This is an optimization exercise on Yosys and OpenROAD, whose aim is small area, not a production implementation.
RTL that was checked went through simulation tests only; none was proved equivalent to the original.
The series may have gaps, and a smaller design here may also do less where the tests do not look.
No functional check of the RTL was part of runs 1 and 5.
Power and IR drop assume default switching activity.

==> flow/design.v <==
module dot_product_stage_1 (stage1_in_1, stage1_in_2, stage1_out);
  input [56:0] stage1_in_1;
  input [56:0] stage1_in_2;
  output [39:0] stage1_out;
  wire [17:0] tx, ty, tz;
  vd_mul MX (.a(stage1_in_1[55:38]), .b(stage1_in_2[55:38]), .t(tx));
  vd_mul MY (.a(stage1_in_1[36:19]), .b(stage1_in_2[36:19]), .t(ty));
  vd_mul MZ (.a(stage1_in_1[17:0]),  .b(stage1_in_2[17:0]),  .t(tz));
  wire sx = stage1_in_1[56] ^ stage1_in_2[56];
  wire sy = stage1_in_1[37] ^ stage1_in_2[37];
  wire sz = stage1_in_1[18] ^ stage1_in_2[18];
  wire ey = sy ^ sx;
  wire ez = sz ^ sx;
  wire [17:0] yy, zz;
  wire [17:0] sum;
  wire [18:1] carry;
  genvar k;
  generate for (k = 0; k < 18; k = k + 1) begin : g_csa
    vd_xor uy (.a(ty[k]), .b(ey), .y(yy[k]));
    vd_xor uz (.a(tz[k]), .b(ez), .y(zz[k]));
    vd_fa u (.a(tx[k]), .b(yy[k]), .ci(zz[k]), .s(sum[k]), .co(carry[k+1]));
  end endgenerate
  assign stage1_out = {sx ^ sy ^ sz, sx, ez, ey, carry, sum};
endmodule
module vd_mul (a, b, t);
  input [17:0] a;
  input [17:0] b;
  output [17:0] t;
  wire [323:0] pn;
  assign pn[0] = ~(a[0] & b[0]);
  assign pn[1] = ~(a[0] & b[1]);
  assign pn[2] = ~(a[0] & b[2]);
  assign pn[3] = ~(a[0] & b[3]);
  assign pn[4] = ~(a[0] & b[4]);
  assign pn[5] = ~(a[0] & b[5]);
  assign pn[6] = ~(a[0] & b[6]);
  assign pn[7] = ~(a[0] & b[7]);
  assign pn[8] = ~(a[0] & b[8]);
  assign pn[9] = ~(a[0] & b[9]);
  assign pn[10] = ~(a[0] & b[10]);
  assign pn[11] = ~(a[0] & b[11]);
  assign pn[12] = ~(a[0] & b[12]);
  assign pn[13] = ~(a[0] & b[13]);
  assign pn[14] = ~(a[0] & b[14]);
  assign pn[15] = ~(a[0] & b[15]);
  assign pn[16] = ~(a[0] & b[16]);
  assign pn[17] = ~(a[0] & b[17]);
  assign pn[18] = ~(a[1] & b[0]);
  assign pn[19] = ~(a[1] & b[1]);
  assign pn[20] = ~(a[1] & b[2]);
  assign pn[21] = ~(a[1] & b[3]);
  assign pn[22] = ~(a[1] & b[4]);
  assign pn[23] = ~(a[1] & b[5]);
  assign pn[24] = ~(a[1] & b[6]);
  assign pn[25] = ~(a[1] & b[7]);
  assign pn[26] = ~(a[1] & b[8]);
  assign pn[27] = ~(a[1] & b[9]);
  assign pn[28] = ~(a[1] & b[10]);
  assign pn[29] = ~(a[1] & b[11]);
  assign pn[30] = ~(a[1] & b[12]);
  assign pn[31] = ~(a[1] & b[13]);
  assign pn[32] = ~(a[1] & b[14]);
  assign pn[33] = ~(a[1] & b[15]);
  assign pn[34] = ~(a[1] & b[16]);
  assign pn[35] = ~(a[1] & b[17]);
  assign pn[36] = ~(a[2] & b[0]);
  assign pn[37] = ~(a[2] & b[1]);
  assign pn[38] = ~(a[2] & b[2]);
  assign pn[39] = ~(a[2] & b[3]);
  assign pn[40] = ~(a[2] & b[4]);
  assign pn[41] = ~(a[2] & b[5]);
  assign pn[42] = ~(a[2] & b[6]);
  assign pn[43] = ~(a[2] & b[7]);
  assign pn[44] = ~(a[2] & b[8]);
  assign pn[45] = ~(a[2] & b[9]);
  assign pn[46] = ~(a[2] & b[10]);
  assign pn[47] = ~(a[2] & b[11]);
  assign pn[48] = ~(a[2] & b[12]);
  assign pn[49] = ~(a[2] & b[13]);
  assign pn[50] = ~(a[2] & b[14]);
  assign pn[51] = ~(a[2] & b[15]);
  assign pn[52] = ~(a[2] & b[16]);
  assign pn[53] = ~(a[2] & b[17]);
  assign pn[54] = ~(a[3] & b[0]);
  assign pn[55] = ~(a[3] & b[1]);
  assign pn[56] = ~(a[3] & b[2]);
  assign pn[57] = ~(a[3] & b[3]);
  assign pn[58] = ~(a[3] & b[4]);
  assign pn[59] = ~(a[3] & b[5]);
  assign pn[60] = ~(a[3] & b[6]);
  assign pn[61] = ~(a[3] & b[7]);
  assign pn[62] = ~(a[3] & b[8]);
  assign pn[63] = ~(a[3] & b[9]);
  assign pn[64] = ~(a[3] & b[10]);
  assign pn[65] = ~(a[3] & b[11]);
  assign pn[66] = ~(a[3] & b[12]);
  assign pn[67] = ~(a[3] & b[13]);
  assign pn[68] = ~(a[3] & b[14]);
  assign pn[69] = ~(a[3] & b[15]);
  assign pn[70] = ~(a[3] & b[16]);
  assign pn[71] = ~(a[3] & b[17]);
  assign pn[72] = ~(a[4] & b[0]);
  assign pn[73] = ~(a[4] & b[1]);
  assign pn[74] = ~(a[4] & b[2]);
  assign pn[75] = ~(a[4] & b[3]);
  assign pn[76] = ~(a[4] & b[4]);
  assign pn[77] = ~(a[4] & b[5]);
  assign pn[78] = ~(a[4] & b[6]);
  assign pn[79] = ~(a[4] & b[7]);
  assign pn[80] = ~(a[4] & b[8]);
  assign pn[81] = ~(a[4] & b[9]);
  assign pn[82] = ~(a[4] & b[10]);
  assign pn[83] = ~(a[4] & b[11]);
  assign pn[84] = ~(a[4] & b[12]);
  assign pn[85] = ~(a[4] & b[13]);
  assign pn[86] = ~(a[4] & b[14]);
  assign pn[87] = ~(a[4] & b[15]);
  assign pn[88] = ~(a[4] & b[16]);
  assign pn[89] = ~(a[4] & b[17]);
  assign pn[90] = ~(a[5] & b[0]);
  assign pn[91] = ~(a[5] & b[1]);
  assign pn[92] = ~(a[5] & b[2]);
  assign pn[93] = ~(a[5] & b[3]);
  assign pn[94] = ~(a[5] & b[4]);
  assign pn[95] = ~(a[5] & b[5]);
  assign pn[96] = ~(a[5] & b[6]);
  assign pn[97] = ~(a[5] & b[7]);
  assign pn[98] = ~(a[5] & b[8]);
  assign pn[99] = ~(a[5] & b[9]);
  assign pn[100] = ~(a[5] & b[10]);
  assign pn[101] = ~(a[5] & b[11]);
  assign pn[102] = ~(a[5] & b[12]);
  assign pn[103] = ~(a[5] & b[13]);
  assign pn[104] = ~(a[5] & b[14]);
  assign pn[105] = ~(a[5] & b[15]);
  assign pn[106] = ~(a[5] & b[16]);
  assign pn[107] = ~(a[5] & b[17]);
  assign pn[108] = ~(a[6] & b[0]);
  assign pn[109] = ~(a[6] & b[1]);
  assign pn[110] = ~(a[6] & b[2]);
  assign pn[111] = ~(a[6] & b[3]);
  assign pn[112] = ~(a[6] & b[4]);
  assign pn[113] = ~(a[6] & b[5]);
  assign pn[114] = ~(a[6] & b[6]);
  assign pn[115] = ~(a[6] & b[7]);
  assign pn[116] = ~(a[6] & b[8]);
  assign pn[117] = ~(a[6] & b[9]);
  assign pn[118] = ~(a[6] & b[10]);
  assign pn[119] = ~(a[6] & b[11]);
  assign pn[120] = ~(a[6] & b[12]);
  assign pn[121] = ~(a[6] & b[13]);
  assign pn[122] = ~(a[6] & b[14]);
  assign pn[123] = ~(a[6] & b[15]);
  assign pn[124] = ~(a[6] & b[16]);
  assign pn[125] = ~(a[6] & b[17]);
  assign pn[126] = ~(a[7] & b[0]);
  assign pn[127] = ~(a[7] & b[1]);
  assign pn[128] = ~(a[7] & b[2]);
  assign pn[129] = ~(a[7] & b[3]);
  assign pn[130] = ~(a[7] & b[4]);
  assign pn[131] = ~(a[7] & b[5]);
  assign pn[132] = ~(a[7] & b[6]);
  assign pn[133] = ~(a[7] & b[7]);
  assign pn[134] = ~(a[7] & b[8]);
  assign pn[135] = ~(a[7] & b[9]);
  assign pn[136] = ~(a[7] & b[10]);
  assign pn[137] = ~(a[7] & b[11]);
  assign pn[138] = ~(a[7] & b[12]);
  assign pn[139] = ~(a[7] & b[13]);
  assign pn[140] = ~(a[7] & b[14]);
  assign pn[141] = ~(a[7] & b[15]);
  assign pn[142] = ~(a[7] & b[16]);
  assign pn[143] = ~(a[7] & b[17]);
  assign pn[144] = ~(a[8] & b[0]);
  assign pn[145] = ~(a[8] & b[1]);
  assign pn[146] = ~(a[8] & b[2]);
  assign pn[147] = ~(a[8] & b[3]);
  assign pn[148] = ~(a[8] & b[4]);
  assign pn[149] = ~(a[8] & b[5]);
  assign pn[150] = ~(a[8] & b[6]);
  assign pn[151] = ~(a[8] & b[7]);
  assign pn[152] = ~(a[8] & b[8]);
  assign pn[153] = ~(a[8] & b[9]);
  assign pn[154] = ~(a[8] & b[10]);
  assign pn[155] = ~(a[8] & b[11]);
  assign pn[156] = ~(a[8] & b[12]);
  assign pn[157] = ~(a[8] & b[13]);
  assign pn[158] = ~(a[8] & b[14]);
  assign pn[159] = ~(a[8] & b[15]);
  assign pn[160] = ~(a[8] & b[16]);
  assign pn[161] = ~(a[8] & b[17]);
  assign pn[162] = ~(a[9] & b[0]);
  assign pn[163] = ~(a[9] & b[1]);
  assign pn[164] = ~(a[9] & b[2]);
  assign pn[165] = ~(a[9] & b[3]);
  assign pn[166] = ~(a[9] & b[4]);
  assign pn[167] = ~(a[9] & b[5]);
  assign pn[168] = ~(a[9] & b[6]);
  assign pn[169] = ~(a[9] & b[7]);
  assign pn[170] = ~(a[9] & b[8]);
  assign pn[171] = ~(a[9] & b[9]);
  assign pn[172] = ~(a[9] & b[10]);
  assign pn[173] = ~(a[9] & b[11]);
  assign pn[174] = ~(a[9] & b[12]);
  assign pn[175] = ~(a[9] & b[13]);
  assign pn[176] = ~(a[9] & b[14]);
  assign pn[177] = ~(a[9] & b[15]);
  assign pn[178] = ~(a[9] & b[16]);
  assign pn[179] = ~(a[9] & b[17]);
  assign pn[180] = ~(a[10] & b[0]);
  assign pn[181] = ~(a[10] & b[1]);
  assign pn[182] = ~(a[10] & b[2]);
  assign pn[183] = ~(a[10] & b[3]);
  assign pn[184] = ~(a[10] & b[4]);
  assign pn[185] = ~(a[10] & b[5]);
  assign pn[186] = ~(a[10] & b[6]);
  assign pn[187] = ~(a[10] & b[7]);
  assign pn[188] = ~(a[10] & b[8]);
  assign pn[189] = ~(a[10] & b[9]);
  assign pn[190] = ~(a[10] & b[10]);
  assign pn[191] = ~(a[10] & b[11]);
  assign pn[192] = ~(a[10] & b[12]);
  assign pn[193] = ~(a[10] & b[13]);
  assign pn[194] = ~(a[10] & b[14]);
  assign pn[195] = ~(a[10] & b[15]);
  assign pn[196] = ~(a[10] & b[16]);
  assign pn[197] = ~(a[10] & b[17]);
  assign pn[198] = ~(a[11] & b[0]);
  assign pn[199] = ~(a[11] & b[1]);
  assign pn[200] = ~(a[11] & b[2]);
  assign pn[201] = ~(a[11] & b[3]);
  assign pn[202] = ~(a[11] & b[4]);
  assign pn[203] = ~(a[11] & b[5]);
  assign pn[204] = ~(a[11] & b[6]);
  assign pn[205] = ~(a[11] & b[7]);
  assign pn[206] = ~(a[11] & b[8]);
  assign pn[207] = ~(a[11] & b[9]);
  assign pn[208] = ~(a[11] & b[10]);
  assign pn[209] = ~(a[11] & b[11]);
  assign pn[210] = ~(a[11] & b[12]);
  assign pn[211] = ~(a[11] & b[13]);
  assign pn[212] = ~(a[11] & b[14]);
  assign pn[213] = ~(a[11] & b[15]);
  assign pn[214] = ~(a[11] & b[16]);
  assign pn[216] = ~(a[12] & b[0]);
  assign pn[217] = ~(a[12] & b[1]);
  assign pn[218] = ~(a[12] & b[2]);
  assign pn[219] = ~(a[12] & b[3]);
  assign pn[220] = ~(a[12] & b[4]);
  assign pn[221] = ~(a[12] & b[5]);
  assign pn[222] = ~(a[12] & b[6]);
  assign pn[223] = ~(a[12] & b[7]);
  assign pn[224] = ~(a[12] & b[8]);
  assign pn[225] = ~(a[12] & b[9]);
  assign pn[226] = ~(a[12] & b[10]);
  assign pn[227] = ~(a[12] & b[11]);
  assign pn[228] = ~(a[12] & b[12]);
  assign pn[229] = ~(a[12] & b[13]);
  assign pn[230] = ~(a[12] & b[14]);
  assign pn[231] = ~(a[12] & b[15]);
  assign pn[234] = ~(a[13] & b[0]);
  assign pn[235] = ~(a[13] & b[1]);
  assign pn[236] = ~(a[13] & b[2]);
  assign pn[237] = ~(a[13] & b[3]);
  assign pn[238] = ~(a[13] & b[4]);
  assign pn[239] = ~(a[13] & b[5]);
  assign pn[240] = ~(a[13] & b[6]);
  assign pn[241] = ~(a[13] & b[7]);
  assign pn[242] = ~(a[13] & b[8]);
  assign pn[243] = ~(a[13] & b[9]);
  assign pn[244] = ~(a[13] & b[10]);
  assign pn[245] = ~(a[13] & b[11]);
  assign pn[246] = ~(a[13] & b[12]);
  assign pn[247] = ~(a[13] & b[13]);
  assign pn[248] = ~(a[13] & b[14]);
  assign pn[252] = ~(a[14] & b[0]);
  assign pn[253] = ~(a[14] & b[1]);
  assign pn[254] = ~(a[14] & b[2]);
  assign pn[255] = ~(a[14] & b[3]);
  assign pn[256] = ~(a[14] & b[4]);
  assign pn[257] = ~(a[14] & b[5]);
  assign pn[258] = ~(a[14] & b[6]);
  assign pn[259] = ~(a[14] & b[7]);
  assign pn[260] = ~(a[14] & b[8]);
  assign pn[261] = ~(a[14] & b[9]);
  assign pn[262] = ~(a[14] & b[10]);
  assign pn[263] = ~(a[14] & b[11]);
  assign pn[264] = ~(a[14] & b[12]);
  assign pn[265] = ~(a[14] & b[13]);
  assign pn[270] = ~(a[15] & b[0]);
  assign pn[271] = ~(a[15] & b[1]);
  assign pn[272] = ~(a[15] & b[2]);
  assign pn[273] = ~(a[15] & b[3]);
  assign pn[274] = ~(a[15] & b[4]);
  assign pn[275] = ~(a[15] & b[5]);
  assign pn[276] = ~(a[15] & b[6]);
  assign pn[277] = ~(a[15] & b[7]);
  assign pn[278] = ~(a[15] & b[8]);
  assign pn[279] = ~(a[15] & b[9]);
  assign pn[280] = ~(a[15] & b[10]);
  assign pn[281] = ~(a[15] & b[11]);
  assign pn[282] = ~(a[15] & b[12]);
  assign pn[288] = ~(a[16] & b[0]);
  assign pn[289] = ~(a[16] & b[1]);
  assign pn[290] = ~(a[16] & b[2]);
  assign pn[291] = ~(a[16] & b[3]);
  assign pn[292] = ~(a[16] & b[4]);
  assign pn[293] = ~(a[16] & b[5]);
  assign pn[294] = ~(a[16] & b[6]);
  assign pn[295] = ~(a[16] & b[7]);
  assign pn[296] = ~(a[16] & b[8]);
  assign pn[297] = ~(a[16] & b[9]);
  assign pn[298] = ~(a[16] & b[10]);
  assign pn[299] = ~(a[16] & b[11]);
  assign pn[306] = ~(a[17] & b[0]);
  assign pn[307] = ~(a[17] & b[1]);
  assign pn[308] = ~(a[17] & b[2]);
  assign pn[309] = ~(a[17] & b[3]);
  assign pn[310] = ~(a[17] & b[4]);
  assign pn[311] = ~(a[17] & b[5]);
  assign pn[312] = ~(a[17] & b[6]);
  assign pn[313] = ~(a[17] & b[7]);
  assign pn[314] = ~(a[17] & b[8]);
  assign pn[315] = ~(a[17] & b[9]);
  assign pn[316] = ~(a[17] & b[10]);
  wire s1;
  wire c2;
  vd_xnor x2 (.a(pn[13]), .b(pn[30]), .y(s1));
  vd_or o2 (.a(pn[13]), .b(pn[30]), .y(c2));
  wire s3;
  wire c4;
  vd_fa u4 (.a(pn[14]), .b(pn[31]), .ci(pn[48]), .s(s3), .co(c4));
  wire s5;
  wire c6;
  vd_xnor x6 (.a(pn[65]), .b(pn[82]), .y(s5));
  vd_or o6 (.a(pn[65]), .b(pn[82]), .y(c6));
  wire s7;
  wire c8;
  vd_fa u8 (.a(pn[15]), .b(pn[32]), .ci(pn[49]), .s(s7), .co(c8));
  wire s9;
  wire c10;
  vd_fa u10 (.a(pn[66]), .b(pn[83]), .ci(pn[100]), .s(s9), .co(c10));
  wire s11;
  wire c12;
  vd_xnor x12 (.a(pn[117]), .b(pn[134]), .y(s11));
  vd_or o12 (.a(pn[117]), .b(pn[134]), .y(c12));
  wire s13;
  wire c14;
  vd_fa u14 (.a(pn[16]), .b(pn[33]), .ci(pn[50]), .s(s13), .co(c14));
  wire s15;
  wire c16;
  vd_fa u16 (.a(pn[67]), .b(pn[84]), .ci(pn[101]), .s(s15), .co(c16));
  wire s17;
  wire c18;
  vd_fa u18 (.a(pn[118]), .b(pn[135]), .ci(pn[152]), .s(s17), .co(c18));
  wire s19;
  wire c20;
  vd_xnor x20 (.a(pn[169]), .b(pn[186]), .y(s19));
  vd_or o20 (.a(pn[169]), .b(pn[186]), .y(c20));
  wire s21;
  wire c22;
  vd_fa u22 (.a(pn[17]), .b(pn[34]), .ci(pn[51]), .s(s21), .co(c22));
  wire s23;
  wire c24;
  vd_fa u24 (.a(pn[68]), .b(pn[85]), .ci(pn[102]), .s(s23), .co(c24));
  wire s25;
  wire c26;
  vd_fa u26 (.a(pn[119]), .b(pn[136]), .ci(pn[153]), .s(s25), .co(c26));
  wire s27;
  wire c28;
  vd_fa u28 (.a(pn[170]), .b(pn[187]), .ci(pn[204]), .s(s27), .co(c28));
  wire s29;
  wire c30;
  vd_xnor x30 (.a(pn[221]), .b(pn[238]), .y(s29));
  vd_or o30 (.a(pn[221]), .b(pn[238]), .y(c30));
  wire s31;
  wire c32;
  vd_fa u32 (.a(pn[35]), .b(pn[52]), .ci(pn[69]), .s(s31), .co(c32));
  wire s33;
  wire c34;
  vd_fa u34 (.a(pn[86]), .b(pn[103]), .ci(pn[120]), .s(s33), .co(c34));
  wire s35;
  wire c36;
  vd_fa u36 (.a(pn[137]), .b(pn[154]), .ci(pn[171]), .s(s35), .co(c36));
  wire s37;
  wire c38;
  vd_fa u38 (.a(pn[188]), .b(pn[205]), .ci(pn[222]), .s(s37), .co(c38));
  wire s39;
  wire c40;
  vd_xnor x40 (.a(pn[239]), .b(pn[256]), .y(s39));
  vd_or o40 (.a(pn[239]), .b(pn[256]), .y(c40));
  wire s41;
  wire c42;
  vd_fa u42 (.a(pn[53]), .b(pn[70]), .ci(pn[87]), .s(s41), .co(c42));
  wire s43;
  wire c44;
  vd_fa u44 (.a(pn[104]), .b(pn[121]), .ci(pn[138]), .s(s43), .co(c44));
  wire s45;
  wire c46;
  vd_fa u46 (.a(pn[155]), .b(pn[172]), .ci(pn[189]), .s(s45), .co(c46));
  wire s47;
  wire c48;
  vd_fa u48 (.a(pn[206]), .b(pn[223]), .ci(pn[240]), .s(s47), .co(c48));
  wire s49;
  wire c50;
  vd_fa u50 (.a(pn[71]), .b(pn[88]), .ci(pn[105]), .s(s49), .co(c50));
  wire s51;
  wire c52;
  vd_fa u52 (.a(pn[122]), .b(pn[139]), .ci(pn[156]), .s(s51), .co(c52));
  wire s53;
  wire c54;
  vd_fa u54 (.a(pn[173]), .b(pn[190]), .ci(pn[207]), .s(s53), .co(c54));
  wire s55;
  wire c56;
  vd_fa u56 (.a(pn[89]), .b(pn[106]), .ci(pn[123]), .s(s55), .co(c56));
  wire s57;
  wire c58;
  vd_fa u58 (.a(pn[140]), .b(pn[157]), .ci(pn[174]), .s(s57), .co(c58));
  wire s59;
  wire c60;
  vd_fa u60 (.a(pn[107]), .b(pn[124]), .ci(pn[141]), .s(s59), .co(c60));
  wire s61;
  wire c62;
  vd_xnor x62 (.a(pn[9]), .b(pn[26]), .y(s61));
  vd_or o62 (.a(pn[9]), .b(pn[26]), .y(c62));
  wire s63;
  wire c64;
  vd_fa u64 (.a(pn[10]), .b(pn[27]), .ci(pn[44]), .s(s63), .co(c64));
  wire s65;
  wire c66;
  vd_xnor x66 (.a(pn[61]), .b(pn[78]), .y(s65));
  vd_or o66 (.a(pn[61]), .b(pn[78]), .y(c66));
  wire s67;
  wire c68;
  vd_fa u68 (.a(pn[11]), .b(pn[28]), .ci(pn[45]), .s(s67), .co(c68));
  wire s69;
  wire c70;
  vd_fa u70 (.a(pn[62]), .b(pn[79]), .ci(pn[96]), .s(s69), .co(c70));
  wire s71;
  wire c72;
  vd_xnor x72 (.a(pn[113]), .b(pn[130]), .y(s71));
  vd_or o72 (.a(pn[113]), .b(pn[130]), .y(c72));
  wire s73;
  wire c74;
  vd_fa u74 (.a(pn[12]), .b(pn[29]), .ci(pn[46]), .s(s73), .co(c74));
  wire s75;
  wire c76;
  vd_fa u76 (.a(pn[63]), .b(pn[80]), .ci(pn[97]), .s(s75), .co(c76));
  wire s77;
  wire c78;
  vd_fa u78 (.a(pn[114]), .b(pn[131]), .ci(pn[148]), .s(s77), .co(c78));
  wire s79;
  wire c80;
  vd_xnor x80 (.a(pn[165]), .b(pn[182]), .y(s79));
  vd_or o80 (.a(pn[165]), .b(pn[182]), .y(c80));
  wire s81;
  wire c82;
  vd_fa u82 (.a(pn[47]), .b(pn[64]), .ci(pn[81]), .s(s81), .co(c82));
  wire s83;
  wire c84;
  vd_fa u84 (.a(pn[98]), .b(pn[115]), .ci(pn[132]), .s(s83), .co(c84));
  wire s85;
  wire c86;
  vd_fa u86 (.a(pn[149]), .b(pn[166]), .ci(pn[183]), .s(s85), .co(c86));
  wire s87;
  wire c88;
  vd_fa u88 (.a(pn[200]), .b(pn[217]), .ci(pn[234]), .s(s87), .co(c88));
  wire s89;
  wire c90;
  vd_fa u90 (.a(pn[99]), .b(pn[116]), .ci(pn[133]), .s(s89), .co(c90));
  wire s91;
  wire c92;
  vd_fa u92 (.a(pn[150]), .b(pn[167]), .ci(pn[184]), .s(s91), .co(c92));
  wire s93;
  wire c94;
  vd_fa u94 (.a(pn[201]), .b(pn[218]), .ci(pn[235]), .s(s93), .co(c94));
  wire s95;
  wire c96;
  vd_fa u96 (.a(pn[252]), .b(c2), .ci(s5), .s(s95), .co(c96));
  wire s97;
  wire c98;
  vd_fa u98 (.a(pn[151]), .b(pn[168]), .ci(pn[185]), .s(s97), .co(c98));
  wire s99;
  wire c100;
  vd_fa u100 (.a(pn[202]), .b(pn[219]), .ci(pn[236]), .s(s99), .co(c100));
  wire s101;
  wire c102;
  vd_fa u102 (.a(pn[253]), .b(pn[270]), .ci(c6), .s(s101), .co(c102));
  wire s103;
  wire c104;
  vd_fa u104 (.a(s11), .b(c4), .ci(s7), .s(s103), .co(c104));
  wire s105;
  wire c106;
  vd_fa u106 (.a(pn[203]), .b(pn[220]), .ci(pn[237]), .s(s105), .co(c106));
  wire s107;
  wire c108;
  vd_fa u108 (.a(pn[254]), .b(pn[271]), .ci(pn[288]), .s(s107), .co(c108));
  wire s109;
  wire c110;
  vd_fa u110 (.a(c12), .b(s19), .ci(c8), .s(s109), .co(c110));
  wire s111;
  wire c112;
  vd_fa u112 (.a(c10), .b(s13), .ci(s15), .s(s111), .co(c112));
  wire s113;
  wire c114;
  vd_fa u114 (.a(pn[255]), .b(pn[272]), .ci(pn[289]), .s(s113), .co(c114));
  wire s115;
  wire c116;
  vd_fa u116 (.a(pn[306]), .b(c20), .ci(s29), .s(s115), .co(c116));
  wire s117;
  wire c118;
  vd_fa u118 (.a(c14), .b(c16), .ci(c18), .s(s117), .co(c118));
  wire s119;
  wire c120;
  vd_fa u120 (.a(s21), .b(s23), .ci(s25), .s(s119), .co(c120));
  wire s121;
  wire c122;
  vd_fa u122 (.a(pn[273]), .b(pn[290]), .ci(pn[307]), .s(s121), .co(c122));
  wire s123;
  wire c124;
  vd_fa u124 (.a(c30), .b(s39), .ci(c22), .s(s123), .co(c124));
  wire s125;
  wire c126;
  vd_fa u126 (.a(c24), .b(c26), .ci(c28), .s(s125), .co(c126));
  wire s127;
  wire c128;
  vd_fa u128 (.a(s31), .b(s33), .ci(s35), .s(s127), .co(c128));
  wire s129;
  wire c130;
  vd_fa u130 (.a(pn[257]), .b(pn[274]), .ci(pn[291]), .s(s129), .co(c130));
  wire s131;
  wire c132;
  vd_fa u132 (.a(pn[308]), .b(c40), .ci(c32), .s(s131), .co(c132));
  wire s133;
  wire c134;
  vd_fa u134 (.a(c34), .b(c36), .ci(c38), .s(s133), .co(c134));
  wire s135;
  wire c136;
  vd_fa u136 (.a(s41), .b(s43), .ci(s45), .s(s135), .co(c136));
  wire s137;
  wire c138;
  vd_fa u138 (.a(pn[224]), .b(pn[241]), .ci(pn[258]), .s(s137), .co(c138));
  wire s139;
  wire c140;
  vd_fa u140 (.a(pn[275]), .b(pn[292]), .ci(pn[309]), .s(s139), .co(c140));
  wire s141;
  wire c142;
  vd_fa u142 (.a(c42), .b(c44), .ci(c46), .s(s141), .co(c142));
  wire s143;
  wire c144;
  vd_fa u144 (.a(c48), .b(s49), .ci(s51), .s(s143), .co(c144));
  wire s145;
  wire c146;
  vd_fa u146 (.a(pn[191]), .b(pn[208]), .ci(pn[225]), .s(s145), .co(c146));
  wire s147;
  wire c148;
  vd_fa u148 (.a(pn[242]), .b(pn[259]), .ci(pn[276]), .s(s147), .co(c148));
  wire s149;
  wire c150;
  vd_fa u150 (.a(pn[293]), .b(pn[310]), .ci(c50), .s(s149), .co(c150));
  wire s151;
  wire c152;
  vd_fa u152 (.a(c52), .b(c54), .ci(s55), .s(s151), .co(c152));
  wire s153;
  wire c154;
  vd_fa u154 (.a(pn[158]), .b(pn[175]), .ci(pn[192]), .s(s153), .co(c154));
  wire s155;
  wire c156;
  vd_fa u156 (.a(pn[209]), .b(pn[226]), .ci(pn[243]), .s(s155), .co(c156));
  wire s157;
  wire c158;
  vd_fa u158 (.a(pn[260]), .b(pn[277]), .ci(pn[294]), .s(s157), .co(c158));
  wire s159;
  wire c160;
  vd_fa u160 (.a(pn[311]), .b(c56), .ci(c58), .s(s159), .co(c160));
  wire s161;
  wire c162;
  vd_fa u162 (.a(pn[125]), .b(pn[142]), .ci(pn[159]), .s(s161), .co(c162));
  wire s163;
  wire c164;
  vd_fa u164 (.a(pn[176]), .b(pn[193]), .ci(pn[210]), .s(s163), .co(c164));
  wire s165;
  wire c166;
  vd_fa u166 (.a(pn[227]), .b(pn[244]), .ci(pn[261]), .s(s165), .co(c166));
  wire s167;
  wire c168;
  vd_fa u168 (.a(pn[278]), .b(pn[295]), .ci(pn[312]), .s(s167), .co(c168));
  wire s169;
  wire c170;
  vd_fa u170 (.a(pn[143]), .b(pn[160]), .ci(pn[177]), .s(s169), .co(c170));
  wire s171;
  wire c172;
  vd_fa u172 (.a(pn[194]), .b(pn[211]), .ci(pn[228]), .s(s171), .co(c172));
  wire s173;
  wire c174;
  vd_fa u174 (.a(pn[245]), .b(pn[262]), .ci(pn[279]), .s(s173), .co(c174));
  wire s175;
  wire c176;
  vd_fa u176 (.a(pn[161]), .b(pn[178]), .ci(pn[195]), .s(s175), .co(c176));
  wire s177;
  wire c178;
  vd_fa u178 (.a(pn[212]), .b(pn[229]), .ci(pn[246]), .s(s177), .co(c178));
  wire s179;
  wire c180;
  vd_fa u180 (.a(pn[179]), .b(pn[196]), .ci(pn[213]), .s(s179), .co(c180));
  wire s181;
  wire c182;
  vd_xnor x182 (.a(pn[6]), .b(pn[23]), .y(s181));
  vd_or o182 (.a(pn[6]), .b(pn[23]), .y(c182));
  wire s183;
  wire c184;
  vd_fa u184 (.a(pn[7]), .b(pn[24]), .ci(pn[41]), .s(s183), .co(c184));
  wire s185;
  wire c186;
  vd_xnor x186 (.a(pn[58]), .b(pn[75]), .y(s185));
  vd_or o186 (.a(pn[58]), .b(pn[75]), .y(c186));
  wire s187;
  wire c188;
  vd_fa u188 (.a(pn[8]), .b(pn[25]), .ci(pn[42]), .s(s187), .co(c188));
  wire s189;
  wire c190;
  vd_fa u190 (.a(pn[59]), .b(pn[76]), .ci(pn[93]), .s(s189), .co(c190));
  wire s191;
  wire c192;
  vd_xnor x192 (.a(pn[110]), .b(pn[127]), .y(s191));
  vd_or o192 (.a(pn[110]), .b(pn[127]), .y(c192));
  wire s193;
  wire c194;
  vd_fa u194 (.a(pn[43]), .b(pn[60]), .ci(pn[77]), .s(s193), .co(c194));
  wire s195;
  wire c196;
  vd_fa u196 (.a(pn[94]), .b(pn[111]), .ci(pn[128]), .s(s195), .co(c196));
  wire s197;
  wire c198;
  vd_fa u198 (.a(pn[145]), .b(pn[162]), .ci(s61), .s(s197), .co(c198));
  wire s199;
  wire c200;
  vd_fa u200 (.a(pn[95]), .b(pn[112]), .ci(pn[129]), .s(s199), .co(c200));
  wire s201;
  wire c202;
  vd_fa u202 (.a(pn[146]), .b(pn[163]), .ci(pn[180]), .s(s201), .co(c202));
  wire s203;
  wire c204;
  vd_fa u204 (.a(c62), .b(s65), .ci(s63), .s(s203), .co(c204));
  wire s205;
  wire c206;
  vd_fa u206 (.a(pn[147]), .b(pn[164]), .ci(pn[181]), .s(s205), .co(c206));
  wire s207;
  wire c208;
  vd_fa u208 (.a(pn[198]), .b(c66), .ci(s71), .s(s207), .co(c208));
  wire s209;
  wire c210;
  vd_fa u210 (.a(c64), .b(s67), .ci(s69), .s(s209), .co(c210));
  wire s211;
  wire c212;
  vd_fa u212 (.a(pn[199]), .b(pn[216]), .ci(c72), .s(s211), .co(c212));
  wire s213;
  wire c214;
  vd_fa u214 (.a(s79), .b(c68), .ci(c70), .s(s213), .co(c214));
  wire s215;
  wire c216;
  vd_fa u216 (.a(s73), .b(s75), .ci(s77), .s(s215), .co(c216));
  wire s217;
  wire c218;
  vd_fa u218 (.a(c80), .b(s1), .ci(c74), .s(s217), .co(c218));
  wire s219;
  wire c220;
  vd_fa u220 (.a(c76), .b(c78), .ci(s81), .s(s219), .co(c220));
  wire s221;
  wire c222;
  vd_fa u222 (.a(s83), .b(s85), .ci(s87), .s(s221), .co(c222));
  wire s223;
  wire c224;
  vd_fa u224 (.a(c82), .b(c84), .ci(c86), .s(s223), .co(c224));
  wire s225;
  wire c226;
  vd_fa u226 (.a(c88), .b(s89), .ci(s91), .s(s225), .co(c226));
  wire s227;
  wire c228;
  vd_fa u228 (.a(s93), .b(s3), .ci(s95), .s(s227), .co(c228));
  wire s229;
  wire c230;
  vd_fa u230 (.a(c90), .b(c92), .ci(c94), .s(s229), .co(c230));
  wire s231;
  wire c232;
  vd_fa u232 (.a(s97), .b(s99), .ci(s9), .s(s231), .co(c232));
  wire s233;
  wire c234;
  vd_fa u234 (.a(c96), .b(s101), .ci(s103), .s(s233), .co(c234));
  wire s235;
  wire c236;
  vd_fa u236 (.a(c98), .b(c100), .ci(s105), .s(s235), .co(c236));
  wire s237;
  wire c238;
  vd_fa u238 (.a(s107), .b(s17), .ci(c102), .s(s237), .co(c238));
  wire s239;
  wire c240;
  vd_fa u240 (.a(c104), .b(s109), .ci(s111), .s(s239), .co(c240));
  wire s241;
  wire c242;
  vd_fa u242 (.a(c106), .b(c108), .ci(s113), .s(s241), .co(c242));
  wire s243;
  wire c244;
  vd_fa u244 (.a(s27), .b(s115), .ci(c110), .s(s243), .co(c244));
  wire s245;
  wire c246;
  vd_fa u246 (.a(c112), .b(s117), .ci(s119), .s(s245), .co(c246));
  wire s247;
  wire c248;
  vd_fa u248 (.a(c114), .b(s121), .ci(s37), .s(s247), .co(c248));
  wire s249;
  wire c250;
  vd_fa u250 (.a(c116), .b(c118), .ci(s123), .s(s249), .co(c250));
  wire s251;
  wire c252;
  vd_fa u252 (.a(c120), .b(s125), .ci(s127), .s(s251), .co(c252));
  wire s253;
  wire c254;
  vd_fa u254 (.a(c122), .b(s129), .ci(s47), .s(s253), .co(c254));
  wire s255;
  wire c256;
  vd_fa u256 (.a(c124), .b(c126), .ci(s131), .s(s255), .co(c256));
  wire s257;
  wire c258;
  vd_fa u258 (.a(c128), .b(s133), .ci(s135), .s(s257), .co(c258));
  wire s259;
  wire c260;
  vd_fa u260 (.a(c130), .b(s137), .ci(s139), .s(s259), .co(c260));
  wire s261;
  wire c262;
  vd_fa u262 (.a(s53), .b(c132), .ci(c134), .s(s261), .co(c262));
  wire s263;
  wire c264;
  vd_fa u264 (.a(c136), .b(s141), .ci(s143), .s(s263), .co(c264));
  wire s265;
  wire c266;
  vd_fa u266 (.a(c138), .b(c140), .ci(s145), .s(s265), .co(c266));
  wire s267;
  wire c268;
  vd_fa u268 (.a(s147), .b(s57), .ci(c142), .s(s267), .co(c268));
  wire s269;
  wire c270;
  vd_fa u270 (.a(s149), .b(c144), .ci(s151), .s(s269), .co(c270));
  wire s271;
  wire c272;
  vd_fa u272 (.a(c146), .b(c148), .ci(s153), .s(s271), .co(c272));
  wire s273;
  wire c274;
  vd_fa u274 (.a(s155), .b(s157), .ci(s59), .s(s273), .co(c274));
  wire s275;
  wire c276;
  vd_fa u276 (.a(c150), .b(c152), .ci(s159), .s(s275), .co(c276));
  wire s277;
  wire c278;
  vd_fa u278 (.a(c154), .b(c156), .ci(c158), .s(s277), .co(c278));
  wire s279;
  wire c280;
  vd_fa u280 (.a(c60), .b(s161), .ci(s163), .s(s279), .co(c280));
  wire s281;
  wire c282;
  vd_fa u282 (.a(s165), .b(s167), .ci(c160), .s(s281), .co(c282));
  wire s283;
  wire c284;
  vd_fa u284 (.a(pn[296]), .b(pn[313]), .ci(c162), .s(s283), .co(c284));
  wire s285;
  wire c286;
  vd_fa u286 (.a(c164), .b(c166), .ci(c168), .s(s285), .co(c286));
  wire s287;
  wire c288;
  vd_fa u288 (.a(s169), .b(s171), .ci(s173), .s(s287), .co(c288));
  wire s289;
  wire c290;
  vd_fa u290 (.a(pn[263]), .b(pn[280]), .ci(pn[297]), .s(s289), .co(c290));
  wire s291;
  wire c292;
  vd_fa u292 (.a(pn[314]), .b(c170), .ci(c172), .s(s291), .co(c292));
  wire s293;
  wire c294;
  vd_fa u294 (.a(c174), .b(s175), .ci(s177), .s(s293), .co(c294));
  wire s295;
  wire c296;
  vd_fa u296 (.a(pn[230]), .b(pn[247]), .ci(pn[264]), .s(s295), .co(c296));
  wire s297;
  wire c298;
  vd_fa u298 (.a(pn[281]), .b(pn[298]), .ci(pn[315]), .s(s297), .co(c298));
  wire s299;
  wire c300;
  vd_fa u300 (.a(c176), .b(c178), .ci(s179), .s(s299), .co(c300));
  wire s301;
  wire c302;
  vd_fa u302 (.a(pn[197]), .b(pn[214]), .ci(pn[231]), .s(s301), .co(c302));
  wire s303;
  wire c304;
  vd_fa u304 (.a(pn[248]), .b(pn[265]), .ci(pn[282]), .s(s303), .co(c304));
  wire s305;
  wire c306;
  vd_fa u306 (.a(pn[299]), .b(pn[316]), .ci(c180), .s(s305), .co(c306));
  wire s307;
  wire c308;
  vd_xnor x308 (.a(pn[4]), .b(pn[21]), .y(s307));
  vd_or o308 (.a(pn[4]), .b(pn[21]), .y(c308));
  wire s309;
  wire c310;
  vd_fa u310 (.a(pn[5]), .b(pn[22]), .ci(pn[39]), .s(s309), .co(c310));
  wire s311;
  wire c312;
  vd_xnor x312 (.a(pn[56]), .b(pn[73]), .y(s311));
  vd_or o312 (.a(pn[56]), .b(pn[73]), .y(c312));
  wire s313;
  wire c314;
  vd_fa u314 (.a(pn[40]), .b(pn[57]), .ci(pn[74]), .s(s313), .co(c314));
  wire s315;
  wire c316;
  vd_fa u316 (.a(pn[91]), .b(pn[108]), .ci(s181), .s(s315), .co(c316));
  wire s317;
  wire c318;
  vd_fa u318 (.a(pn[92]), .b(pn[109]), .ci(pn[126]), .s(s317), .co(c318));
  wire s319;
  wire c320;
  vd_fa u320 (.a(c182), .b(s185), .ci(s183), .s(s319), .co(c320));
  wire s321;
  wire c322;
  vd_fa u322 (.a(pn[144]), .b(c186), .ci(s191), .s(s321), .co(c322));
  wire s323;
  wire c324;
  vd_fa u324 (.a(c184), .b(s187), .ci(s189), .s(s323), .co(c324));
  wire s325;
  wire c326;
  vd_fa u326 (.a(c192), .b(c188), .ci(c190), .s(s325), .co(c326));
  wire s327;
  wire c328;
  vd_fa u328 (.a(s193), .b(s195), .ci(s197), .s(s327), .co(c328));
  wire s329;
  wire c330;
  vd_fa u330 (.a(c194), .b(c196), .ci(s199), .s(s329), .co(c330));
  wire s331;
  wire c332;
  vd_fa u332 (.a(s201), .b(c198), .ci(s203), .s(s331), .co(c332));
  wire s333;
  wire c334;
  vd_fa u334 (.a(c200), .b(c202), .ci(s205), .s(s333), .co(c334));
  wire s335;
  wire c336;
  vd_fa u336 (.a(s207), .b(c204), .ci(s209), .s(s335), .co(c336));
  wire s337;
  wire c338;
  vd_fa u338 (.a(c206), .b(c208), .ci(s211), .s(s337), .co(c338));
  wire s339;
  wire c340;
  vd_fa u340 (.a(c210), .b(s213), .ci(s215), .s(s339), .co(c340));
  wire s341;
  wire c342;
  vd_fa u342 (.a(c212), .b(c214), .ci(s217), .s(s341), .co(c342));
  wire s343;
  wire c344;
  vd_fa u344 (.a(c216), .b(s219), .ci(s221), .s(s343), .co(c344));
  wire s345;
  wire c346;
  vd_fa u346 (.a(c218), .b(c220), .ci(c222), .s(s345), .co(c346));
  wire s347;
  wire c348;
  vd_fa u348 (.a(s223), .b(s225), .ci(s227), .s(s347), .co(c348));
  wire s349;
  wire c350;
  vd_fa u350 (.a(c224), .b(c226), .ci(s229), .s(s349), .co(c350));
  wire s351;
  wire c352;
  vd_fa u352 (.a(s231), .b(c228), .ci(s233), .s(s351), .co(c352));
  wire s353;
  wire c354;
  vd_fa u354 (.a(c230), .b(c232), .ci(s235), .s(s353), .co(c354));
  wire s355;
  wire c356;
  vd_fa u356 (.a(s237), .b(c234), .ci(s239), .s(s355), .co(c356));
  wire s357;
  wire c358;
  vd_fa u358 (.a(c236), .b(s241), .ci(c238), .s(s357), .co(c358));
  wire s359;
  wire c360;
  vd_fa u360 (.a(s243), .b(c240), .ci(s245), .s(s359), .co(c360));
  wire s361;
  wire c362;
  vd_fa u362 (.a(c242), .b(s247), .ci(c244), .s(s361), .co(c362));
  wire s363;
  wire c364;
  vd_fa u364 (.a(c246), .b(s249), .ci(s251), .s(s363), .co(c364));
  wire s365;
  wire c366;
  vd_fa u366 (.a(c248), .b(s253), .ci(c250), .s(s365), .co(c366));
  wire s367;
  wire c368;
  vd_fa u368 (.a(c252), .b(s255), .ci(s257), .s(s367), .co(c368));
  wire s369;
  wire c370;
  vd_fa u370 (.a(c254), .b(s259), .ci(c256), .s(s369), .co(c370));
  wire s371;
  wire c372;
  vd_fa u372 (.a(s261), .b(c258), .ci(s263), .s(s371), .co(c372));
  wire s373;
  wire c374;
  vd_fa u374 (.a(c260), .b(s265), .ci(c262), .s(s373), .co(c374));
  wire s375;
  wire c376;
  vd_fa u376 (.a(s267), .b(c264), .ci(s269), .s(s375), .co(c376));
  wire s377;
  wire c378;
  vd_fa u378 (.a(c266), .b(s271), .ci(s273), .s(s377), .co(c378));
  wire s379;
  wire c380;
  vd_fa u380 (.a(c268), .b(c270), .ci(s275), .s(s379), .co(c380));
  wire s381;
  wire c382;
  vd_fa u382 (.a(c272), .b(c274), .ci(s277), .s(s381), .co(c382));
  wire s383;
  wire c384;
  vd_fa u384 (.a(s279), .b(c276), .ci(s281), .s(s383), .co(c384));
  wire s385;
  wire c386;
  vd_fa u386 (.a(c278), .b(s283), .ci(c280), .s(s385), .co(c386));
  wire s387;
  wire c388;
  vd_fa u388 (.a(s285), .b(s287), .ci(c282), .s(s387), .co(c388));
  wire s389;
  wire c390;
  vd_fa u390 (.a(s289), .b(c284), .ci(c286), .s(s389), .co(c390));
  wire s391;
  wire c392;
  vd_fa u392 (.a(c288), .b(s291), .ci(s293), .s(s391), .co(c392));
  wire s393;
  wire c394;
  vd_fa u394 (.a(c290), .b(s295), .ci(s297), .s(s393), .co(c394));
  wire s395;
  wire c396;
  vd_fa u396 (.a(c292), .b(c294), .ci(s299), .s(s395), .co(c396));
  wire s397;
  wire c398;
  vd_fa u398 (.a(c296), .b(c298), .ci(s301), .s(s397), .co(c398));
  wire s399;
  wire c400;
  vd_fa u400 (.a(s303), .b(c300), .ci(s305), .s(s399), .co(c400));
  wire s401;
  wire c402;
  vd_xnor x402 (.a(pn[3]), .b(pn[20]), .y(s401));
  vd_or o402 (.a(pn[3]), .b(pn[20]), .y(c402));
  wire s403;
  wire c404;
  vd_fa u404 (.a(pn[38]), .b(pn[55]), .ci(pn[72]), .s(s403), .co(c404));
  wire s405;
  wire c406;
  vd_fa u406 (.a(pn[90]), .b(c308), .ci(s311), .s(s405), .co(c406));
  wire s407;
  wire c408;
  vd_fa u408 (.a(c312), .b(c310), .ci(s313), .s(s407), .co(c408));
  wire s409;
  wire c410;
  vd_fa u410 (.a(c314), .b(s317), .ci(c316), .s(s409), .co(c410));
  wire s411;
  wire c412;
  vd_fa u412 (.a(c318), .b(s321), .ci(c320), .s(s411), .co(c412));
  wire s413;
  wire c414;
  vd_fa u414 (.a(c322), .b(c324), .ci(s325), .s(s413), .co(c414));
  wire s415;
  wire c416;
  vd_fa u416 (.a(c326), .b(s329), .ci(c328), .s(s415), .co(c416));
  wire s417;
  wire c418;
  vd_fa u418 (.a(c330), .b(s333), .ci(c332), .s(s417), .co(c418));
  wire s419;
  wire c420;
  vd_fa u420 (.a(c334), .b(s337), .ci(c336), .s(s419), .co(c420));
  wire s421;
  wire c422;
  vd_fa u422 (.a(c338), .b(c340), .ci(s341), .s(s421), .co(c422));
  wire s423;
  wire c424;
  vd_fa u424 (.a(c342), .b(c344), .ci(s345), .s(s423), .co(c424));
  wire s425;
  wire c426;
  vd_fa u426 (.a(c346), .b(s349), .ci(c348), .s(s425), .co(c426));
  wire s427;
  wire c428;
  vd_fa u428 (.a(c350), .b(s353), .ci(c352), .s(s427), .co(c428));
  wire s429;
  wire c430;
  vd_fa u430 (.a(c354), .b(s357), .ci(c356), .s(s429), .co(c430));
  wire s431;
  wire c432;
  vd_fa u432 (.a(c358), .b(s361), .ci(c360), .s(s431), .co(c432));
  wire s433;
  wire c434;
  vd_fa u434 (.a(c362), .b(s365), .ci(c364), .s(s433), .co(c434));
  wire s435;
  wire c436;
  vd_fa u436 (.a(c366), .b(s369), .ci(c368), .s(s435), .co(c436));
  wire s437;
  wire c438;
  vd_fa u438 (.a(c370), .b(s373), .ci(c372), .s(s437), .co(c438));
  wire s439;
  wire c440;
  vd_fa u440 (.a(s377), .b(c374), .ci(c376), .s(s439), .co(c440));
  wire s441;
  wire c442;
  vd_fa u442 (.a(c378), .b(s381), .ci(c380), .s(s441), .co(c442));
  wire s443;
  wire c444;
  vd_fa u444 (.a(c382), .b(s385), .ci(s387), .s(s443), .co(c444));
  wire s445;
  wire c446;
  vd_fa u446 (.a(c386), .b(s389), .ci(s391), .s(s445), .co(c446));
  wire s447;
  wire c448;
  vd_fa u448 (.a(s393), .b(c390), .ci(c392), .s(s447), .co(c448));
  wire s449;
  wire c450;
  vd_fa u450 (.a(c394), .b(s397), .ci(c396), .s(s449), .co(c450));
  wire s451;
  wire c452;
  vd_xnor x452 (.a(pn[2]), .b(pn[19]), .y(s451));
  vd_or o452 (.a(pn[2]), .b(pn[19]), .y(c452));
  wire s453;
  wire c454;
  vd_fa u454 (.a(pn[37]), .b(pn[54]), .ci(s401), .s(s453), .co(c454));
  wire s455;
  wire c456;
  vd_fa u456 (.a(c402), .b(s307), .ci(s403), .s(s455), .co(c456));
  wire s457;
  wire c458;
  vd_fa u458 (.a(c404), .b(s309), .ci(s405), .s(s457), .co(c458));
  wire s459;
  wire c460;
  vd_fa u460 (.a(c406), .b(s315), .ci(s407), .s(s459), .co(c460));
  wire s461;
  wire c462;
  vd_fa u462 (.a(c408), .b(s319), .ci(s409), .s(s461), .co(c462));
  wire s463;
  wire c464;
  vd_fa u464 (.a(s323), .b(c410), .ci(s411), .s(s463), .co(c464));
  wire s465;
  wire c466;
  vd_fa u466 (.a(s327), .b(c412), .ci(s413), .s(s465), .co(c466));
  wire s467;
  wire c468;
  vd_fa u468 (.a(c414), .b(s331), .ci(s415), .s(s467), .co(c468));
  wire s469;
  wire c470;
  vd_fa u470 (.a(s335), .b(c416), .ci(s417), .s(s469), .co(c470));
  wire s471;
  wire c472;
  vd_fa u472 (.a(s339), .b(c418), .ci(s419), .s(s471), .co(c472));
  wire s473;
  wire c474;
  vd_fa u474 (.a(s343), .b(c420), .ci(s421), .s(s473), .co(c474));
  wire s475;
  wire c476;
  vd_fa u476 (.a(s347), .b(c422), .ci(s423), .s(s475), .co(c476));
  wire s477;
  wire c478;
  vd_fa u478 (.a(c424), .b(s351), .ci(s425), .s(s477), .co(c478));
  wire s479;
  wire c480;
  vd_fa u480 (.a(s355), .b(c426), .ci(s427), .s(s479), .co(c480));
  wire s481;
  wire c482;
  vd_fa u482 (.a(s359), .b(c428), .ci(s429), .s(s481), .co(c482));
  wire s483;
  wire c484;
  vd_fa u484 (.a(s363), .b(c430), .ci(s431), .s(s483), .co(c484));
  wire s485;
  wire c486;
  vd_fa u486 (.a(s367), .b(c432), .ci(s433), .s(s485), .co(c486));
  wire s487;
  wire c488;
  vd_fa u488 (.a(s371), .b(c434), .ci(s435), .s(s487), .co(c488));
  wire s489;
  wire c490;
  vd_fa u490 (.a(s375), .b(c436), .ci(s437), .s(s489), .co(c490));
  wire s491;
  wire c492;
  vd_fa u492 (.a(s379), .b(c438), .ci(s439), .s(s491), .co(c492));
  wire s493;
  wire c494;
  vd_fa u494 (.a(s383), .b(c440), .ci(s441), .s(s493), .co(c494));
  wire s495;
  wire c496;
  vd_fa u496 (.a(c384), .b(s443), .ci(c442), .s(s495), .co(c496));
  wire s497;
  wire c498;
  vd_fa u498 (.a(c388), .b(s445), .ci(c444), .s(s497), .co(c498));
  wire s499;
  wire c500;
  vd_fa u500 (.a(s395), .b(c446), .ci(s447), .s(s499), .co(c500));
  wire s501;
  wire c502;
  vd_fa u502 (.a(s399), .b(c448), .ci(s449), .s(s501), .co(c502));
  wire c503;
  vd_or o503 (.a(pn[1]), .b(pn[18]), .y(c503));
  wire c504;
  assign c504 = (pn[36] & s451) | (pn[36] & c503) | (s451 & c503);
  wire c505;
  assign c505 = (c452 & s453) | (c452 & c504) | (s453 & c504);
  wire c506;
  assign c506 = (c454 & s455) | (c454 & c505) | (s455 & c505);
  wire c507;
  assign c507 = (c456 & s457) | (c456 & c506) | (s457 & c506);
  wire c508;
  assign c508 = (c458 & s459) | (c458 & c507) | (s459 & c507);
  wire c509;
  assign c509 = (c460 & s461) | (c460 & c508) | (s461 & c508);
  wire c510;
  assign c510 = (c462 & s463) | (c462 & c509) | (s463 & c509);
  wire c511;
  assign c511 = (c464 & s465) | (c464 & c510) | (s465 & c510);
  wire s512;
  wire c513;
  vd_fa u513 (.a(c466), .b(s467), .ci(c511), .s(s512), .co(c513));
  wire s514;
  wire c515;
  vd_fa u515 (.a(c468), .b(s469), .ci(c513), .s(s514), .co(c515));
  wire s516;
  wire c517;
  vd_fa u517 (.a(c470), .b(s471), .ci(c515), .s(s516), .co(c517));
  wire s518;
  wire c519;
  vd_fa u519 (.a(c472), .b(s473), .ci(c517), .s(s518), .co(c519));
  wire s520;
  wire c521;
  vd_fa u521 (.a(c474), .b(s475), .ci(c519), .s(s520), .co(c521));
  wire s522;
  wire c523;
  vd_fa u523 (.a(c476), .b(s477), .ci(c521), .s(s522), .co(c523));
  wire g524;
  wire t525;
  vd_gtn u525 (.an(c478), .bn(s479), .g(g524), .t(t525));
  wire s526;
  assign s526 = (t525 & ~g524) ^ ~c523;
  wire c527;
  assign c527 = g524 | (t525 & ~c523);
  wire g528;
  wire t529;
  vd_gtn u529 (.an(c480), .bn(s481), .g(g528), .t(t529));
  wire s530;
  assign s530 = (t529 & ~g528) ^ c527;
  wire c531;
  assign c531 = g528 | (t529 & c527);
  wire g532;
  wire t533;
  vd_gtn u533 (.an(c482), .bn(s483), .g(g532), .t(t533));
  wire s534;
  assign s534 = (t533 & ~g532) ^ c531;
  wire c535;
  assign c535 = g532 | (t533 & c531);
  wire g536;
  wire t537;
  vd_gtn u537 (.an(c484), .bn(s485), .g(g536), .t(t537));
  wire s538;
  assign s538 = (t537 & ~g536) ^ c535;
  wire c539;
  assign c539 = g536 | (t537 & c535);
  wire g540;
  wire t541;
  vd_gtn u541 (.an(c486), .bn(s487), .g(g540), .t(t541));
  wire s542;
  assign s542 = (t541 & ~g540) ^ c539;
  wire c543;
  assign c543 = g540 | (t541 & c539);
  wire g544;
  wire t545;
  vd_gtn u545 (.an(c488), .bn(s489), .g(g544), .t(t545));
  wire s546;
  assign s546 = (t545 & ~g544) ^ c543;
  wire c547;
  assign c547 = g544 | (t545 & c543);
  wire g548;
  wire t549;
  vd_gtn u549 (.an(c490), .bn(s491), .g(g548), .t(t549));
  wire s550;
  assign s550 = (t549 & ~g548) ^ c547;
  wire c551;
  assign c551 = g548 | (t549 & c547);
  wire g552;
  wire t553;
  vd_gtn u553 (.an(c492), .bn(s493), .g(g552), .t(t553));
  wire s554;
  assign s554 = (t553 & ~g552) ^ c551;
  wire c555;
  assign c555 = g552 | (t553 & c551);
  wire g556;
  wire t557;
  vd_gtn u557 (.an(c494), .bn(s495), .g(g556), .t(t557));
  wire s558;
  assign s558 = (t557 & ~g556) ^ c555;
  wire c559;
  assign c559 = g556 | (t557 & c555);
  wire g560;
  wire t561;
  vd_gtn u561 (.an(s497), .bn(c496), .g(g560), .t(t561));
  wire s562;
  assign s562 = (t561 & ~g560) ^ c559;
  wire c563;
  assign c563 = g560 | (t561 & c559);
  wire g564;
  wire t565;
  vd_gtn u565 (.an(s499), .bn(c498), .g(g564), .t(t565));
  wire s566;
  assign s566 = (t565 & ~g564) ^ c563;
  wire c567;
  assign c567 = g564 | (t565 & c563);
  wire g568;
  wire t569;
  vd_gtn u569 (.an(c500), .bn(s501), .g(g568), .t(t569));
  wire s570;
  assign s570 = (t569 & ~g568) ^ c567;
  wire c571;
  assign c571 = g568 | (t569 & c567);
  wire hi = (a[11] & (|b[17:17])) | (a[12] & (|b[17:16])) | (a[13] & (|b[17:15])) | (a[14] & (|b[17:14])) | (a[15] & (|b[17:13])) | (a[16] & (|b[17:12])) | (a[17] & (|b[17:11]));
  wire sat = hi | ~c302 | ~c304 | ~c306 | ~c398 | ~c400 | ~c450 | ~c502 | c571;
  assign t[0] = ~s512 | sat;
  assign t[1] = ~s514 | sat;
  assign t[2] = ~s516 | sat;
  assign t[3] = ~s518 | sat;
  assign t[4] = ~s520 | sat;
  assign t[5] = ~s522 | sat;
  assign t[6] = s526 | sat;
  assign t[7] = s530 | sat;
  assign t[8] = s534 | sat;
  assign t[9] = s538 | sat;
  assign t[10] = s542 | sat;
  assign t[11] = s546 | sat;
  assign t[12] = s550 | sat;
  assign t[13] = s554 | sat;
  assign t[14] = s558 | sat;
  assign t[15] = s562 | sat;
  assign t[16] = s566 | sat;
  assign t[17] = s570 | sat;
endmodule
module vd_fa (a, b, ci, s, co);
  input a, b, ci;
  output s, co;
  assign s = a ^ b ^ ci;
  assign co = (a & b) | (ci & (a ^ b));
endmodule
module vd_gtn (an, bn, g, t);
  input an, bn;
  output g, t;
  assign g = ~(an | bn);
  assign t = ~(an & bn);
endmodule
module vd_xnor (a, b, y);
  input a, b;
  output y;
  assign y = ~(a ^ b);
endmodule
module vd_xor (a, b, y);
  input a, b;
  output y;
  assign y = a ^ b;
endmodule
module vd_or (a, b, y);
  input a, b;
  output y;
  assign y = a | b;
endmodule
module vd_gt (a, b, g, t);
  input a, b;
  output g, t;
  assign g = a & b;
  assign t = a | b;
endmodule
module dot_product_stage_2 (stage2_in, stage2_out);
  input [39:0] stage2_in;
  output [18:0] stage2_out;
  wire [17:0] s  = stage2_in[17:0];
  wire [18:1] cy = stage2_in[35:18];
  wire ey = stage2_in[36];
  wire ez = stage2_in[37];
  wire sx = stage2_in[38];
  wire zero_sign = stage2_in[39];
  wire [19:0] u;
  wire s1;
  wire c2;
  vd_fa u2 (.a(s[0]), .b(ey), .ci(ez), .s(s1), .co(c2));
  wire s3;
  wire c4;
  vd_fa u4 (.a(cy[1]), .b(s[1]), .ci(c2), .s(s3), .co(c4));
  wire s5;
  wire c6;
  vd_fa u6 (.a(cy[2]), .b(s[2]), .ci(c4), .s(s5), .co(c6));
  wire s7;
  wire c8;
  vd_fa u8 (.a(cy[3]), .b(s[3]), .ci(c6), .s(s7), .co(c8));
  wire s9;
  wire c10;
  vd_fa u10 (.a(cy[4]), .b(s[4]), .ci(c8), .s(s9), .co(c10));
  wire s11;
  wire c12;
  vd_fa u12 (.a(cy[5]), .b(s[5]), .ci(c10), .s(s11), .co(c12));
  wire s13;
  wire c14;
  vd_fa u14 (.a(cy[6]), .b(s[6]), .ci(c12), .s(s13), .co(c14));
  wire s15;
  wire c16;
  vd_fa u16 (.a(cy[7]), .b(s[7]), .ci(c14), .s(s15), .co(c16));
  wire s17;
  wire c18;
  vd_fa u18 (.a(cy[8]), .b(s[8]), .ci(c16), .s(s17), .co(c18));
  wire s19;
  wire c20;
  vd_fa u20 (.a(cy[9]), .b(s[9]), .ci(c18), .s(s19), .co(c20));
  wire s21;
  wire c22;
  vd_fa u22 (.a(cy[10]), .b(s[10]), .ci(c20), .s(s21), .co(c22));
  wire s23;
  wire c24;
  vd_fa u24 (.a(cy[11]), .b(s[11]), .ci(c22), .s(s23), .co(c24));
  wire g25;
  wire t26;
  vd_gt u26 (.a(cy[12]), .b(s[12]), .g(g25), .t(t26));
  wire s27;
  assign s27 = (t26 & ~g25) ^ c24;
  wire c28;
  assign c28 = g25 | (t26 & c24);
  wire g29;
  wire t30;
  vd_gt u30 (.a(cy[13]), .b(s[13]), .g(g29), .t(t30));
  wire s31;
  assign s31 = (t30 & ~g29) ^ c28;
  wire c32;
  assign c32 = g29 | (t30 & c28);
  wire g33;
  wire t34;
  vd_gt u34 (.a(cy[14]), .b(s[14]), .g(g33), .t(t34));
  wire s35;
  assign s35 = (t34 & ~g33) ^ c32;
  wire c36;
  assign c36 = g33 | (t34 & c32);
  wire g37;
  wire t38;
  vd_gt u38 (.a(cy[15]), .b(s[15]), .g(g37), .t(t38));
  wire s39;
  assign s39 = (t38 & ~g37) ^ c36;
  wire c40;
  assign c40 = g37 | (t38 & c36);
  wire g41;
  wire t42;
  vd_gt u42 (.a(cy[16]), .b(s[16]), .g(g41), .t(t42));
  wire s43;
  assign s43 = (t42 & ~g41) ^ c40;
  wire c44;
  assign c44 = g41 | (t42 & c40);
  wire g45;
  wire t46;
  vd_gt u46 (.a(cy[17]), .b(s[17]), .g(g45), .t(t46));
  wire s47;
  assign s47 = (t46 & ~g45) ^ c44;
  wire c48;
  assign c48 = g45 | (t46 & c44);
  wire s49;
  wire c50;
  assign s49 = cy[18] ^ c48;
  assign c50 = cy[18] & c48;
  assign u[0] = s1;
  assign u[1] = s3;
  assign u[2] = s5;
  assign u[3] = s7;
  assign u[4] = s9;
  assign u[5] = s11;
  assign u[6] = s13;
  assign u[7] = s15;
  assign u[8] = s17;
  assign u[9] = s19;
  assign u[10] = s21;
  assign u[11] = s23;
  assign u[12] = s27;
  assign u[13] = s31;
  assign u[14] = s35;
  assign u[15] = s39;
  assign u[16] = s43;
  assign u[17] = s47;
  assign u[18] = s49;
  assign u[19] = c50;
  wire [17:0] lo = u[17:0];
  wire lo_zero = ~(|lo);
  wire [2:0] hi = {1'b0, u[19:18]} - {2'b00, ey} - {2'b00, ez};
  wire hi_pos  = ~hi[2] & (hi[1:0] != 2'b00);       
  wire hi_zero = (hi == 3'b000);
  wire hi_m1   = (hi == 3'b111);                    
  wire ovf  = hi_pos | (hi[2] & ~hi_m1) | (hi_m1 & lo_zero);
  wire [17:0] below;                                 
  assign below[0] = 1'b0;
  genvar k;
  generate for (k = 1; k < 18; k = k + 1) begin : g_or
    assign below[k] = below[k-1] | lo[k-1];
  end endgenerate
  wire [17:0] mag = (lo ^ ({18{hi_m1}} & below)) | {18{ovf}};
  wire sgn = (hi_zero & lo_zero) ? zero_sign : (sx ^ hi[2]);
  assign stage2_out = {sgn, mag};
endmodule
module dot_product_TOP (in_vector_1, in_vector_2, clk, out_scalar);
  input [56:0] in_vector_1;
  input [56:0] in_vector_2;
  input clk;
  output [18:0] out_scalar;
  wire [39:0] part;
  wire [18:0] sum;
  reg [39:0] stage1_part;
  reg [18:0] stage2_out;
  dot_product_stage_1 STAGE1 (.stage1_in_1(in_vector_1), .stage1_in_2(in_vector_2), .stage1_out(part));
  always @(posedge clk)
    stage1_part <= part;
  dot_product_stage_2 STAGE2 (.stage2_in(stage1_part), .stage2_out(sum));
  always @(posedge clk)
    stage2_out <= sum;
  assign out_scalar = stage2_out;
endmodule
==> flow/flow/run.sh <==
#!/bin/bash
# The standard layout with: buf_1 port buffers, synthesis buffers removed at
# floorplan (placement is not timing driven), and a clock tree of clkbuf_4
# without dummy loads.
set -euo pipefail
export BUFFER_PORTS_ARGS="-buffer_cell sky130_fd_sc_hd__buf_1"
export REMOVE_ABC_BUFFERS=1
export CTS_ARGS="-sink_clustering_enable -repair_clock_nets -dont_use_dummy_load -buf_list sky130_fd_sc_hd__clkbuf_4"
bash standard.sh > standard.log 2>&1
==> flow/standard.sh <==
#!/bin/bash
# synth_recipe.tcl (not shown) runs the flow's synth.tcl, then flattens the netlist and writes it again
# the make line also repeats each setting of config.mk as NAME=value (left out here)
make -C /OpenROAD-flow-scripts/flow DESIGN_CONFIG=/design/flow/config.mk WORK_HOME=/design/flow/orfs CLKGATE_MAP_FILE= SYNTH_SCRIPT=/design/flow/synth_recipe.tcl "${@:-finish}"
==> flow/config.mk <==
export PLATFORM = sky130hd
export DESIGN_NAME = dot_product_TOP
export DESIGN_NICKNAME = dot_product_TOP
export VERILOG_FILES = /design/flow/design.v
export SDC_FILE = /design/flow/constraint.sdc
export NUM_CORES = 4
export LEC_CHECK = 0
export CAP_MARGIN = 0
export CORE_MARGIN = 2
export CORE_UTILIZATION = 70
export GPL_TIMING_DRIVEN = 0
export SLEW_MARGIN = 0
export SYNTH_HIERARCHICAL = 1
export SYNTH_MINIMUM_KEEP_SIZE = 0
==> flow/constraint.sdc <==
create_clock -name core_clock -period 10.0 [get_ports {clk}]
set_input_delay 2.0000 -clock core_clock [delete_from_list [all_inputs] [get_ports {clk}]]
set_output_delay 2.0000 -clock core_clock [all_outputs]
set_load 0.01 [all_outputs]
Fig. 1: run 1, ports around the boundary
Scale bar: 50 µm. Pins as bars across the die edge, other pins in gray.
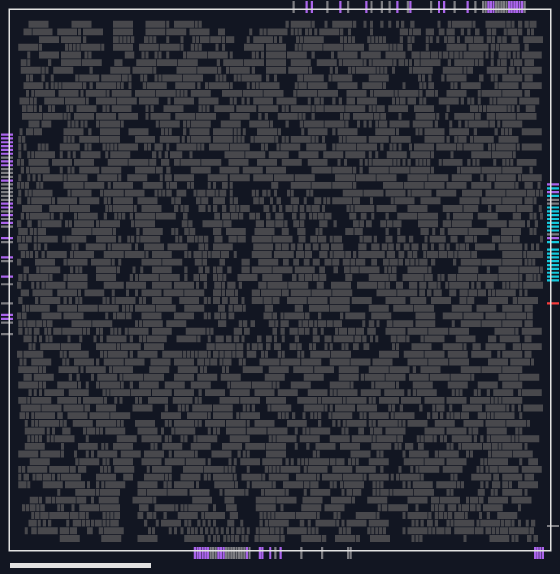
legend:
  purple:
    port: in_vector_1
    pins: 57
    direction: input
    edge: 18 west, 18 north, 18 south, 3 east
  red:
    port: clk
    pins: 1
    direction: input
    edge: east
  cyan:
    port: out_scalar
    pins: 19
    direction: output
    edge: east
DIE HEIGHT: 191 µm
die width: 191 µm

Fig. 2: run 1, cell placement
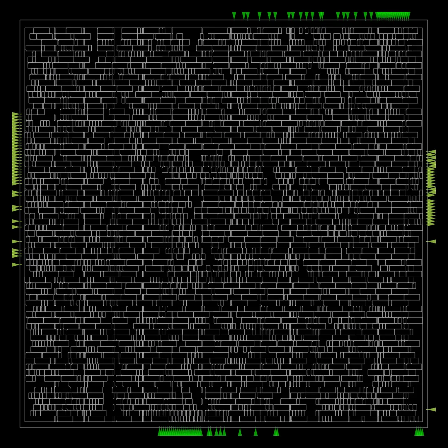
Final Util: 0.725
Filler Cell Count: 2640
# Taps: 455
Seq area share: 0.0472
Seq cells: 59

==> summary.txt, run 1 <==
min-delay worst type reg2reg; vias in the first global route 20508; post-synthesis sequential area ratio 0.0481; Pleak 8.36 nW; first-pass GRT wire length 104000 µm; Worst Clk Skew 0.0373 ns; Die ar. 0.0366 mm²; Largest delay share family, worst path adder cells; Netlist cell types 65; First-pass DRT Iterations 6; R2R Setup Slk 1.01 ns; P&R area growth vs syn 1.89%; row cnt 68; IO Pins 134; critical path cell sequence clkdlybuf4s15_1 > nand2_1 > fa_1 > fa_1 > fa_1 > o22ai_1 > nor2_1 > o221ai_1 > nand3_1 > maj3_1 > maj3_1 > fa_1 > fa_1 > fa_1 > fa_1 > fa_1 > fa_1 > nor2b_1 > o31ai_1 > a21o_1 > a211oi_1 > o22ai_4 > o21ai_0 > fa_1; final hold vios 0; met2 usage 0.618; ys flop type dfxtp_1; worst hold margin 0.444 ns; Final WS setup 0.339 ns; via-per-instance ratio 6.29; end of the critical path stage1_part[11]; Post-Place Setup Slack -0.594 ns; grt ovf 0; Layout Cells excl Fill 2945; largest net degree at the start of global routing 20; clock latency on the worst-skew pair 0.42 ns; NumNets Final 3360; crit path time final 9.66 ns; CTS tree yes; met1 usage 0.494; outcome complete, no violations; worst IR drop on VDD 0.000373 V; Slowest cell on crit path clkdlybuf4s15_1; Pwr Density 313 mW/mm²; CP endpoint kind flop; EDFF count, synth 0; critical path startpoint category input pin; average size of a mapped cell 9.64 µm²; max cap viols 0; Clock transition at path regs 0.10 ns; TritonCTS Buffers 9; period utilization 0.966; antenna diode count 0; clock root cell clkbuf_4; antenna violations before repair 0; Setup violations, final 0; Final GP Congestion 0.900; CORE AREA 0.0345 mm²; CP startpoint in_vector_1[45]; Slew headroom 0.132; worst r2r src stage1_part[0]; drt wl/cell 21.3 µm; synthesized area 0.0246 mm²; critical path peak fanout 18; Worst Path Arrival 9.92 ns; clk sinks 59; fraction of registers with async set/reset 0; post-DP HPWL 48000 µm; Initial Util 0.711; CTS Buffer Depth 2; CP peak stage delay 0.80 ns; Crit Path Class in2reg; Crit path buffers/inverters 1; placed instance count 2936; H-tree Lvls 3; busiest metal layer after global routing met2; RSZ-0062 raised after global routing false; Hold Buf Count CTS 0; WP depth 24; R2R cell count 25; met3 Usage GRT 0.0668; FMAX 0.104 GHz; Port Buf Inserts 133; final slew viol count 0; share of layout cells above drive strength 1 0.0365; Synth Warn # 7; reg2reg end stage2_out[14]; initial drt markers 1337; FF+latch count, synth 59; Worst Max-Slew Pin Slew 1.30 ns; Worst Path Required 10.26 ns; Post-DRT Antenna Nets 0; GR Util All Layers 0.370; drt drc 0; Post-Synthesis Cells 2549; Post-CTS Setup Inserts 0; cell seen most often among critical-path stages fa_1
Fig. 3: run 1, register map, names as in the netlist
Other cells in gray.
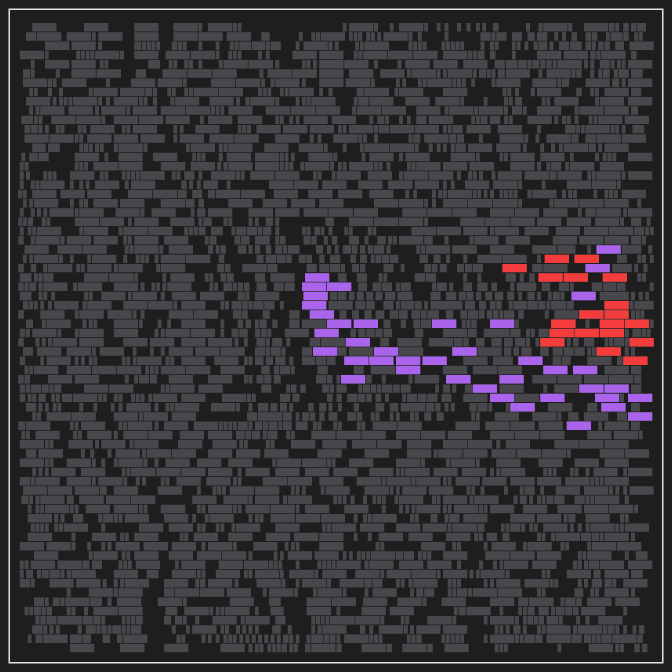
legend:
  purple:
    netlist_name: stage1_part
    sequential_cells: 40
  red:
    netlist_name: stage2_out
    sequential_cells: 19
    where: east

Fig. 4: run 1, wiring heat map
Scale bar: 50 µm. The die is cut into 38 by 38 equal tiles; white is low, dark blue is high, scaled to the fullest tile. Values are wire area over tile area, all layers added.
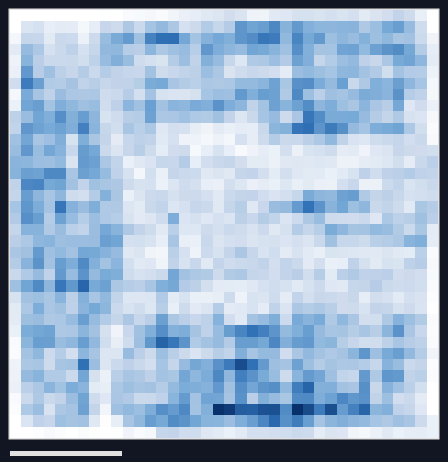
tiles over half the peak: 15%
nearly empty tiles: 2.0%
fullest tile: 0.92
densest ninth of the die: south
mean over tiles: 0.29
emptiest ninth of the die: center
Routed WL: 62600 µm
vias: 18534

[run 1: report_power, final]
| part | leakage [nW] | total (mW) | switching [mW] | internal, mW |
|---|---|---|---|---|
| Clock | 0.0414 | 0.116 | 0.0749 | 0.0416 |
| Combinational | 7.83 | 7.35 | 4.02 | 3.33 |
| Sequential | 0.493 | 0.358 | 0.0381 | 0.320 |
| Total | 8.36 | 7.83 | 4.14 | 3.69 |
[run 1: Yosys stat by module (local to each module, per instance)]
| module | copies in the design | cells | flip-flops and latches | cell area [µm²] |
|---|---|---|---|---|
| vd_xor | 36 | 1 | 0 | 8.76 |
| vd_gt | 6 | 2 | 0 | 13.8 |
| dot_product_stage_2 | 1 | 117 | 0 | 830 |
| vd_xnor | 51 | 1 | 0 | 8.76 |
| dot_product_stage_1 | 1 | 9 | 0 | 97.6 |
| vd_mul | 3 | 463 | 0 | 2000 |
| vd_or | 54 | 1 | 0 | 6.26 |
| dot_product_TOP | 1 | 59 | 59 | 1180 |
| vd_fa | 750 | 1 | 0 | 20.0 |
| vd_gtn | 36 | 2 | 0 | 7.51 |
[run 1: layer usage]
| metal | up-vias | share of wire |
|---|---|---|
| met4 | 2 | 0.033 |
| met5 | - | 0.00081 |
| met1 | 9581 | 0.36 |
| met2 | 1072 | 0.50 |
| li1 | 7685 | - |
| met3 | 194 | 0.10 |
[run 1: layout make-up]
class	instances	area, µm²
repair buffers	135	617
clock buffers	9	67.6
flip-flops and latches	59	1180
multi-input cells	2265	22500
well taps	455	569
fillers	2640	9510
inverters	22	82.6
[run 1: kinds of logic after synthesis]
family | Yosys count | synth area share
muxes | 2 | 0.000866
and+or+nand+nor | 1223 | 0.209
adders and majority gates | 759 | 0.615
AOI/OAI and AO/OA | 152 | 0.0439
DFF | 59 | 0.0481
buffers and inverters | 225 | 0.0365
xor gates and xnor gates | 129 | 0.0469
[run 1: repair_timing]
action	CTS	global route
resized for setup	29	90
setup endpoints to repair	15	35
pin swaps	0	0
[run 1: metrics by stage]
stage / cell area [µm²] / setup TNS, ns / power (mW)
after global placement: 24800 / -8.90 / 7.45
after floorplan: 23800 / 0 / 6.21
after detailed placement: 24900 / -12.74 / 7.70
final: 25000 / 0 / 7.83
after CTS: 25100 / 0 / 7.84
after global routing: 25000 / 0 / 8.90
[run 1: layout by cell type (no fill, tap or decap), types with 9 or more instances in the layout]
cell and count:
a21o_1 11, a21oi_1 29, and3_1 13, buf_1 84
clkbuf_2 35, clkbuf_4 11, dfxtp_1 59, fa_1 751
inv_1 22, nand2_1 990, nand2b_1 23, nand3_1 9
nor2_1 57, o21a_1 12, o21ai_0 39, o31ai_1 10
or2_1 60, xnor2_1 78, xor2_1 47
[run 1: cells in the mapped netlist, types with 4 or more instances]
library cell / number / area, µm²
or2_2: 5 / 31.3
or2_1: 60 / 375
clkbuf_1: 173 / 649
or4_1: 5 / 37.5
fa_1: 751 / 15000
o21ai_0: 39 / 195
buf_4: 4 / 30.0
nand2b_1: 23 / 144
xor2_1: 47 / 412
nand2_1: 990 / 3720
and2_2: 6 / 45.0
a222oi_1: 6 / 60.1
o22ai_1: 7 / 43.8
xnor2_1: 80 / 701
and3_1: 13 / 81.3
dfxtp_1: 59 / 1180
a21oi_1: 29 / 145
nor2b_1: 8 / 50.1
maj3_1: 6 / 60.1
a211oi_1: 7 / 52.6
a21o_1: 11 / 82.6
nor3b_1: 6 / 45.0
o21a_1: 12 / 90.1
nand4_1: 8 / 50.1
o31ai_1: 10 / 75.1
inv_1: 22 / 82.6
nor3_1: 7 / 35.0
buf_1: 21 / 78.8
nand3_1: 9 / 45.0
nor2_1: 57 / 214
buf_6: 5 / 56.3
[run 1: how the worst min path moves through the flow]
stage                               start        endpoint  slack [ns]  cells after the start
final                     stage1_part[39]  stage2_out[18]        0.44                      1
after global routing      stage1_part[39]  stage2_out[18]        0.48                      1
after CTS                 stage1_part[39]  stage2_out[18]        0.45                      1
after detailed placement  stage1_part[39]  stage2_out[18]        0.42                      1
after global placement    stage1_part[39]  stage2_out[18]        0.43                      1
after floorplan           stage1_part[39]  stage2_out[18]        0.41                      1
[run 1: sequential cells by signal, summed over array words and instances, names as in the netlist]
signal and flops:
stage1_part 40, stage2_out 19
--- run 2 (diff from run 1) ---
--- a/flow/design.v
+++ b/flow/design.v
@@ -1315,48 +1315,24 @@
   vd_fa u24 (.a(cy[11]), .b(s[11]), .ci(c22), .s(s23), .co(c24));
-  wire g25;
-  wire t26;
-  vd_gt u26 (.a(cy[12]), .b(s[12]), .g(g25), .t(t26));
+  wire s25;
+  wire c26;
+  vd_fa u26 (.a(cy[12]), .b(s[12]), .ci(c24), .s(s25), .co(c26));
   wire s27;
-  assign s27 = (t26 & ~g25) ^ c24;
   wire c28;
-  assign c28 = g25 | (t26 & c24);
-  wire g29;
-  wire t30;
-  vd_gt u30 (.a(cy[13]), .b(s[13]), .g(g29), .t(t30));
+  vd_fa u28 (.a(cy[13]), .b(s[13]), .ci(c26), .s(s27), .co(c28));
+  wire s29;
+  wire c30;
+  vd_fa u30 (.a(cy[14]), .b(s[14]), .ci(c28), .s(s29), .co(c30));
   wire s31;
-  assign s31 = (t30 & ~g29) ^ c28;
   wire c32;
-  assign c32 = g29 | (t30 & c28);
-  wire g33;
-  wire t34;
-  vd_gt u34 (.a(cy[14]), .b(s[14]), .g(g33), .t(t34));
+  vd_fa u32 (.a(cy[15]), .b(s[15]), .ci(c30), .s(s31), .co(c32));
+  wire s33;
+  wire c34;
+  vd_fa u34 (.a(cy[16]), .b(s[16]), .ci(c32), .s(s33), .co(c34));
   wire s35;
-  assign s35 = (t34 & ~g33) ^ c32;
   wire c36;
-  assign c36 = g33 | (t34 & c32);
-  wire g37;
-  wire t38;
-  vd_gt u38 (.a(cy[15]), .b(s[15]), .g(g37), .t(t38));
-  wire s39;
-  assign s39 = (t38 & ~g37) ^ c36;
-  wire c40;
-  assign c40 = g37 | (t38 & c36);
-  wire g41;
-  wire t42;
-  vd_gt u42 (.a(cy[16]), .b(s[16]), .g(g41), .t(t42));
-  wire s43;
-  assign s43 = (t42 & ~g41) ^ c40;
-  wire c44;
-  assign c44 = g41 | (t42 & c40);
-  wire g45;
-  wire t46;
-  vd_gt u46 (.a(cy[17]), .b(s[17]), .g(g45), .t(t46));
-  wire s47;
-  assign s47 = (t46 & ~g45) ^ c44;
-  wire c48;
-  assign c48 = g45 | (t46 & c44);
-  wire s49;
-  wire c50;
-  assign s49 = cy[18] ^ c48;
-  assign c50 = cy[18] & c48;
+  vd_fa u36 (.a(cy[17]), .b(s[17]), .ci(c34), .s(s35), .co(c36));
+  wire c37;
+  assign c37 = cy[18] & c36;
+  wire s38;
+  assign s38 = cy[18] ^ c36;
   assign u[0] = s1;
@@ -1373,10 +1349,10 @@
   assign u[11] = s23;
-  assign u[12] = s27;
-  assign u[13] = s31;
-  assign u[14] = s35;
-  assign u[15] = s39;
-  assign u[16] = s43;
-  assign u[17] = s47;
-  assign u[18] = s49;
-  assign u[19] = c50;
+  assign u[12] = s25;
+  assign u[13] = s27;
+  assign u[14] = s29;
+  assign u[15] = s31;
+  assign u[16] = s33;
+  assign u[17] = s35;
+  assign u[18] = s38;
+  assign u[19] = c37;
   wire [17:0] lo = u[17:0];
--- a/flow/config.mk
+++ b/flow/config.mk
@@ -9,3 +9,3 @@
 export CORE_MARGIN = 2
-export CORE_UTILIZATION = 70
+export CORE_UTILIZATION = 85
 export GPL_TIMING_DRIVEN = 0
Fig. 5: run 2, wiring heat map
Scale bar: 50 µm. The die is cut into 35 by 35 equal tiles; white is low, dark blue is high, scaled to the fullest tile. Values are wire area over tile area, all layers added.
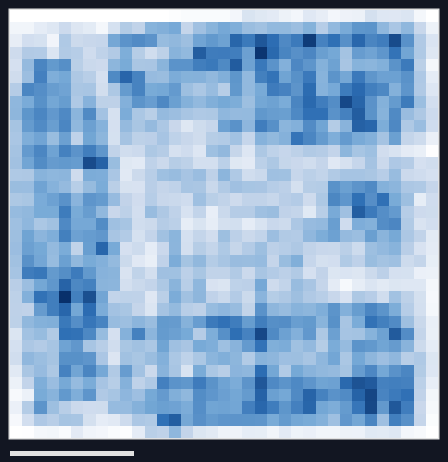
fullest tile: 1.0
tiles over half the peak: 32%
nearly empty tiles: 1.6%
mean over tiles: 0.41

Fig. 6: run 2, cell placement
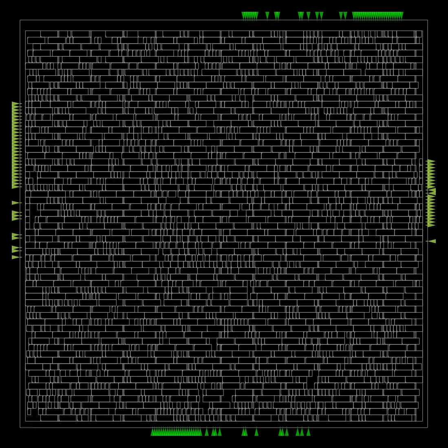
# Taps: 378
Filler Cell Count: 1388
CORE AREA: 0.0280 mm²
row cnt: 61
Layout Cells excl Fill: 2834

Fig. 7: run 2, clock distribution
Scale bar: 50 µm.
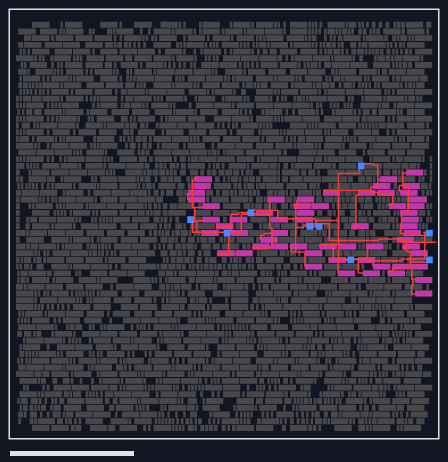
legend:
  blue:
    item: clock-net drivers
    count: 9
  magenta:
    item: flip-flops
    count: 59
  red:
    item: clock wires
    length: 667 µm
routed clock nets: 10
clock latency on the worst-skew pair: 0.40 ns
Clk power: 0.115 mW
Worst Clk Skew: 0.0205 ns
Clock Power Share: 0.014

==> run 2 against run 1 <==
Against the previous run: still clean on timing, DRC and antenna; final area down 1.1%; critical path depth up 1; worst setup slack worse by 0.14 ns; synthesized cell count down 1.5%; synthesized area down 0.93%; cell count down 3.8%; die area down 18%; non-clock buffer count up 2; critical endpoint is now stage1_part[4]; largest cell class unchanged; highest routed layer is now met4.
==> summary.txt, run 2 <==
FMAX 0.102 GHz (was 0.104 GHz); FF/Latch Area 0.00118 mm² (unchanged); Pwr Density 332 mW/mm² (was 313 mW/mm²); grt ovf 0 (unchanged); share of layout cells above drive strength 1 0.0354 (was 0.0365); Worst Path Required 10.28 ns (was 10.26 ns); area share of the largest cell type after synthesis 0.623 (was 0.612); largest registers stage1_part (40), stage2_out (19) (unchanged); period utilization 0.980 (was 0.966); max cap viols 0 (unchanged); worst hold margin 0.455 ns (was 0.444 ns); most instantiated cells after synthesis nand2_1, fa_1, clkbuf_1 (unchanged); post-synthesis sequential area ratio 0.0485 (was 0.0481); post-DP HPWL 49900 µm (was 48000 µm); vias 19649 (was 18534); antenna violations before repair 0 (unchanged); FF+latch count, synth 59 (unchanged); CP endpoint kind flop (unchanged); Post-DRT Antenna Nets 0 (unchanged); hold wc startpoint stage1_part[39] (unchanged); via-per-instance ratio 6.93 (was 6.29); antenna diode count 0 (unchanged); Synth area leaders fa_1, nand2_1, dfxtp_1 (unchanged); count leader, synth nand2_1 (unchanged); Largest delay share family, worst path adder cells (unchanged); NumNets Final 3332 (was 3360); Hold Buf Count CTS 0 (unchanged); final slew viol count 0 (unchanged); CTS Buffer Depth 2 (unchanged); Die ar. 0.0300 mm² (was 0.0366 mm²); R2R cell count 26 (was 25); largest reg by FF count stage1_part (unchanged); Hold Path Sink stage2_out[18] (unchanged); min-delay worst type reg2reg (unchanged); R2R Setup Slk 0.26 ns (was 1.01 ns); drt drc 0 (unchanged); Setup violations, final 0 (unchanged); Crit path buffers/inverters 2 (was 1); clock root cell clkbuf_4 (unchanged); WP depth 25 (was 24); max FFs per register 40 (unchanged); most frequent cells in the layout nand2_1, fa_1, buf_1 (unchanged); outcome complete, no violations (unchanged); Port Buf Inserts 133 (unchanged); Routed WL 67000 µm (was 62600 µm); Post-Synthesis Cells 2511 (was 2549); Synth Warn # 7 (unchanged); synthesized area 0.0243 mm² (was 0.0246 mm²); drt wl/cell 23.6 µm (was 21.3 µm); First-pass DRT Iterations 9 (was 6); CP peak stage delay 0.57 ns (was 0.80 ns); reg2reg end stage2_out[8] (was stage2_out[14]); leading area contributor after synthesis fa_1 (unchanged); Hold Path Stages 1 (unchanged); TNS Setup 0 ns (unchanged); vias in the first global route 22753 (was 20508); Worst Max-Slew Pin Slew 1.27 ns (was 1.30 ns); Slew headroom 0.152 (was 0.132); ys flop type dfxtp_1 (unchanged); die width 173 µm (was 191 µm); Initial Util 0.869 (was 0.711); P&R area growth vs syn 1.69% (was 1.89%); Worst Path Arrival 10.08 ns (was 9.92 ns); Netlist cell types 58 (was 65); H-tree Lvls 3 (unchanged); multi-input logic area 0.0223 mm² (was 0.0225 mm²); critical path startpoint category input pin (unchanged); Clock transition at path regs 0.09 ns (was 0.10 ns); fraction of registers with async set/reset 0 (unchanged); Slowest cell on crit path fa_1 (was clkdlybuf4s15_1); average size of a mapped cell 9.70 µm² (was 9.64 µm²); final hold vios 0 (unchanged)
==> run 2: worst max path at each step <==
stage / startpoint / endpoint / slack (ns)
final: in_vector_2[23] / stage1_part[4] / 0.20
after global routing: in_vector_2[6] / stage1_part[2] / -0.0009
after CTS: in_vector_1[25] / stage1_part[15] / 0.002
after detailed placement: in_vector_2[7] / stage1_part[1] / -0.62
after global placement: stage1_part[36] / stage2_out[14] / -0.58
after floorplan: stage1_part[36] / stage2_out[16] / 0.16
==> run 2: worst register-to-register path, stage by stage (launching register included) <==
cell	delay, ns
dfxtp_1	0.37
fa_1	0.46
fa_1	0.40
fa_1	0.38
fa_1	0.40
fa_1	0.40
fa_1	0.39
fa_1	0.39
fa_1	0.39
fa_1	0.40
fa_1	0.39
fa_1	0.38
fa_1	0.38
fa_1	0.38
fa_1	0.40
fa_1	0.39
fa_1	0.39
fa_1	0.39
fa_1	0.42
ha_1	0.29
inv_1	0.05
fa_1	0.37
ha_1	0.37
nor3b_4	0.27
o31a_2	0.30
or2_1	0.34
nand2_1	0.12
==> run 2: cells by family after synthesis <==
group,Yosys count,share of synthesized area
compound gates,147,0.0414
mux,1,0.000463
simple gates,1194,0.203
fa+ha+maj,765,0.626
flops,59,0.0485
buf+inv,224,0.0364
xor+xnor,121,0.0445
==> run 2: layer usage <==
layer  vias up  routed length [µm]  GRT usage
met4         0                5220      0.273
li1       7576                   -          -
met3       647                9490      0.139
met5         -                   0          0
met1      9578               19900      0.586
met2      1848               32400      0.785
==> run 2: layout make-up <==
cell class / instances / share of cell area
multi-input combinational: 2228 / 0.901
sequential: 59 / 0.0477
inverter: 23 / 0.00349
tap: 378 / 0.0191
timing repair buffer: 137 / 0.0256
clock buffer: 9 / 0.00273
==> run 2: metrics by stage <==
| stage | cell area (µm²) | cells | worst slack (ns) | utilization |
|---|---|---|---|---|
| after floorplan | 23500 | 2310 | 0.155 | - |
| after global placement | 24500 | 2821 | -0.575 | 0.875 |
| after detailed placement | 24600 | 2823 | -0.618 | 0.877 |
| after CTS | 24800 | 2834 | 0.00155 | 0.884 |
| after global routing | 24800 | 2834 | -0.000917 | 0.884 |
| final | 24800 | 2834 | 0.203 | 0.884 |
==> run 2: report_power, final <==
part,internal (mW),total [mW],leakage (nW),switching [mW]
clock network,0.0417,0.115,0.0414,0.0738
logic,3.38,7.75,7.74,4.38
registers,0.317,0.358,0.493,0.0414
==> run 2: modules after synthesis (local to each module, per instance) <==
module	copies in the design	area (µm²)
dot_product_TOP	1	1180
vd_gtn	36	7.51
vd_or	54	6.26
dot_product_stage_1	1	97.6
vd_mul	3	2000
dot_product_stage_2	1	563
vd_fa	756	20.0
vd_xnor	51	8.76
vd_xor	36	8.76
==> run 2: timing repair <==
item / in CTS / in global routing
endpoints found under the hold margin: 0 / 0
pin swaps: 1 / 0
endpoints found under the setup margin: 21 / 35
buffers inserted: 2 / 0
resized for setup: 30 / 86
--- run 3 (diff from run 2) ---
--- a/flow/config.mk
+++ b/flow/config.mk
@@ -9,3 +9,3 @@
 export CORE_MARGIN = 2
-export CORE_UTILIZATION = 85
+export CORE_UTILIZATION = 55
 export GPL_TIMING_DRIVEN = 0
Fig. 8: run 3, ports around the boundary
Scale bar: 50 µm. Pins as bars across the die edge, other pins in gray.
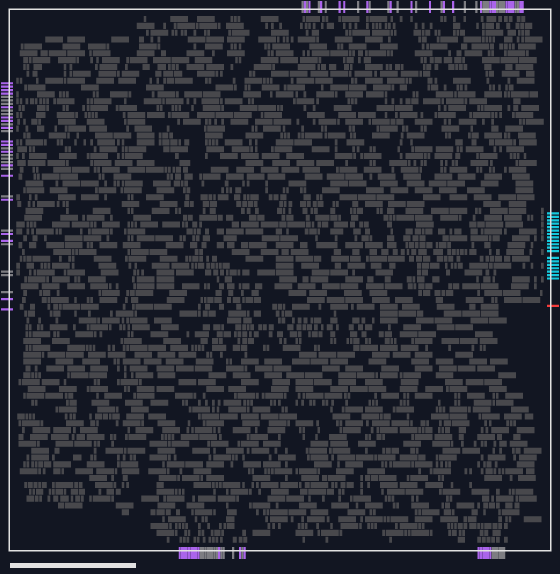
legend:
  cyan:
    port: out_scalar
    pins: 19
    direction: output
    edge: east
  red:
    port: clk
    pins: 1
    direction: input
    edge: east
  purple:
    port: in_vector_1
    pins: 57
    direction: input
    edge: 21 north, 18 west, 18 south

Fig. 9: run 3, wiring heat map
Scale bar: 50 µm. The die is cut into 21 by 21 equal tiles; white is low, dark blue is high, scaled to the fullest tile. Values are wire area over tile area, all layers added.
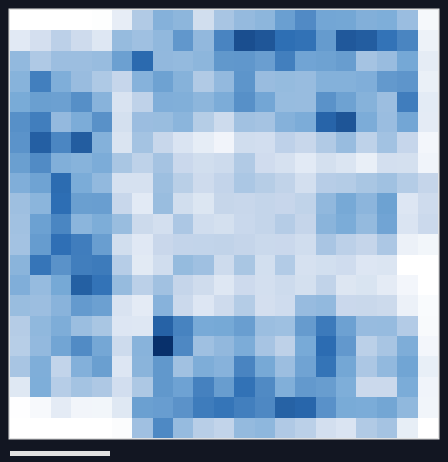
mean over tiles: 0.23
nearly empty tiles: 3.4%
tiles over half the peak: 26%
fullest tile: 0.61

Fig. 10: run 3, clock distribution
Scale bar: 50 µm.
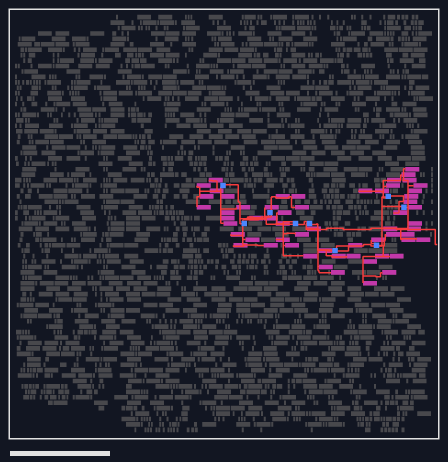
legend:
  magenta:
    item: flip-flops
    count: 59
  blue:
    item: clock-net drivers
    count: 9
  red:
    item: clock wires
    length: 703 µm
routed clock nets: 10
Worst Clk Skew: 0.0283 ns
Clk power: 0.113 mW

==> run 3 against run 2 <==
Against the previous run: largest power group unchanged; count of clock-buffer cells in the layout did not move; synthesized cell count did not move; combinational power shrank 5.2%.
==> summary.txt, run 3 <==
post-synthesis sequential area ratio 0.0485 (unchanged); area post-placement 0.0248 mm² (was 0.0246 mm²); Pwr Density 311 mW/mm² (was 332 mW/mm²); Initial Util 0.554 (was 0.869); antenna violations before repair 1 (was 0); share of layout cells above drive strength 1 0.0382 (was 0.0354); clock latency on the worst-skew pair 0.40 ns (about the same); clk sinks 59 (unchanged); FF+latch count, synth 59 (unchanged); First-pass DRT Iterations 5 (was 9); outcome complete, no violations (unchanged); final hold vios 0 (unchanged); clock root cell clkbuf_4 (unchanged); vias 18008 (was 19649); ys flop type dfxtp_1 (unchanged); period utilization 0.966 (was 0.980); first-pass GRT wire length 107000 µm (was 112000 µm); CTS tree yes (unchanged); Worst Path Arrival 9.91 ns (was 10.08 ns); largest net degree at the start of global routing 19 (unchanged); fraction of registers with async set/reset 0 (unchanged); largest family of logic cells by synthesized area adder cells (unchanged); Worst Max-Slew Pin Slew 1.29 ns (was 1.27 ns); most instantiated cells after synthesis nand2_1, fa_1, clkbuf_1 (unchanged); critical path peak fanout 5 (was 18); worst hold margin 0.501 ns (was 0.455 ns); met3 Usage GRT 0.0470 (was 0.139); design area 0.0251 mm² (was 0.0248 mm²); Slowest cell on crit path fa_1 (unchanged); drt drc 0 (unchanged); mux cell area share after synthesis 0.000463 (unchanged); average size of a mapped cell 9.70 µm² (unchanged); min-delay worst type reg2reg (unchanged); total power 7.82 mW (was 8.23 mW); Worst Path Required 10.25 ns (was 10.28 ns); Post-Place Setup Slack -0.709 ns (was -0.618 ns); Final WS setup 0.337 ns (was 0.203 ns); Synth Warn # 7 (unchanged); DIE HEIGHT 214 µm (was 173 µm); Die ar. 0.0460 mm² (was 0.0300 mm²); Routed WL 64300 µm (was 67000 µm)
==> run 3: per-module statistics from Yosys, one instance, submodules excluded <==
module / flops+latches / cell area, µm² / cells / times used
vd_xnor: 0 / 8.76 / 1 / 51
vd_xor: 0 / 8.76 / 1 / 36
vd_mul: 0 / 2000 / 463 / 3
dot_product_stage_2: 0 / 563 / 85 / 1
vd_or: 0 / 6.26 / 1 / 54
dot_product_TOP: 59 / 1180 / 59 / 1
vd_gtn: 0 / 7.51 / 2 / 36
dot_product_stage_1: 0 / 97.6 / 9 / 1
vd_fa: 0 / 20.0 / 1 / 756
==> run 3: critical path, delay by kind of cell, from the launching register on <==
| family | cells | cell delay [ns] |
|---|---|---|
| adder cells (fa/ha/maj) | 21 | 8.08 |
| AO/OA/AOI/OAI | 2 | 0.23 |
| AND/OR/NAND/NOR | 3 | 0.65 |
| flip-flops | 1 | 0.33 |
| buffers and inverters | 2 | 0.20 |
==> run 3: final cells by class <==
type                       instances  area, µm²
fill                            3988      18800
clock buffer                       9       67.6
inverter                          23       86.3
tap                              592        741
timing repair buffer             141        679
sequential                        59       1180
antenna                            1       2.50
multi-input combinational       2228      22300
==> run 3: cell families after synthesis <==
family	count (synthesis)
AO/OA/AOI/OAI	147
XOR/XNOR	121
buffers and inverters	224
adder cells (fa/ha/maj)	765
flip-flops	59
multiplexers	1
AND/OR/NAND/NOR	1194
==> run 3: metrics by stage <==
step           TNS (ns)  std cells   util
2_1_floorplan         0       2310      -
3_3_place_gp     -21.92       3035  0.564
3_5_place_dp     -15.98       3037  0.565
4_1_cts               0       3046  0.571
5_1_grt        -0.00101       3053  0.571
6_report              0       3053  0.571
==> run 3: final timing paths <==
| kind | endpoint | cells after the start | slack, ns | from |
|---|---|---|---|---|
| setup / recovery | stage2_out[16] | 28 | 0.34 | stage1_part[0] |
| setup reg to reg | stage2_out[16] | 28 | 0.34 | stage1_part[0] |
| hold reg to reg | stage2_out[18] | 1 | 0.50 | stage1_part[39] |
| hold / removal | stage2_out[18] | 1 | 0.50 | stage1_part[39] |
==> run 3: where the power goes <==
part           leakage, nW  switching, mW  internal (mW)
Clock               0.0414         0.0712         0.0417
Combinational         7.78           4.01           3.34
Sequential           0.493         0.0364          0.317
Total                 8.31           4.12           3.70
==> run 3: what timing repair did <==
item	CTS	global route
hold buffers	0	0
gates resized for setup	41	87
buffers inserted	0	6
endpoints found under the setup margin	28	53
pin swaps	0	1
==> run 3: per-layer routing <==
layer  part of all wire  up-vias
met2               0.49      840
met3              0.081      147
met4              0.032        0
li1                   -     7575
met1               0.39     9446
met5                  0        -
--- run 4 (diff from run 3) ---
--- a/flow/config.mk
+++ b/flow/config.mk
@@ -9,3 +9,3 @@
 export CORE_MARGIN = 2
-export CORE_UTILIZATION = 55
+export CORE_UTILIZATION = 70
 export GPL_TIMING_DRIVEN = 0
Fig. 11: run 4, cell placement
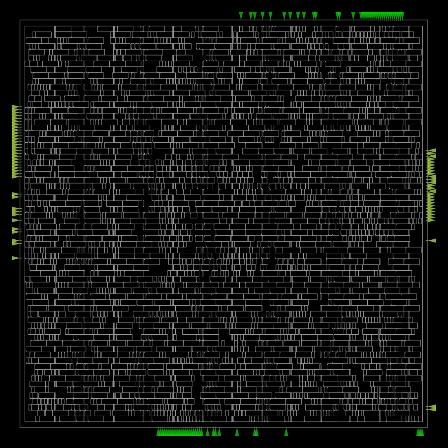
CORE AREA: 0.0344 mm²
Seq area share: 0.0476
Final Util: 0.722
# Taps: 455
Filler Cell Count: 2644

Fig. 12: run 4, register map, names as in the netlist
Other cells in gray.
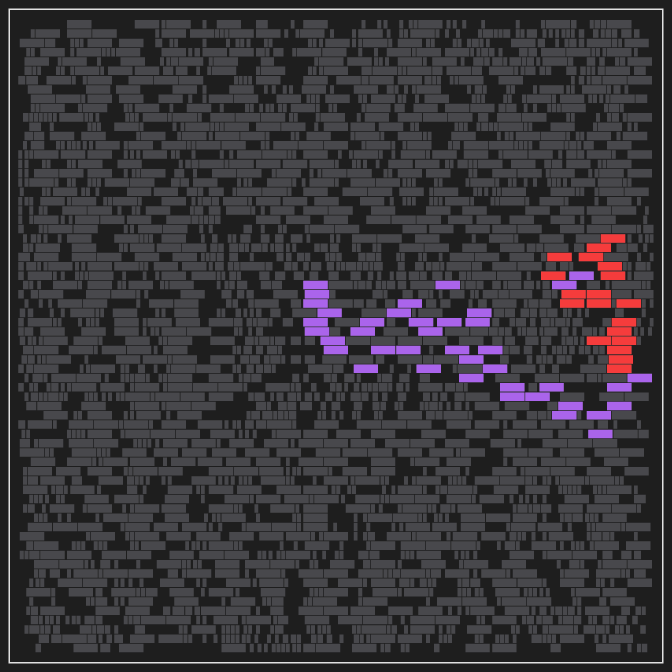
legend:
  purple:
    netlist_name: stage1_part
    sequential_cells: 40
  red:
    netlist_name: stage2_out
    sequential_cells: 19
    where: east

Fig. 13: run 4, clock distribution
Scale bar: 50 µm.
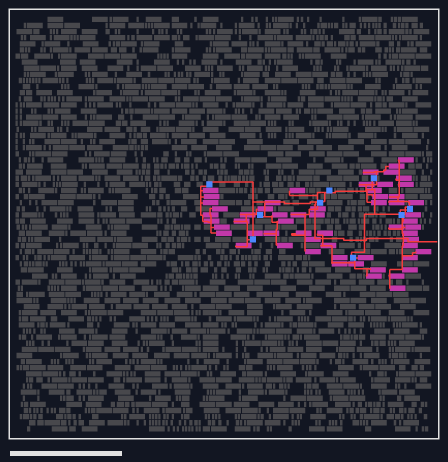
legend:
  magenta:
    item: flip-flops
    count: 59
  blue:
    item: clock-net drivers
    count: 9
  red:
    item: clock wires
    length: 625 µm
routed clock nets: 10
Clk power: 0.111 mW
Worst Clk Skew: 0.0281 ns

==> run 4 against run 3 <==
Against the previous run: still clean on timing, DRC and antenna; worst setup slack got worse by 0.046 ns; combinational power fell by 0.7%; clock power barely moved; cell count fell by 4.7%; maximum frequency fell by 0.47%; synthesized area did not move; register-to-register slack got worse by 0.05 ns.
==> summary.txt, run 4 <==
Routed WL 61100 µm (was 64300 µm); period utilization 0.971 (was 0.966); initial drt markers 1350 (was 1279); die width 190 µm (was 214 µm); Worst Path Required 10.28 ns (was 10.25 ns); vias in the first global route 20297 (was 19855); Hold Path Sink stage2_out[18] (unchanged); Synth Warn # 7 (unchanged); largest family of logic cells by synthesized area adder cells (unchanged); grt ovf 0 (unchanged); adder-cell share of the synthesized area 0.626 (unchanged); outcome complete, no violations (unchanged); Gate power share 0.940 (about the same); hold wc startpoint stage1_part[39] (unchanged); row cnt 68 (was 77); post-synthesis simple-gate area fraction 0.203 (unchanged); most frequent cells in the layout nand2_1, fa_1, buf_1 (unchanged); Sw Share 0.527 (about the same); first-pass GRT wire length 102000 µm (was 107000 µm); Final GP Congestion 0.883 (was 0.861); clk sinks 59 (unchanged); average size of a mapped cell 9.70 µm² (unchanged); final hold vios 0 (unchanged); Pwr Density 313 mW/mm² (was 311 mW/mm²); FMAX 0.103 GHz (about the same); largest net degree at the start of global routing 19 (unchanged); count leader, synth nand2_1 (unchanged); TNS Setup 0 ns (unchanged); Clock transition at path regs 0.08 ns (was 0.10 ns); Port Buf Inserts 133 (unchanged); fraction of registers with async set/reset 0 (unchanged); XOR/XNOR share of the synthesized area 0.0445 (unchanged); largest registers stage1_part (40), stage2_out (19) (unchanged); Worst Path Arrival 9.99 ns (was 9.91 ns); mux cell area share after synthesis 0.000463 (unchanged); ys flop type dfxtp_1 (unchanged); post-synthesis sequential area ratio 0.0485 (unchanged); IO Pins 134 (unchanged); Slew headroom 0.156 (was 0.141); P&R area growth vs syn 1.97% (was 3.09%); clock root cell clkbuf_4 (unchanged); Die ar. 0.0363 mm² (was 0.0460 mm²); CP endpoint kind flop (unchanged); min-delay worst type reg2reg (unchanged); synthesized area 0.0243 mm² (unchanged); critical path startpoint category flop (unchanged); Cell Int Power 3.67 mW (was 3.70 mW); Netlist cell types 58 (unchanged); H-tree Lvls 3 (unchanged); worst IR drop on VDD 0.000354 V (was 0.000308 V); Post-Synthesis Cells 2511 (unchanged); CTS Buffer Depth 2 (unchanged); Crit Path Class reg2reg (unchanged); sequential share of power 0.046 (was 0.045); crit path time final 9.71 ns (was 9.66 ns); Hold Path Stages 1 (unchanged); total power 7.76 mW (was 7.82 mW); R2R Setup Slk 0.29 ns (was 0.34 ns); antenna diode count 0 (was 1); CTS tree yes (unchanged); drt drc 0 (unchanged); R2R cell count 25 (was 28); largest reg by FF count stage1_part (unchanged); Initial Util 0.708 (was 0.554); Setup violations, final 0 (unchanged); antenna violations before repair 0 (was 1); First-pass DRT Iterations 6 (was 5); Post-DRT Antenna Nets 0 (unchanged); critical path peak fanout 9 (was 5); post-DP HPWL 46500 µm (was 48700 µm); EDFF count, synth 0 (unchanged); FF+latch count, synth 59 (unchanged); drt wl/cell 21.0 µm (was 21.1 µm); sw power 4.09 mW (was 4.12 mW); Synth Area in Compound Gates 0.0414 (unchanged)
-- run 4: cell counts after synthesis --
No cell type changed its count.
-- run 4: layout make-up --
| type | count | area (µm²) | share of cell area |
|---|---|---|---|
| clock buffer | 9 | 67.6 | 0.00272 |
| inverter | 23 | 86.3 | 0.00348 |
| multi-input combinational | 2228 | 22300 | 0.899 |
| sequential | 59 | 1180 | 0.0476 |
| tap | 455 | 569 | 0.0229 |
| timing repair buffer | 137 | 612 | 0.0246 |
-- run 4: metal layers --
metal / up-vias / part of all wire / global-route usage
met5: - / 0 / 0
met4: 0 / 0.031 / 0.129
met3: 163 / 0.10 / 0.0613
met2: 1120 / 0.51 / 0.616
met1: 9491 / 0.36 / 0.491
li1: 7560 / - / -
-- run 4: power by group through the flow --
| stage | registers [mW] | clock network [mW] | logic [mW] |
|---|---|---|---|
| floorplan | 0.363 | 0 | 5.78 |
| global placement | 0.359 | 0 | 7.05 |
| detailed placement | 0.361 | 0 | 7.27 |
| CTS | 0.356 | 0.115 | 7.30 |
| global route | 0.362 | 0.124 | 8.33 |
| finish | 0.354 | 0.111 | 7.30 |
-- run 4: how the worst max path moves through the flow --
stage                               start             end  slack, ns
after floorplan           stage1_part[36]  stage2_out[16]       0.16
after global placement    stage1_part[36]  stage2_out[15]      -0.62
after detailed placement  in_vector_2[26]  stage1_part[2]      -0.49
after CTS                  in_vector_2[3]  stage1_part[4]      0.003
after global routing      in_vector_2[25]  stage1_part[1]      0.007
final                     stage1_part[36]  stage2_out[18]       0.29
-- run 4: modules after synthesis, one instance, submodules excluded --
| module | copies in the design | cell area [µm²] | flip-flops and latches | cells inside |
|---|---|---|---|---|
| vd_xnor | 51 | 8.76 | 0 | 1 |
| vd_xor | 36 | 8.76 | 0 | 1 |
| vd_fa | 756 | 20.0 | 0 | 1 |
| vd_gtn | 36 | 7.51 | 0 | 2 |
| vd_or | 54 | 6.26 | 0 | 1 |
| vd_mul | 3 | 2000 | 0 | 463 |
| dot_product_TOP | 1 | 1180 | 59 | 59 |
| dot_product_stage_2 | 1 | 563 | 0 | 85 |
| dot_product_stage_1 | 1 | 97.6 | 0 | 9 |
-- run 4: per-stage QoR --
stage               hold WS [ns]  utilization  cell area [µm²]  instances
detailed placement         0.435        0.717            24700       2900
CTS                        0.454        0.722            24800       2911
finish                     0.451        0.722            24800       2911
global route               0.488        0.722            24800       2911
floorplan                  0.417            -            23500       2310
global placement           0.430        0.716            24600       2898
-- run 4: what timing repair did --
item | CTS | global route
cloned | 0 | 0
hold buffers | 0 | 0
gates resized for setup | 12 | 89
setup buffers | 2 | 0
endpoints found under the setup margin | 21 | 36
pin swaps | 1 | 0
-- run 4: kinds of logic (layout without fill, tap and decap cells) --
family / count (synthesis) / in the layout
buffers and inverters: 224 / 169
AOI/OAI and AO/OA: 147 / 147
adders and majority gates: 765 / 765
DFF: 59 / 59
muxes: 1 / 1
xor gates and xnor gates: 121 / 121
and+or+nand+nor: 1194 / 1194
-- run 4: critical path, stage by stage (launching register included) --
cell      delay [ns]
dfxtp_1         0.37
fa_1            0.44
fa_1            0.40
fa_1            0.40
fa_1            0.40
fa_1            0.39
fa_1            0.38
fa_1            0.39
fa_1            0.40
fa_1            0.39
fa_1            0.38
fa_1            0.40
fa_1            0.41
fa_1            0.39
fa_1            0.38
fa_1            0.39
fa_1            0.39
fa_1            0.40
fa_1            0.44
ha_1            0.30
inv_1           0.05
fa_1            0.36
ha_1            0.37
nand3b_1        0.31
nor3_1          0.33
mux2_1          0.35
--- run 5 (diff from run 4) ---
--- a/flow/design.v
+++ b/flow/design.v
@@ -1131,88 +1131,84 @@
   vd_fa u523 (.a(c476), .b(s477), .ci(c521), .s(s522), .co(c523));
-  wire g524;
-  wire t525;
-  vd_gtn u525 (.an(c478), .bn(s479), .g(g524), .t(t525));
-  wire s526;
-  assign s526 = (t525 & ~g524) ^ ~c523;
-  wire c527;
-  assign c527 = g524 | (t525 & ~c523);
-  wire g528;
-  wire t529;
-  vd_gtn u529 (.an(c480), .bn(s481), .g(g528), .t(t529));
-  wire s530;
-  assign s530 = (t529 & ~g528) ^ c527;
-  wire c531;
-  assign c531 = g528 | (t529 & c527);
-  wire g532;
-  wire t533;
-  vd_gtn u533 (.an(c482), .bn(s483), .g(g532), .t(t533));
-  wire s534;
-  assign s534 = (t533 & ~g532) ^ c531;
-  wire c535;
-  assign c535 = g532 | (t533 & c531);
-  wire g536;
-  wire t537;
-  vd_gtn u537 (.an(c484), .bn(s485), .g(g536), .t(t537));
-  wire s538;
-  assign s538 = (t537 & ~g536) ^ c535;
-  wire c539;
-  assign c539 = g536 | (t537 & c535);
-  wire g540;
-  wire t541;
-  vd_gtn u541 (.an(c486), .bn(s487), .g(g540), .t(t541));
-  wire s542;
-  assign s542 = (t541 & ~g540) ^ c539;
-  wire c543;
-  assign c543 = g540 | (t541 & c539);
-  wire g544;
-  wire t545;
-  vd_gtn u545 (.an(c488), .bn(s489), .g(g544), .t(t545));
-  wire s546;
-  assign s546 = (t545 & ~g544) ^ c543;
-  wire c547;
-  assign c547 = g544 | (t545 & c543);
-  wire g548;
-  wire t549;
-  vd_gtn u549 (.an(c490), .bn(s491), .g(g548), .t(t549));
-  wire s550;
-  assign s550 = (t549 & ~g548) ^ c547;
-  wire c551;
-  assign c551 = g548 | (t549 & c547);
-  wire g552;
-  wire t553;
-  vd_gtn u553 (.an(c492), .bn(s493), .g(g552), .t(t553));
-  wire s554;
-  assign s554 = (t553 & ~g552) ^ c551;
-  wire c555;
-  assign c555 = g552 | (t553 & c551);
-  wire g556;
-  wire t557;
-  vd_gtn u557 (.an(c494), .bn(s495), .g(g556), .t(t557));
-  wire s558;
-  assign s558 = (t557 & ~g556) ^ c555;
-  wire c559;
-  assign c559 = g556 | (t557 & c555);
-  wire g560;
-  wire t561;
-  vd_gtn u561 (.an(s497), .bn(c496), .g(g560), .t(t561));
-  wire s562;
-  assign s562 = (t561 & ~g560) ^ c559;
-  wire c563;
-  assign c563 = g560 | (t561 & c559);
-  wire g564;
-  wire t565;
-  vd_gtn u565 (.an(s499), .bn(c498), .g(g564), .t(t565));
-  wire s566;
-  assign s566 = (t565 & ~g564) ^ c563;
-  wire c567;
-  assign c567 = g564 | (t565 & c563);
-  wire g568;
-  wire t569;
-  vd_gtn u569 (.an(c500), .bn(s501), .g(g568), .t(t569));
-  wire s570;
-  assign s570 = (t569 & ~g568) ^ c567;
-  wire c571;
-  assign c571 = g568 | (t569 & c567);
+  wire s524;
+  wire c525;
+  vd_fa u525 (.a(c478), .b(s479), .ci(c523), .s(s524), .co(c525));
+  wire g526;
+  wire t527;
+  vd_gtn u527 (.an(c480), .bn(s481), .g(g526), .t(t527));
+  wire s528;
+  assign s528 = (t527 & ~g526) ^ ~c525;
+  wire c529;
+  assign c529 = g526 | (t527 & ~c525);
+  wire g530;
+  wire t531;
+  vd_gtn u531 (.an(c482), .bn(s483), .g(g530), .t(t531));
+  wire s532;
+  assign s532 = (t531 & ~g530) ^ c529;
+  wire c533;
+  assign c533 = g530 | (t531 & c529);
+  wire g534;
+  wire t535;
+  vd_gtn u535 (.an(c484), .bn(s485), .g(g534), .t(t535));
+  wire s536;
+  assign s536 = (t535 & ~g534) ^ c533;
+  wire c537;
+  assign c537 = g534 | (t535 & c533);
+  wire g538;
+  wire t539;
+  vd_gtn u539 (.an(c486), .bn(s487), .g(g538), .t(t539));
+  wire s540;
+  assign s540 = (t539 & ~g538) ^ c537;
+  wire c541;
+  assign c541 = g538 | (t539 & c537);
+  wire g542;
+  wire t543;
+  vd_gtn u543 (.an(c488), .bn(s489), .g(g542), .t(t543));
+  wire s544;
+  assign s544 = (t543 & ~g542) ^ c541;
+  wire c545;
+  assign c545 = g542 | (t543 & c541);
+  wire g546;
+  wire t547;
+  vd_gtn u547 (.an(c490), .bn(s491), .g(g546), .t(t547));
+  wire s548;
+  assign s548 = (t547 & ~g546) ^ c545;
+  wire c549;
+  assign c549 = g546 | (t547 & c545);
+  wire g550;
+  wire t551;
+  vd_gtn u551 (.an(c492), .bn(s493), .g(g550), .t(t551));
+  wire s552;
+  assign s552 = (t551 & ~g550) ^ c549;
+  wire c553;
+  assign c553 = g550 | (t551 & c549);
+  wire g554;
+  wire t555;
+  vd_gtn u555 (.an(c494), .bn(s495), .g(g554), .t(t555));
+  wire s556;
+  assign s556 = (t555 & ~g554) ^ c553;
+  wire c557;
+  assign c557 = g554 | (t555 & c553);
+  wire g558;
+  wire t559;
+  vd_gtn u559 (.an(s497), .bn(c496), .g(g558), .t(t559));
+  wire s560;
+  assign s560 = (t559 & ~g558) ^ c557;
+  wire c561;
+  assign c561 = g558 | (t559 & c557);
+  wire g562;
+  wire t563;
+  vd_gtn u563 (.an(s499), .bn(c498), .g(g562), .t(t563));
+  wire s564;
+  assign s564 = (t563 & ~g562) ^ c561;
+  wire c565;
+  assign c565 = g562 | (t563 & c561);
+  wire g566;
+  wire t567;
+  vd_gtn u567 (.an(c500), .bn(s501), .g(g566), .t(t567));
+  wire s568;
+  assign s568 = (t567 & ~g566) ^ c565;
+  wire c569;
+  assign c569 = g566 | (t567 & c565);
   wire hi = (a[11] & (|b[17:17])) | (a[12] & (|b[17:16])) | (a[13] & (|b[17:15])) | (a[14] & (|b[17:14])) | (a[15] & (|b[17:13])) | (a[16] & (|b[17:12])) | (a[17] & (|b[17:11]));
-  wire sat = hi | ~c302 | ~c304 | ~c306 | ~c398 | ~c400 | ~c450 | ~c502 | c571;
+  wire sat = hi | ~c302 | ~c304 | ~c306 | ~c398 | ~c400 | ~c450 | ~c502 | c569;
   assign t[0] = ~s512 | sat;
@@ -1223,14 +1219,14 @@
   assign t[5] = ~s522 | sat;
-  assign t[6] = s526 | sat;
-  assign t[7] = s530 | sat;
-  assign t[8] = s534 | sat;
-  assign t[9] = s538 | sat;
-  assign t[10] = s542 | sat;
-  assign t[11] = s546 | sat;
-  assign t[12] = s550 | sat;
-  assign t[13] = s554 | sat;
-  assign t[14] = s558 | sat;
-  assign t[15] = s562 | sat;
-  assign t[16] = s566 | sat;
-  assign t[17] = s570 | sat;
+  assign t[6] = ~s524 | sat;
+  assign t[7] = s528 | sat;
+  assign t[8] = s532 | sat;
+  assign t[9] = s536 | sat;
+  assign t[10] = s540 | sat;
+  assign t[11] = s544 | sat;
+  assign t[12] = s548 | sat;
+  assign t[13] = s552 | sat;
+  assign t[14] = s556 | sat;
+  assign t[15] = s560 | sat;
+  assign t[16] = s564 | sat;
+  assign t[17] = s568 | sat;
 endmodule
Fig. 14: run 5, register map, names as in the netlist
Other cells in gray.
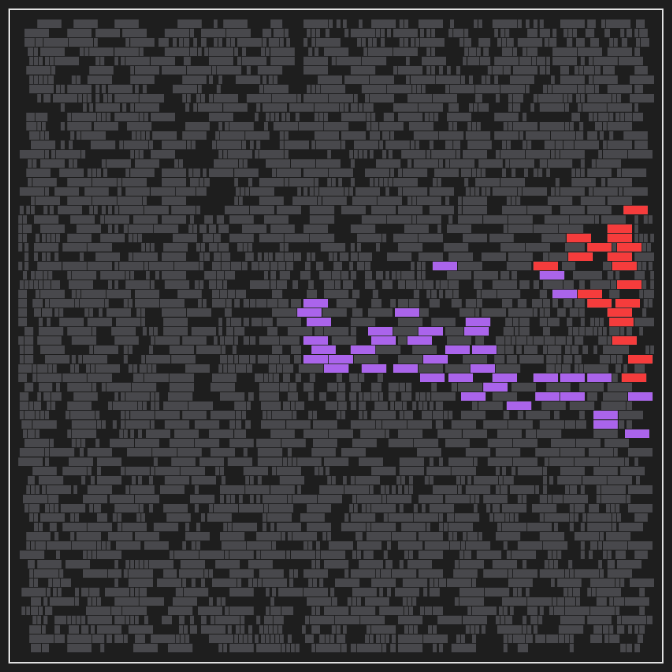
legend:
  red:
    netlist_name: stage2_out
    sequential_cells: 19
    where: east
  purple:
    netlist_name: stage1_part
    sequential_cells: 40
Final Util: 0.724
FF/Latch Area: 0.00118 mm²

Fig. 15: run 5, ports around the boundary
Scale bar: 50 µm. Pins as bars across the die edge, other pins in gray.
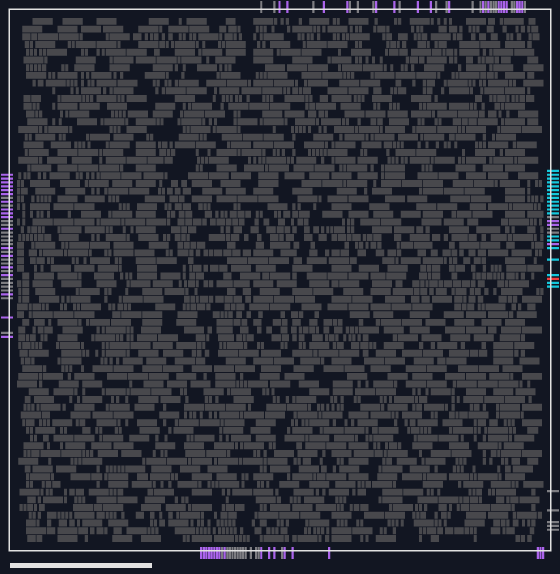
legend:
  red:
    port: clk
    pins: 1
    direction: input
    edge: east
  purple:
    port: in_vector_1
    pins: 57
    direction: input
    edge: 18 west, 18 north, 18 south, 3 east
  cyan:
    port: out_scalar
    pins: 19
    direction: output
    edge: east
all pins by edge: 36 west, 36 north, 31 east, 31 south

Fig. 16: run 5, wiring heat map
Scale bar: 50 µm. The die is cut into 38 by 38 equal tiles; white is low, dark blue is high, scaled to the fullest tile. Values are wire area over tile area, all layers added.
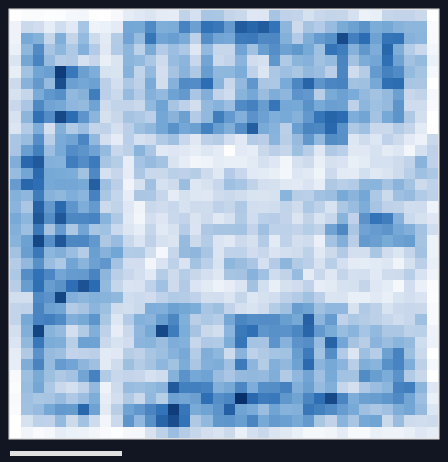
tiles over half the peak: 26%
emptiest ninth of the die: center
nearly empty tiles: 1.0%
mean over tiles: 0.28
fullest tile: 0.77
drt wl/cell: 21.4 µm
vias: 18137
GR Util All Layers: 0.365
Routed WL: 61500 µm

==> run 5 against run 4 <==
Against the previous run: maximum frequency rose by 0.24%; sequential power about the same; synthesized cell count down 1.4%; critical path type is now in2reg; highest routed layer unchanged; count of clock-buffer cells in the layout unchanged.
==> summary.txt, run 5 <==
EDFF count, synth 0 (unchanged); Synth area leaders fa_1, nand2_1, dfxtp_1 (unchanged); Largest delay share family, worst path adder cells (unchanged); leading area contributor after synthesis fa_1 (unchanged); commonest non-fill, non-tap cell in the layout nand2_1 (unchanged); largest net degree at the start of global routing 19 (unchanged); TritonCTS Buffers 9 (unchanged); Slowest cell on crit path fa_1 (unchanged); CTS Buffer Depth 2 (unchanged); critical path startpoint category input pin (was flop); NumNets Final 3293 (was 3332); period utilization 0.969 (was 0.971); placed instance count 2858 (was 2900); P&R area growth vs syn 2.40% (was 1.97%); post-synthesis sequential area ratio 0.0486 (was 0.0485); Pwr Density 326 mW/mm² (was 313 mW/mm²); CTS tree yes (unchanged); CP peak stage delay 0.59 ns (was 0.44 ns); most instantiated cells after synthesis nand2_1, fa_1, clkbuf_1 (unchanged); die width 190 µm (about the same); CORE AREA 0.0344 mm² (unchanged); min-delay worst type reg2reg (unchanged); Worst Clk Skew 0.0157 ns (was 0.0281 ns); Post-Synthesis Cells 2475 (was 2511); Worst Max-Slew Pin Slew 1.24 ns (was 1.27 ns); Clock transition at path regs 0.08 ns (about the same); fraction of registers with async set/reset 0 (unchanged); Setup violations, final 0 (unchanged); Final GP Congestion 0.892 (was 0.883); clock root cell clkbuf_4 (unchanged); share of layout cells above drive strength 1 0.0418 (was 0.0330); most frequent cells in the layout nand2_1, fa_1, xnor2_1 (was nand2_1, fa_1, buf_1); First-pass DRT Iterations 5 (was 6); DIE HEIGHT 190 µm (about the same); CP startpoint in_vector_2[26] (was stage1_part[36]); FMAX 0.103 GHz (about the same); H-tree Lvls 3 (unchanged); post-DP HPWL 47000 µm (was 46500 µm); grt ovf 0 (unchanged); ys flop type dfxtp_1 (unchanged); largest registers stage1_part (40), stage2_out (19) (unchanged); Port Buf Inserts 133 (unchanged); worst hold margin 0.458 ns (was 0.451 ns); Synth Warn # 7 (unchanged); first-pass GRT wire length 102000 µm (about the same); Worst Path Required 10.26 ns (was 10.28 ns); Crit Path Class in2reg (was reg2reg); Post-DRT Antenna Nets 0 (unchanged); worst IR drop on VDD 0.000372 V (was 0.000354 V); IO Pins 134 (unchanged); vias in the first global route 20227 (was 20297); hold wc startpoint stage1_part[39] (unchanged); worst r2r src stage1_part[36] (unchanged); synthesized area 0.0243 mm² (about the same); RSZ-0062 raised after global routing false (unchanged); max cap viols 0 (unchanged); drt drc 0 (unchanged); critical path peak fanout 18 (was 9); count leader, synth nand2_1 (unchanged); Worst Path Arrival 9.95 ns (was 9.99 ns); via-per-instance ratio 6.32 (was 6.30); max FFs per register 40 (unchanged); Slew headroom 0.172 (was 0.156); Pleak 8.26 nW (was 8.27 nW); Layout Cells excl Fill 2869 (was 2911); clock latency on the worst-skew pair 0.39 ns (was 0.40 ns); clk sinks 59 (unchanged); final slew viol count 0 (unchanged); area share of the largest cell type after synthesis 0.626 (was 0.623); Initial Util 0.707 (was 0.708); FF+latch count, synth 59 (unchanged); average size of a mapped cell 9.82 µm² (was 9.70 µm²); antenna violations before repair 0 (unchanged); largest reg by FF count stage1_part (unchanged); final hold vios 0 (unchanged); Netlist cell types 58 (unchanged); row cnt 68 (unchanged); cell seen most often among critical-path stages fa_1 (unchanged); outcome complete, no violations (unchanged); Crit path buffers/inverters 1 (unchanged); crit path time final 9.69 ns (was 9.71 ns); antenna diode count 0 (unchanged); CP endpoint kind flop (unchanged); initial drt markers 1256 (was 1350); Die ar. 0.0362 mm² (was 0.0363 mm²)
## run 5: cell types whose count changed in the layout (fill, tap and decap cells not counted), sizes merged, moves of 15 or more
| cell | before | now |
|---|---|---|
| inv | 23 | 8 |
| a21oi | 32 | 14 |
| nand3 | 9 | 60 |
| o21ai | 37 | 19 |
| nand2 | 984 | 951 |
## run 5: timing repair
action	CTS	global route
pin swaps	1	2
hold buffers	0	0
setup endpoints to repair	45	36
resized for setup	68	148
buffers inserted	2	0
## run 5: cell type report
cell class	count	area [µm²]
Sequential cell	59	1180
Clock buffer	9	67.6
Tap cell	455	569
Multi-Input combinational cell	2201	22300
Fill cell	2575	9490
Timing Repair Buffer	137	696
Inverter	8	30.0
## run 5: final timing paths
check                                        to  slack [ns]  depth (start not counted)
worst max-delay path            stage1_part[12]        0.31                         26
worst min-delay path             stage2_out[18]        0.46                          1
worst max register to register   stage2_out[11]        0.40                         27
worst min register to register   stage2_out[18]        0.46                          1
## run 5: cells by family (layout without fill, tap and decap cells)
logic type	Yosys count	in the layout	share of synthesized area
xor+xnor	133	133	0.0489
compound gates	102	102	0.0314
flops	59	59	0.0486
mux	1	1	0.000463
simple gates	1194	1194	0.203
buf+inv	215	154	0.0361
fa+ha+maj	771	771	0.631
## run 5: power breakdown
group	switching, mW	internal [mW]	total (mW)
clock network	0.0700	0.0417	0.112
logic	4.14	3.51	7.65
registers	0.0367	0.316	0.352
## run 5: per-module statistics from Yosys (local to each module, per instance), a selection
module	flip-flops and latches	cell area (µm²)	copies in the design	cells inside
vd_gtn	0	7.51	33	2
dot_product_TOP	59	1180	1	59
vd_fa	0	20.0	759	1
dot_product_stage_1	0	97.6	1	9
vd_xor	0	8.76	36	1
vd_xnor	0	8.76	51	1
vd_or	0	6.26	54	1
## run 5: metal layers
metal	vias to the layer above	share of wire	global-route usage
li1	7417	-	-
met1	9405	0.36	0.485
met2	1128	0.51	0.616
met3	187	0.092	0.0611
met4	0	0.033	0.131
met5	-	0	0
## run 5: stage by stage
stage	area, µm²	setup WS [ns]	power [mW]	setup TNS, ns
after floorplan	23500	0.155	6.39	0
after global placement	24500	-0.614	7.76	-23.95
after detailed placement	24600	-0.744	7.99	-21.08
after CTS	24900	0.00190	8.14	0
after global routing	24900	0.0000275	9.20	0
final	24900	0.315	8.11	0

## port drivers added, routing unchanged
The flow's constraints put no driver on any port. The routed layouts listed below were extracted and timed again, unchanged, in two steps. Step 1 sets driving cells, clkbuf_16 on the clock port and buf_2 on the other inputs (assumed; they add their load-dependent delay and slew). Step 2, shift: input delay + t, output delay - t, t = (earliest + latest rising clock arrival at the registers) / 2. This alone moves slack from input paths to output paths. Three values: no drivers, after step 1, after step 2; two values: the first two.
| run | shift t [ns] | setup WS [ns] | worst setup path at the end | clock arrival spread, ns |
|---|---|---|---|---|
| run 1 | 0.425 | 0.339 / 0.336 / -0.089 | input to register | 0.037 / 0.038 |
| run 2 | 0.421 | 0.203 / 0.192 / -0.229 | input to register | 0.020 / 0.021 |
| run 3 | 0.412 | 0.337 / 0.337 / -0.034 | input to register | 0.028 / 0.028 |
| run 4 | 0.417 | 0.291 / 0.291 / -0.084 | input to register | 0.028 / 0.028 |
| run 5 | 0.412 | 0.315 / 0.292 / -0.120 | input to register | 0.016 / 0.016 |
Met with ideal ports but missed after step 2: setup timing in every run listed. For run 5, which loses most, drivers alone change the setup slack by -0.023 ns; drivers and shift together by -0.435 ns.
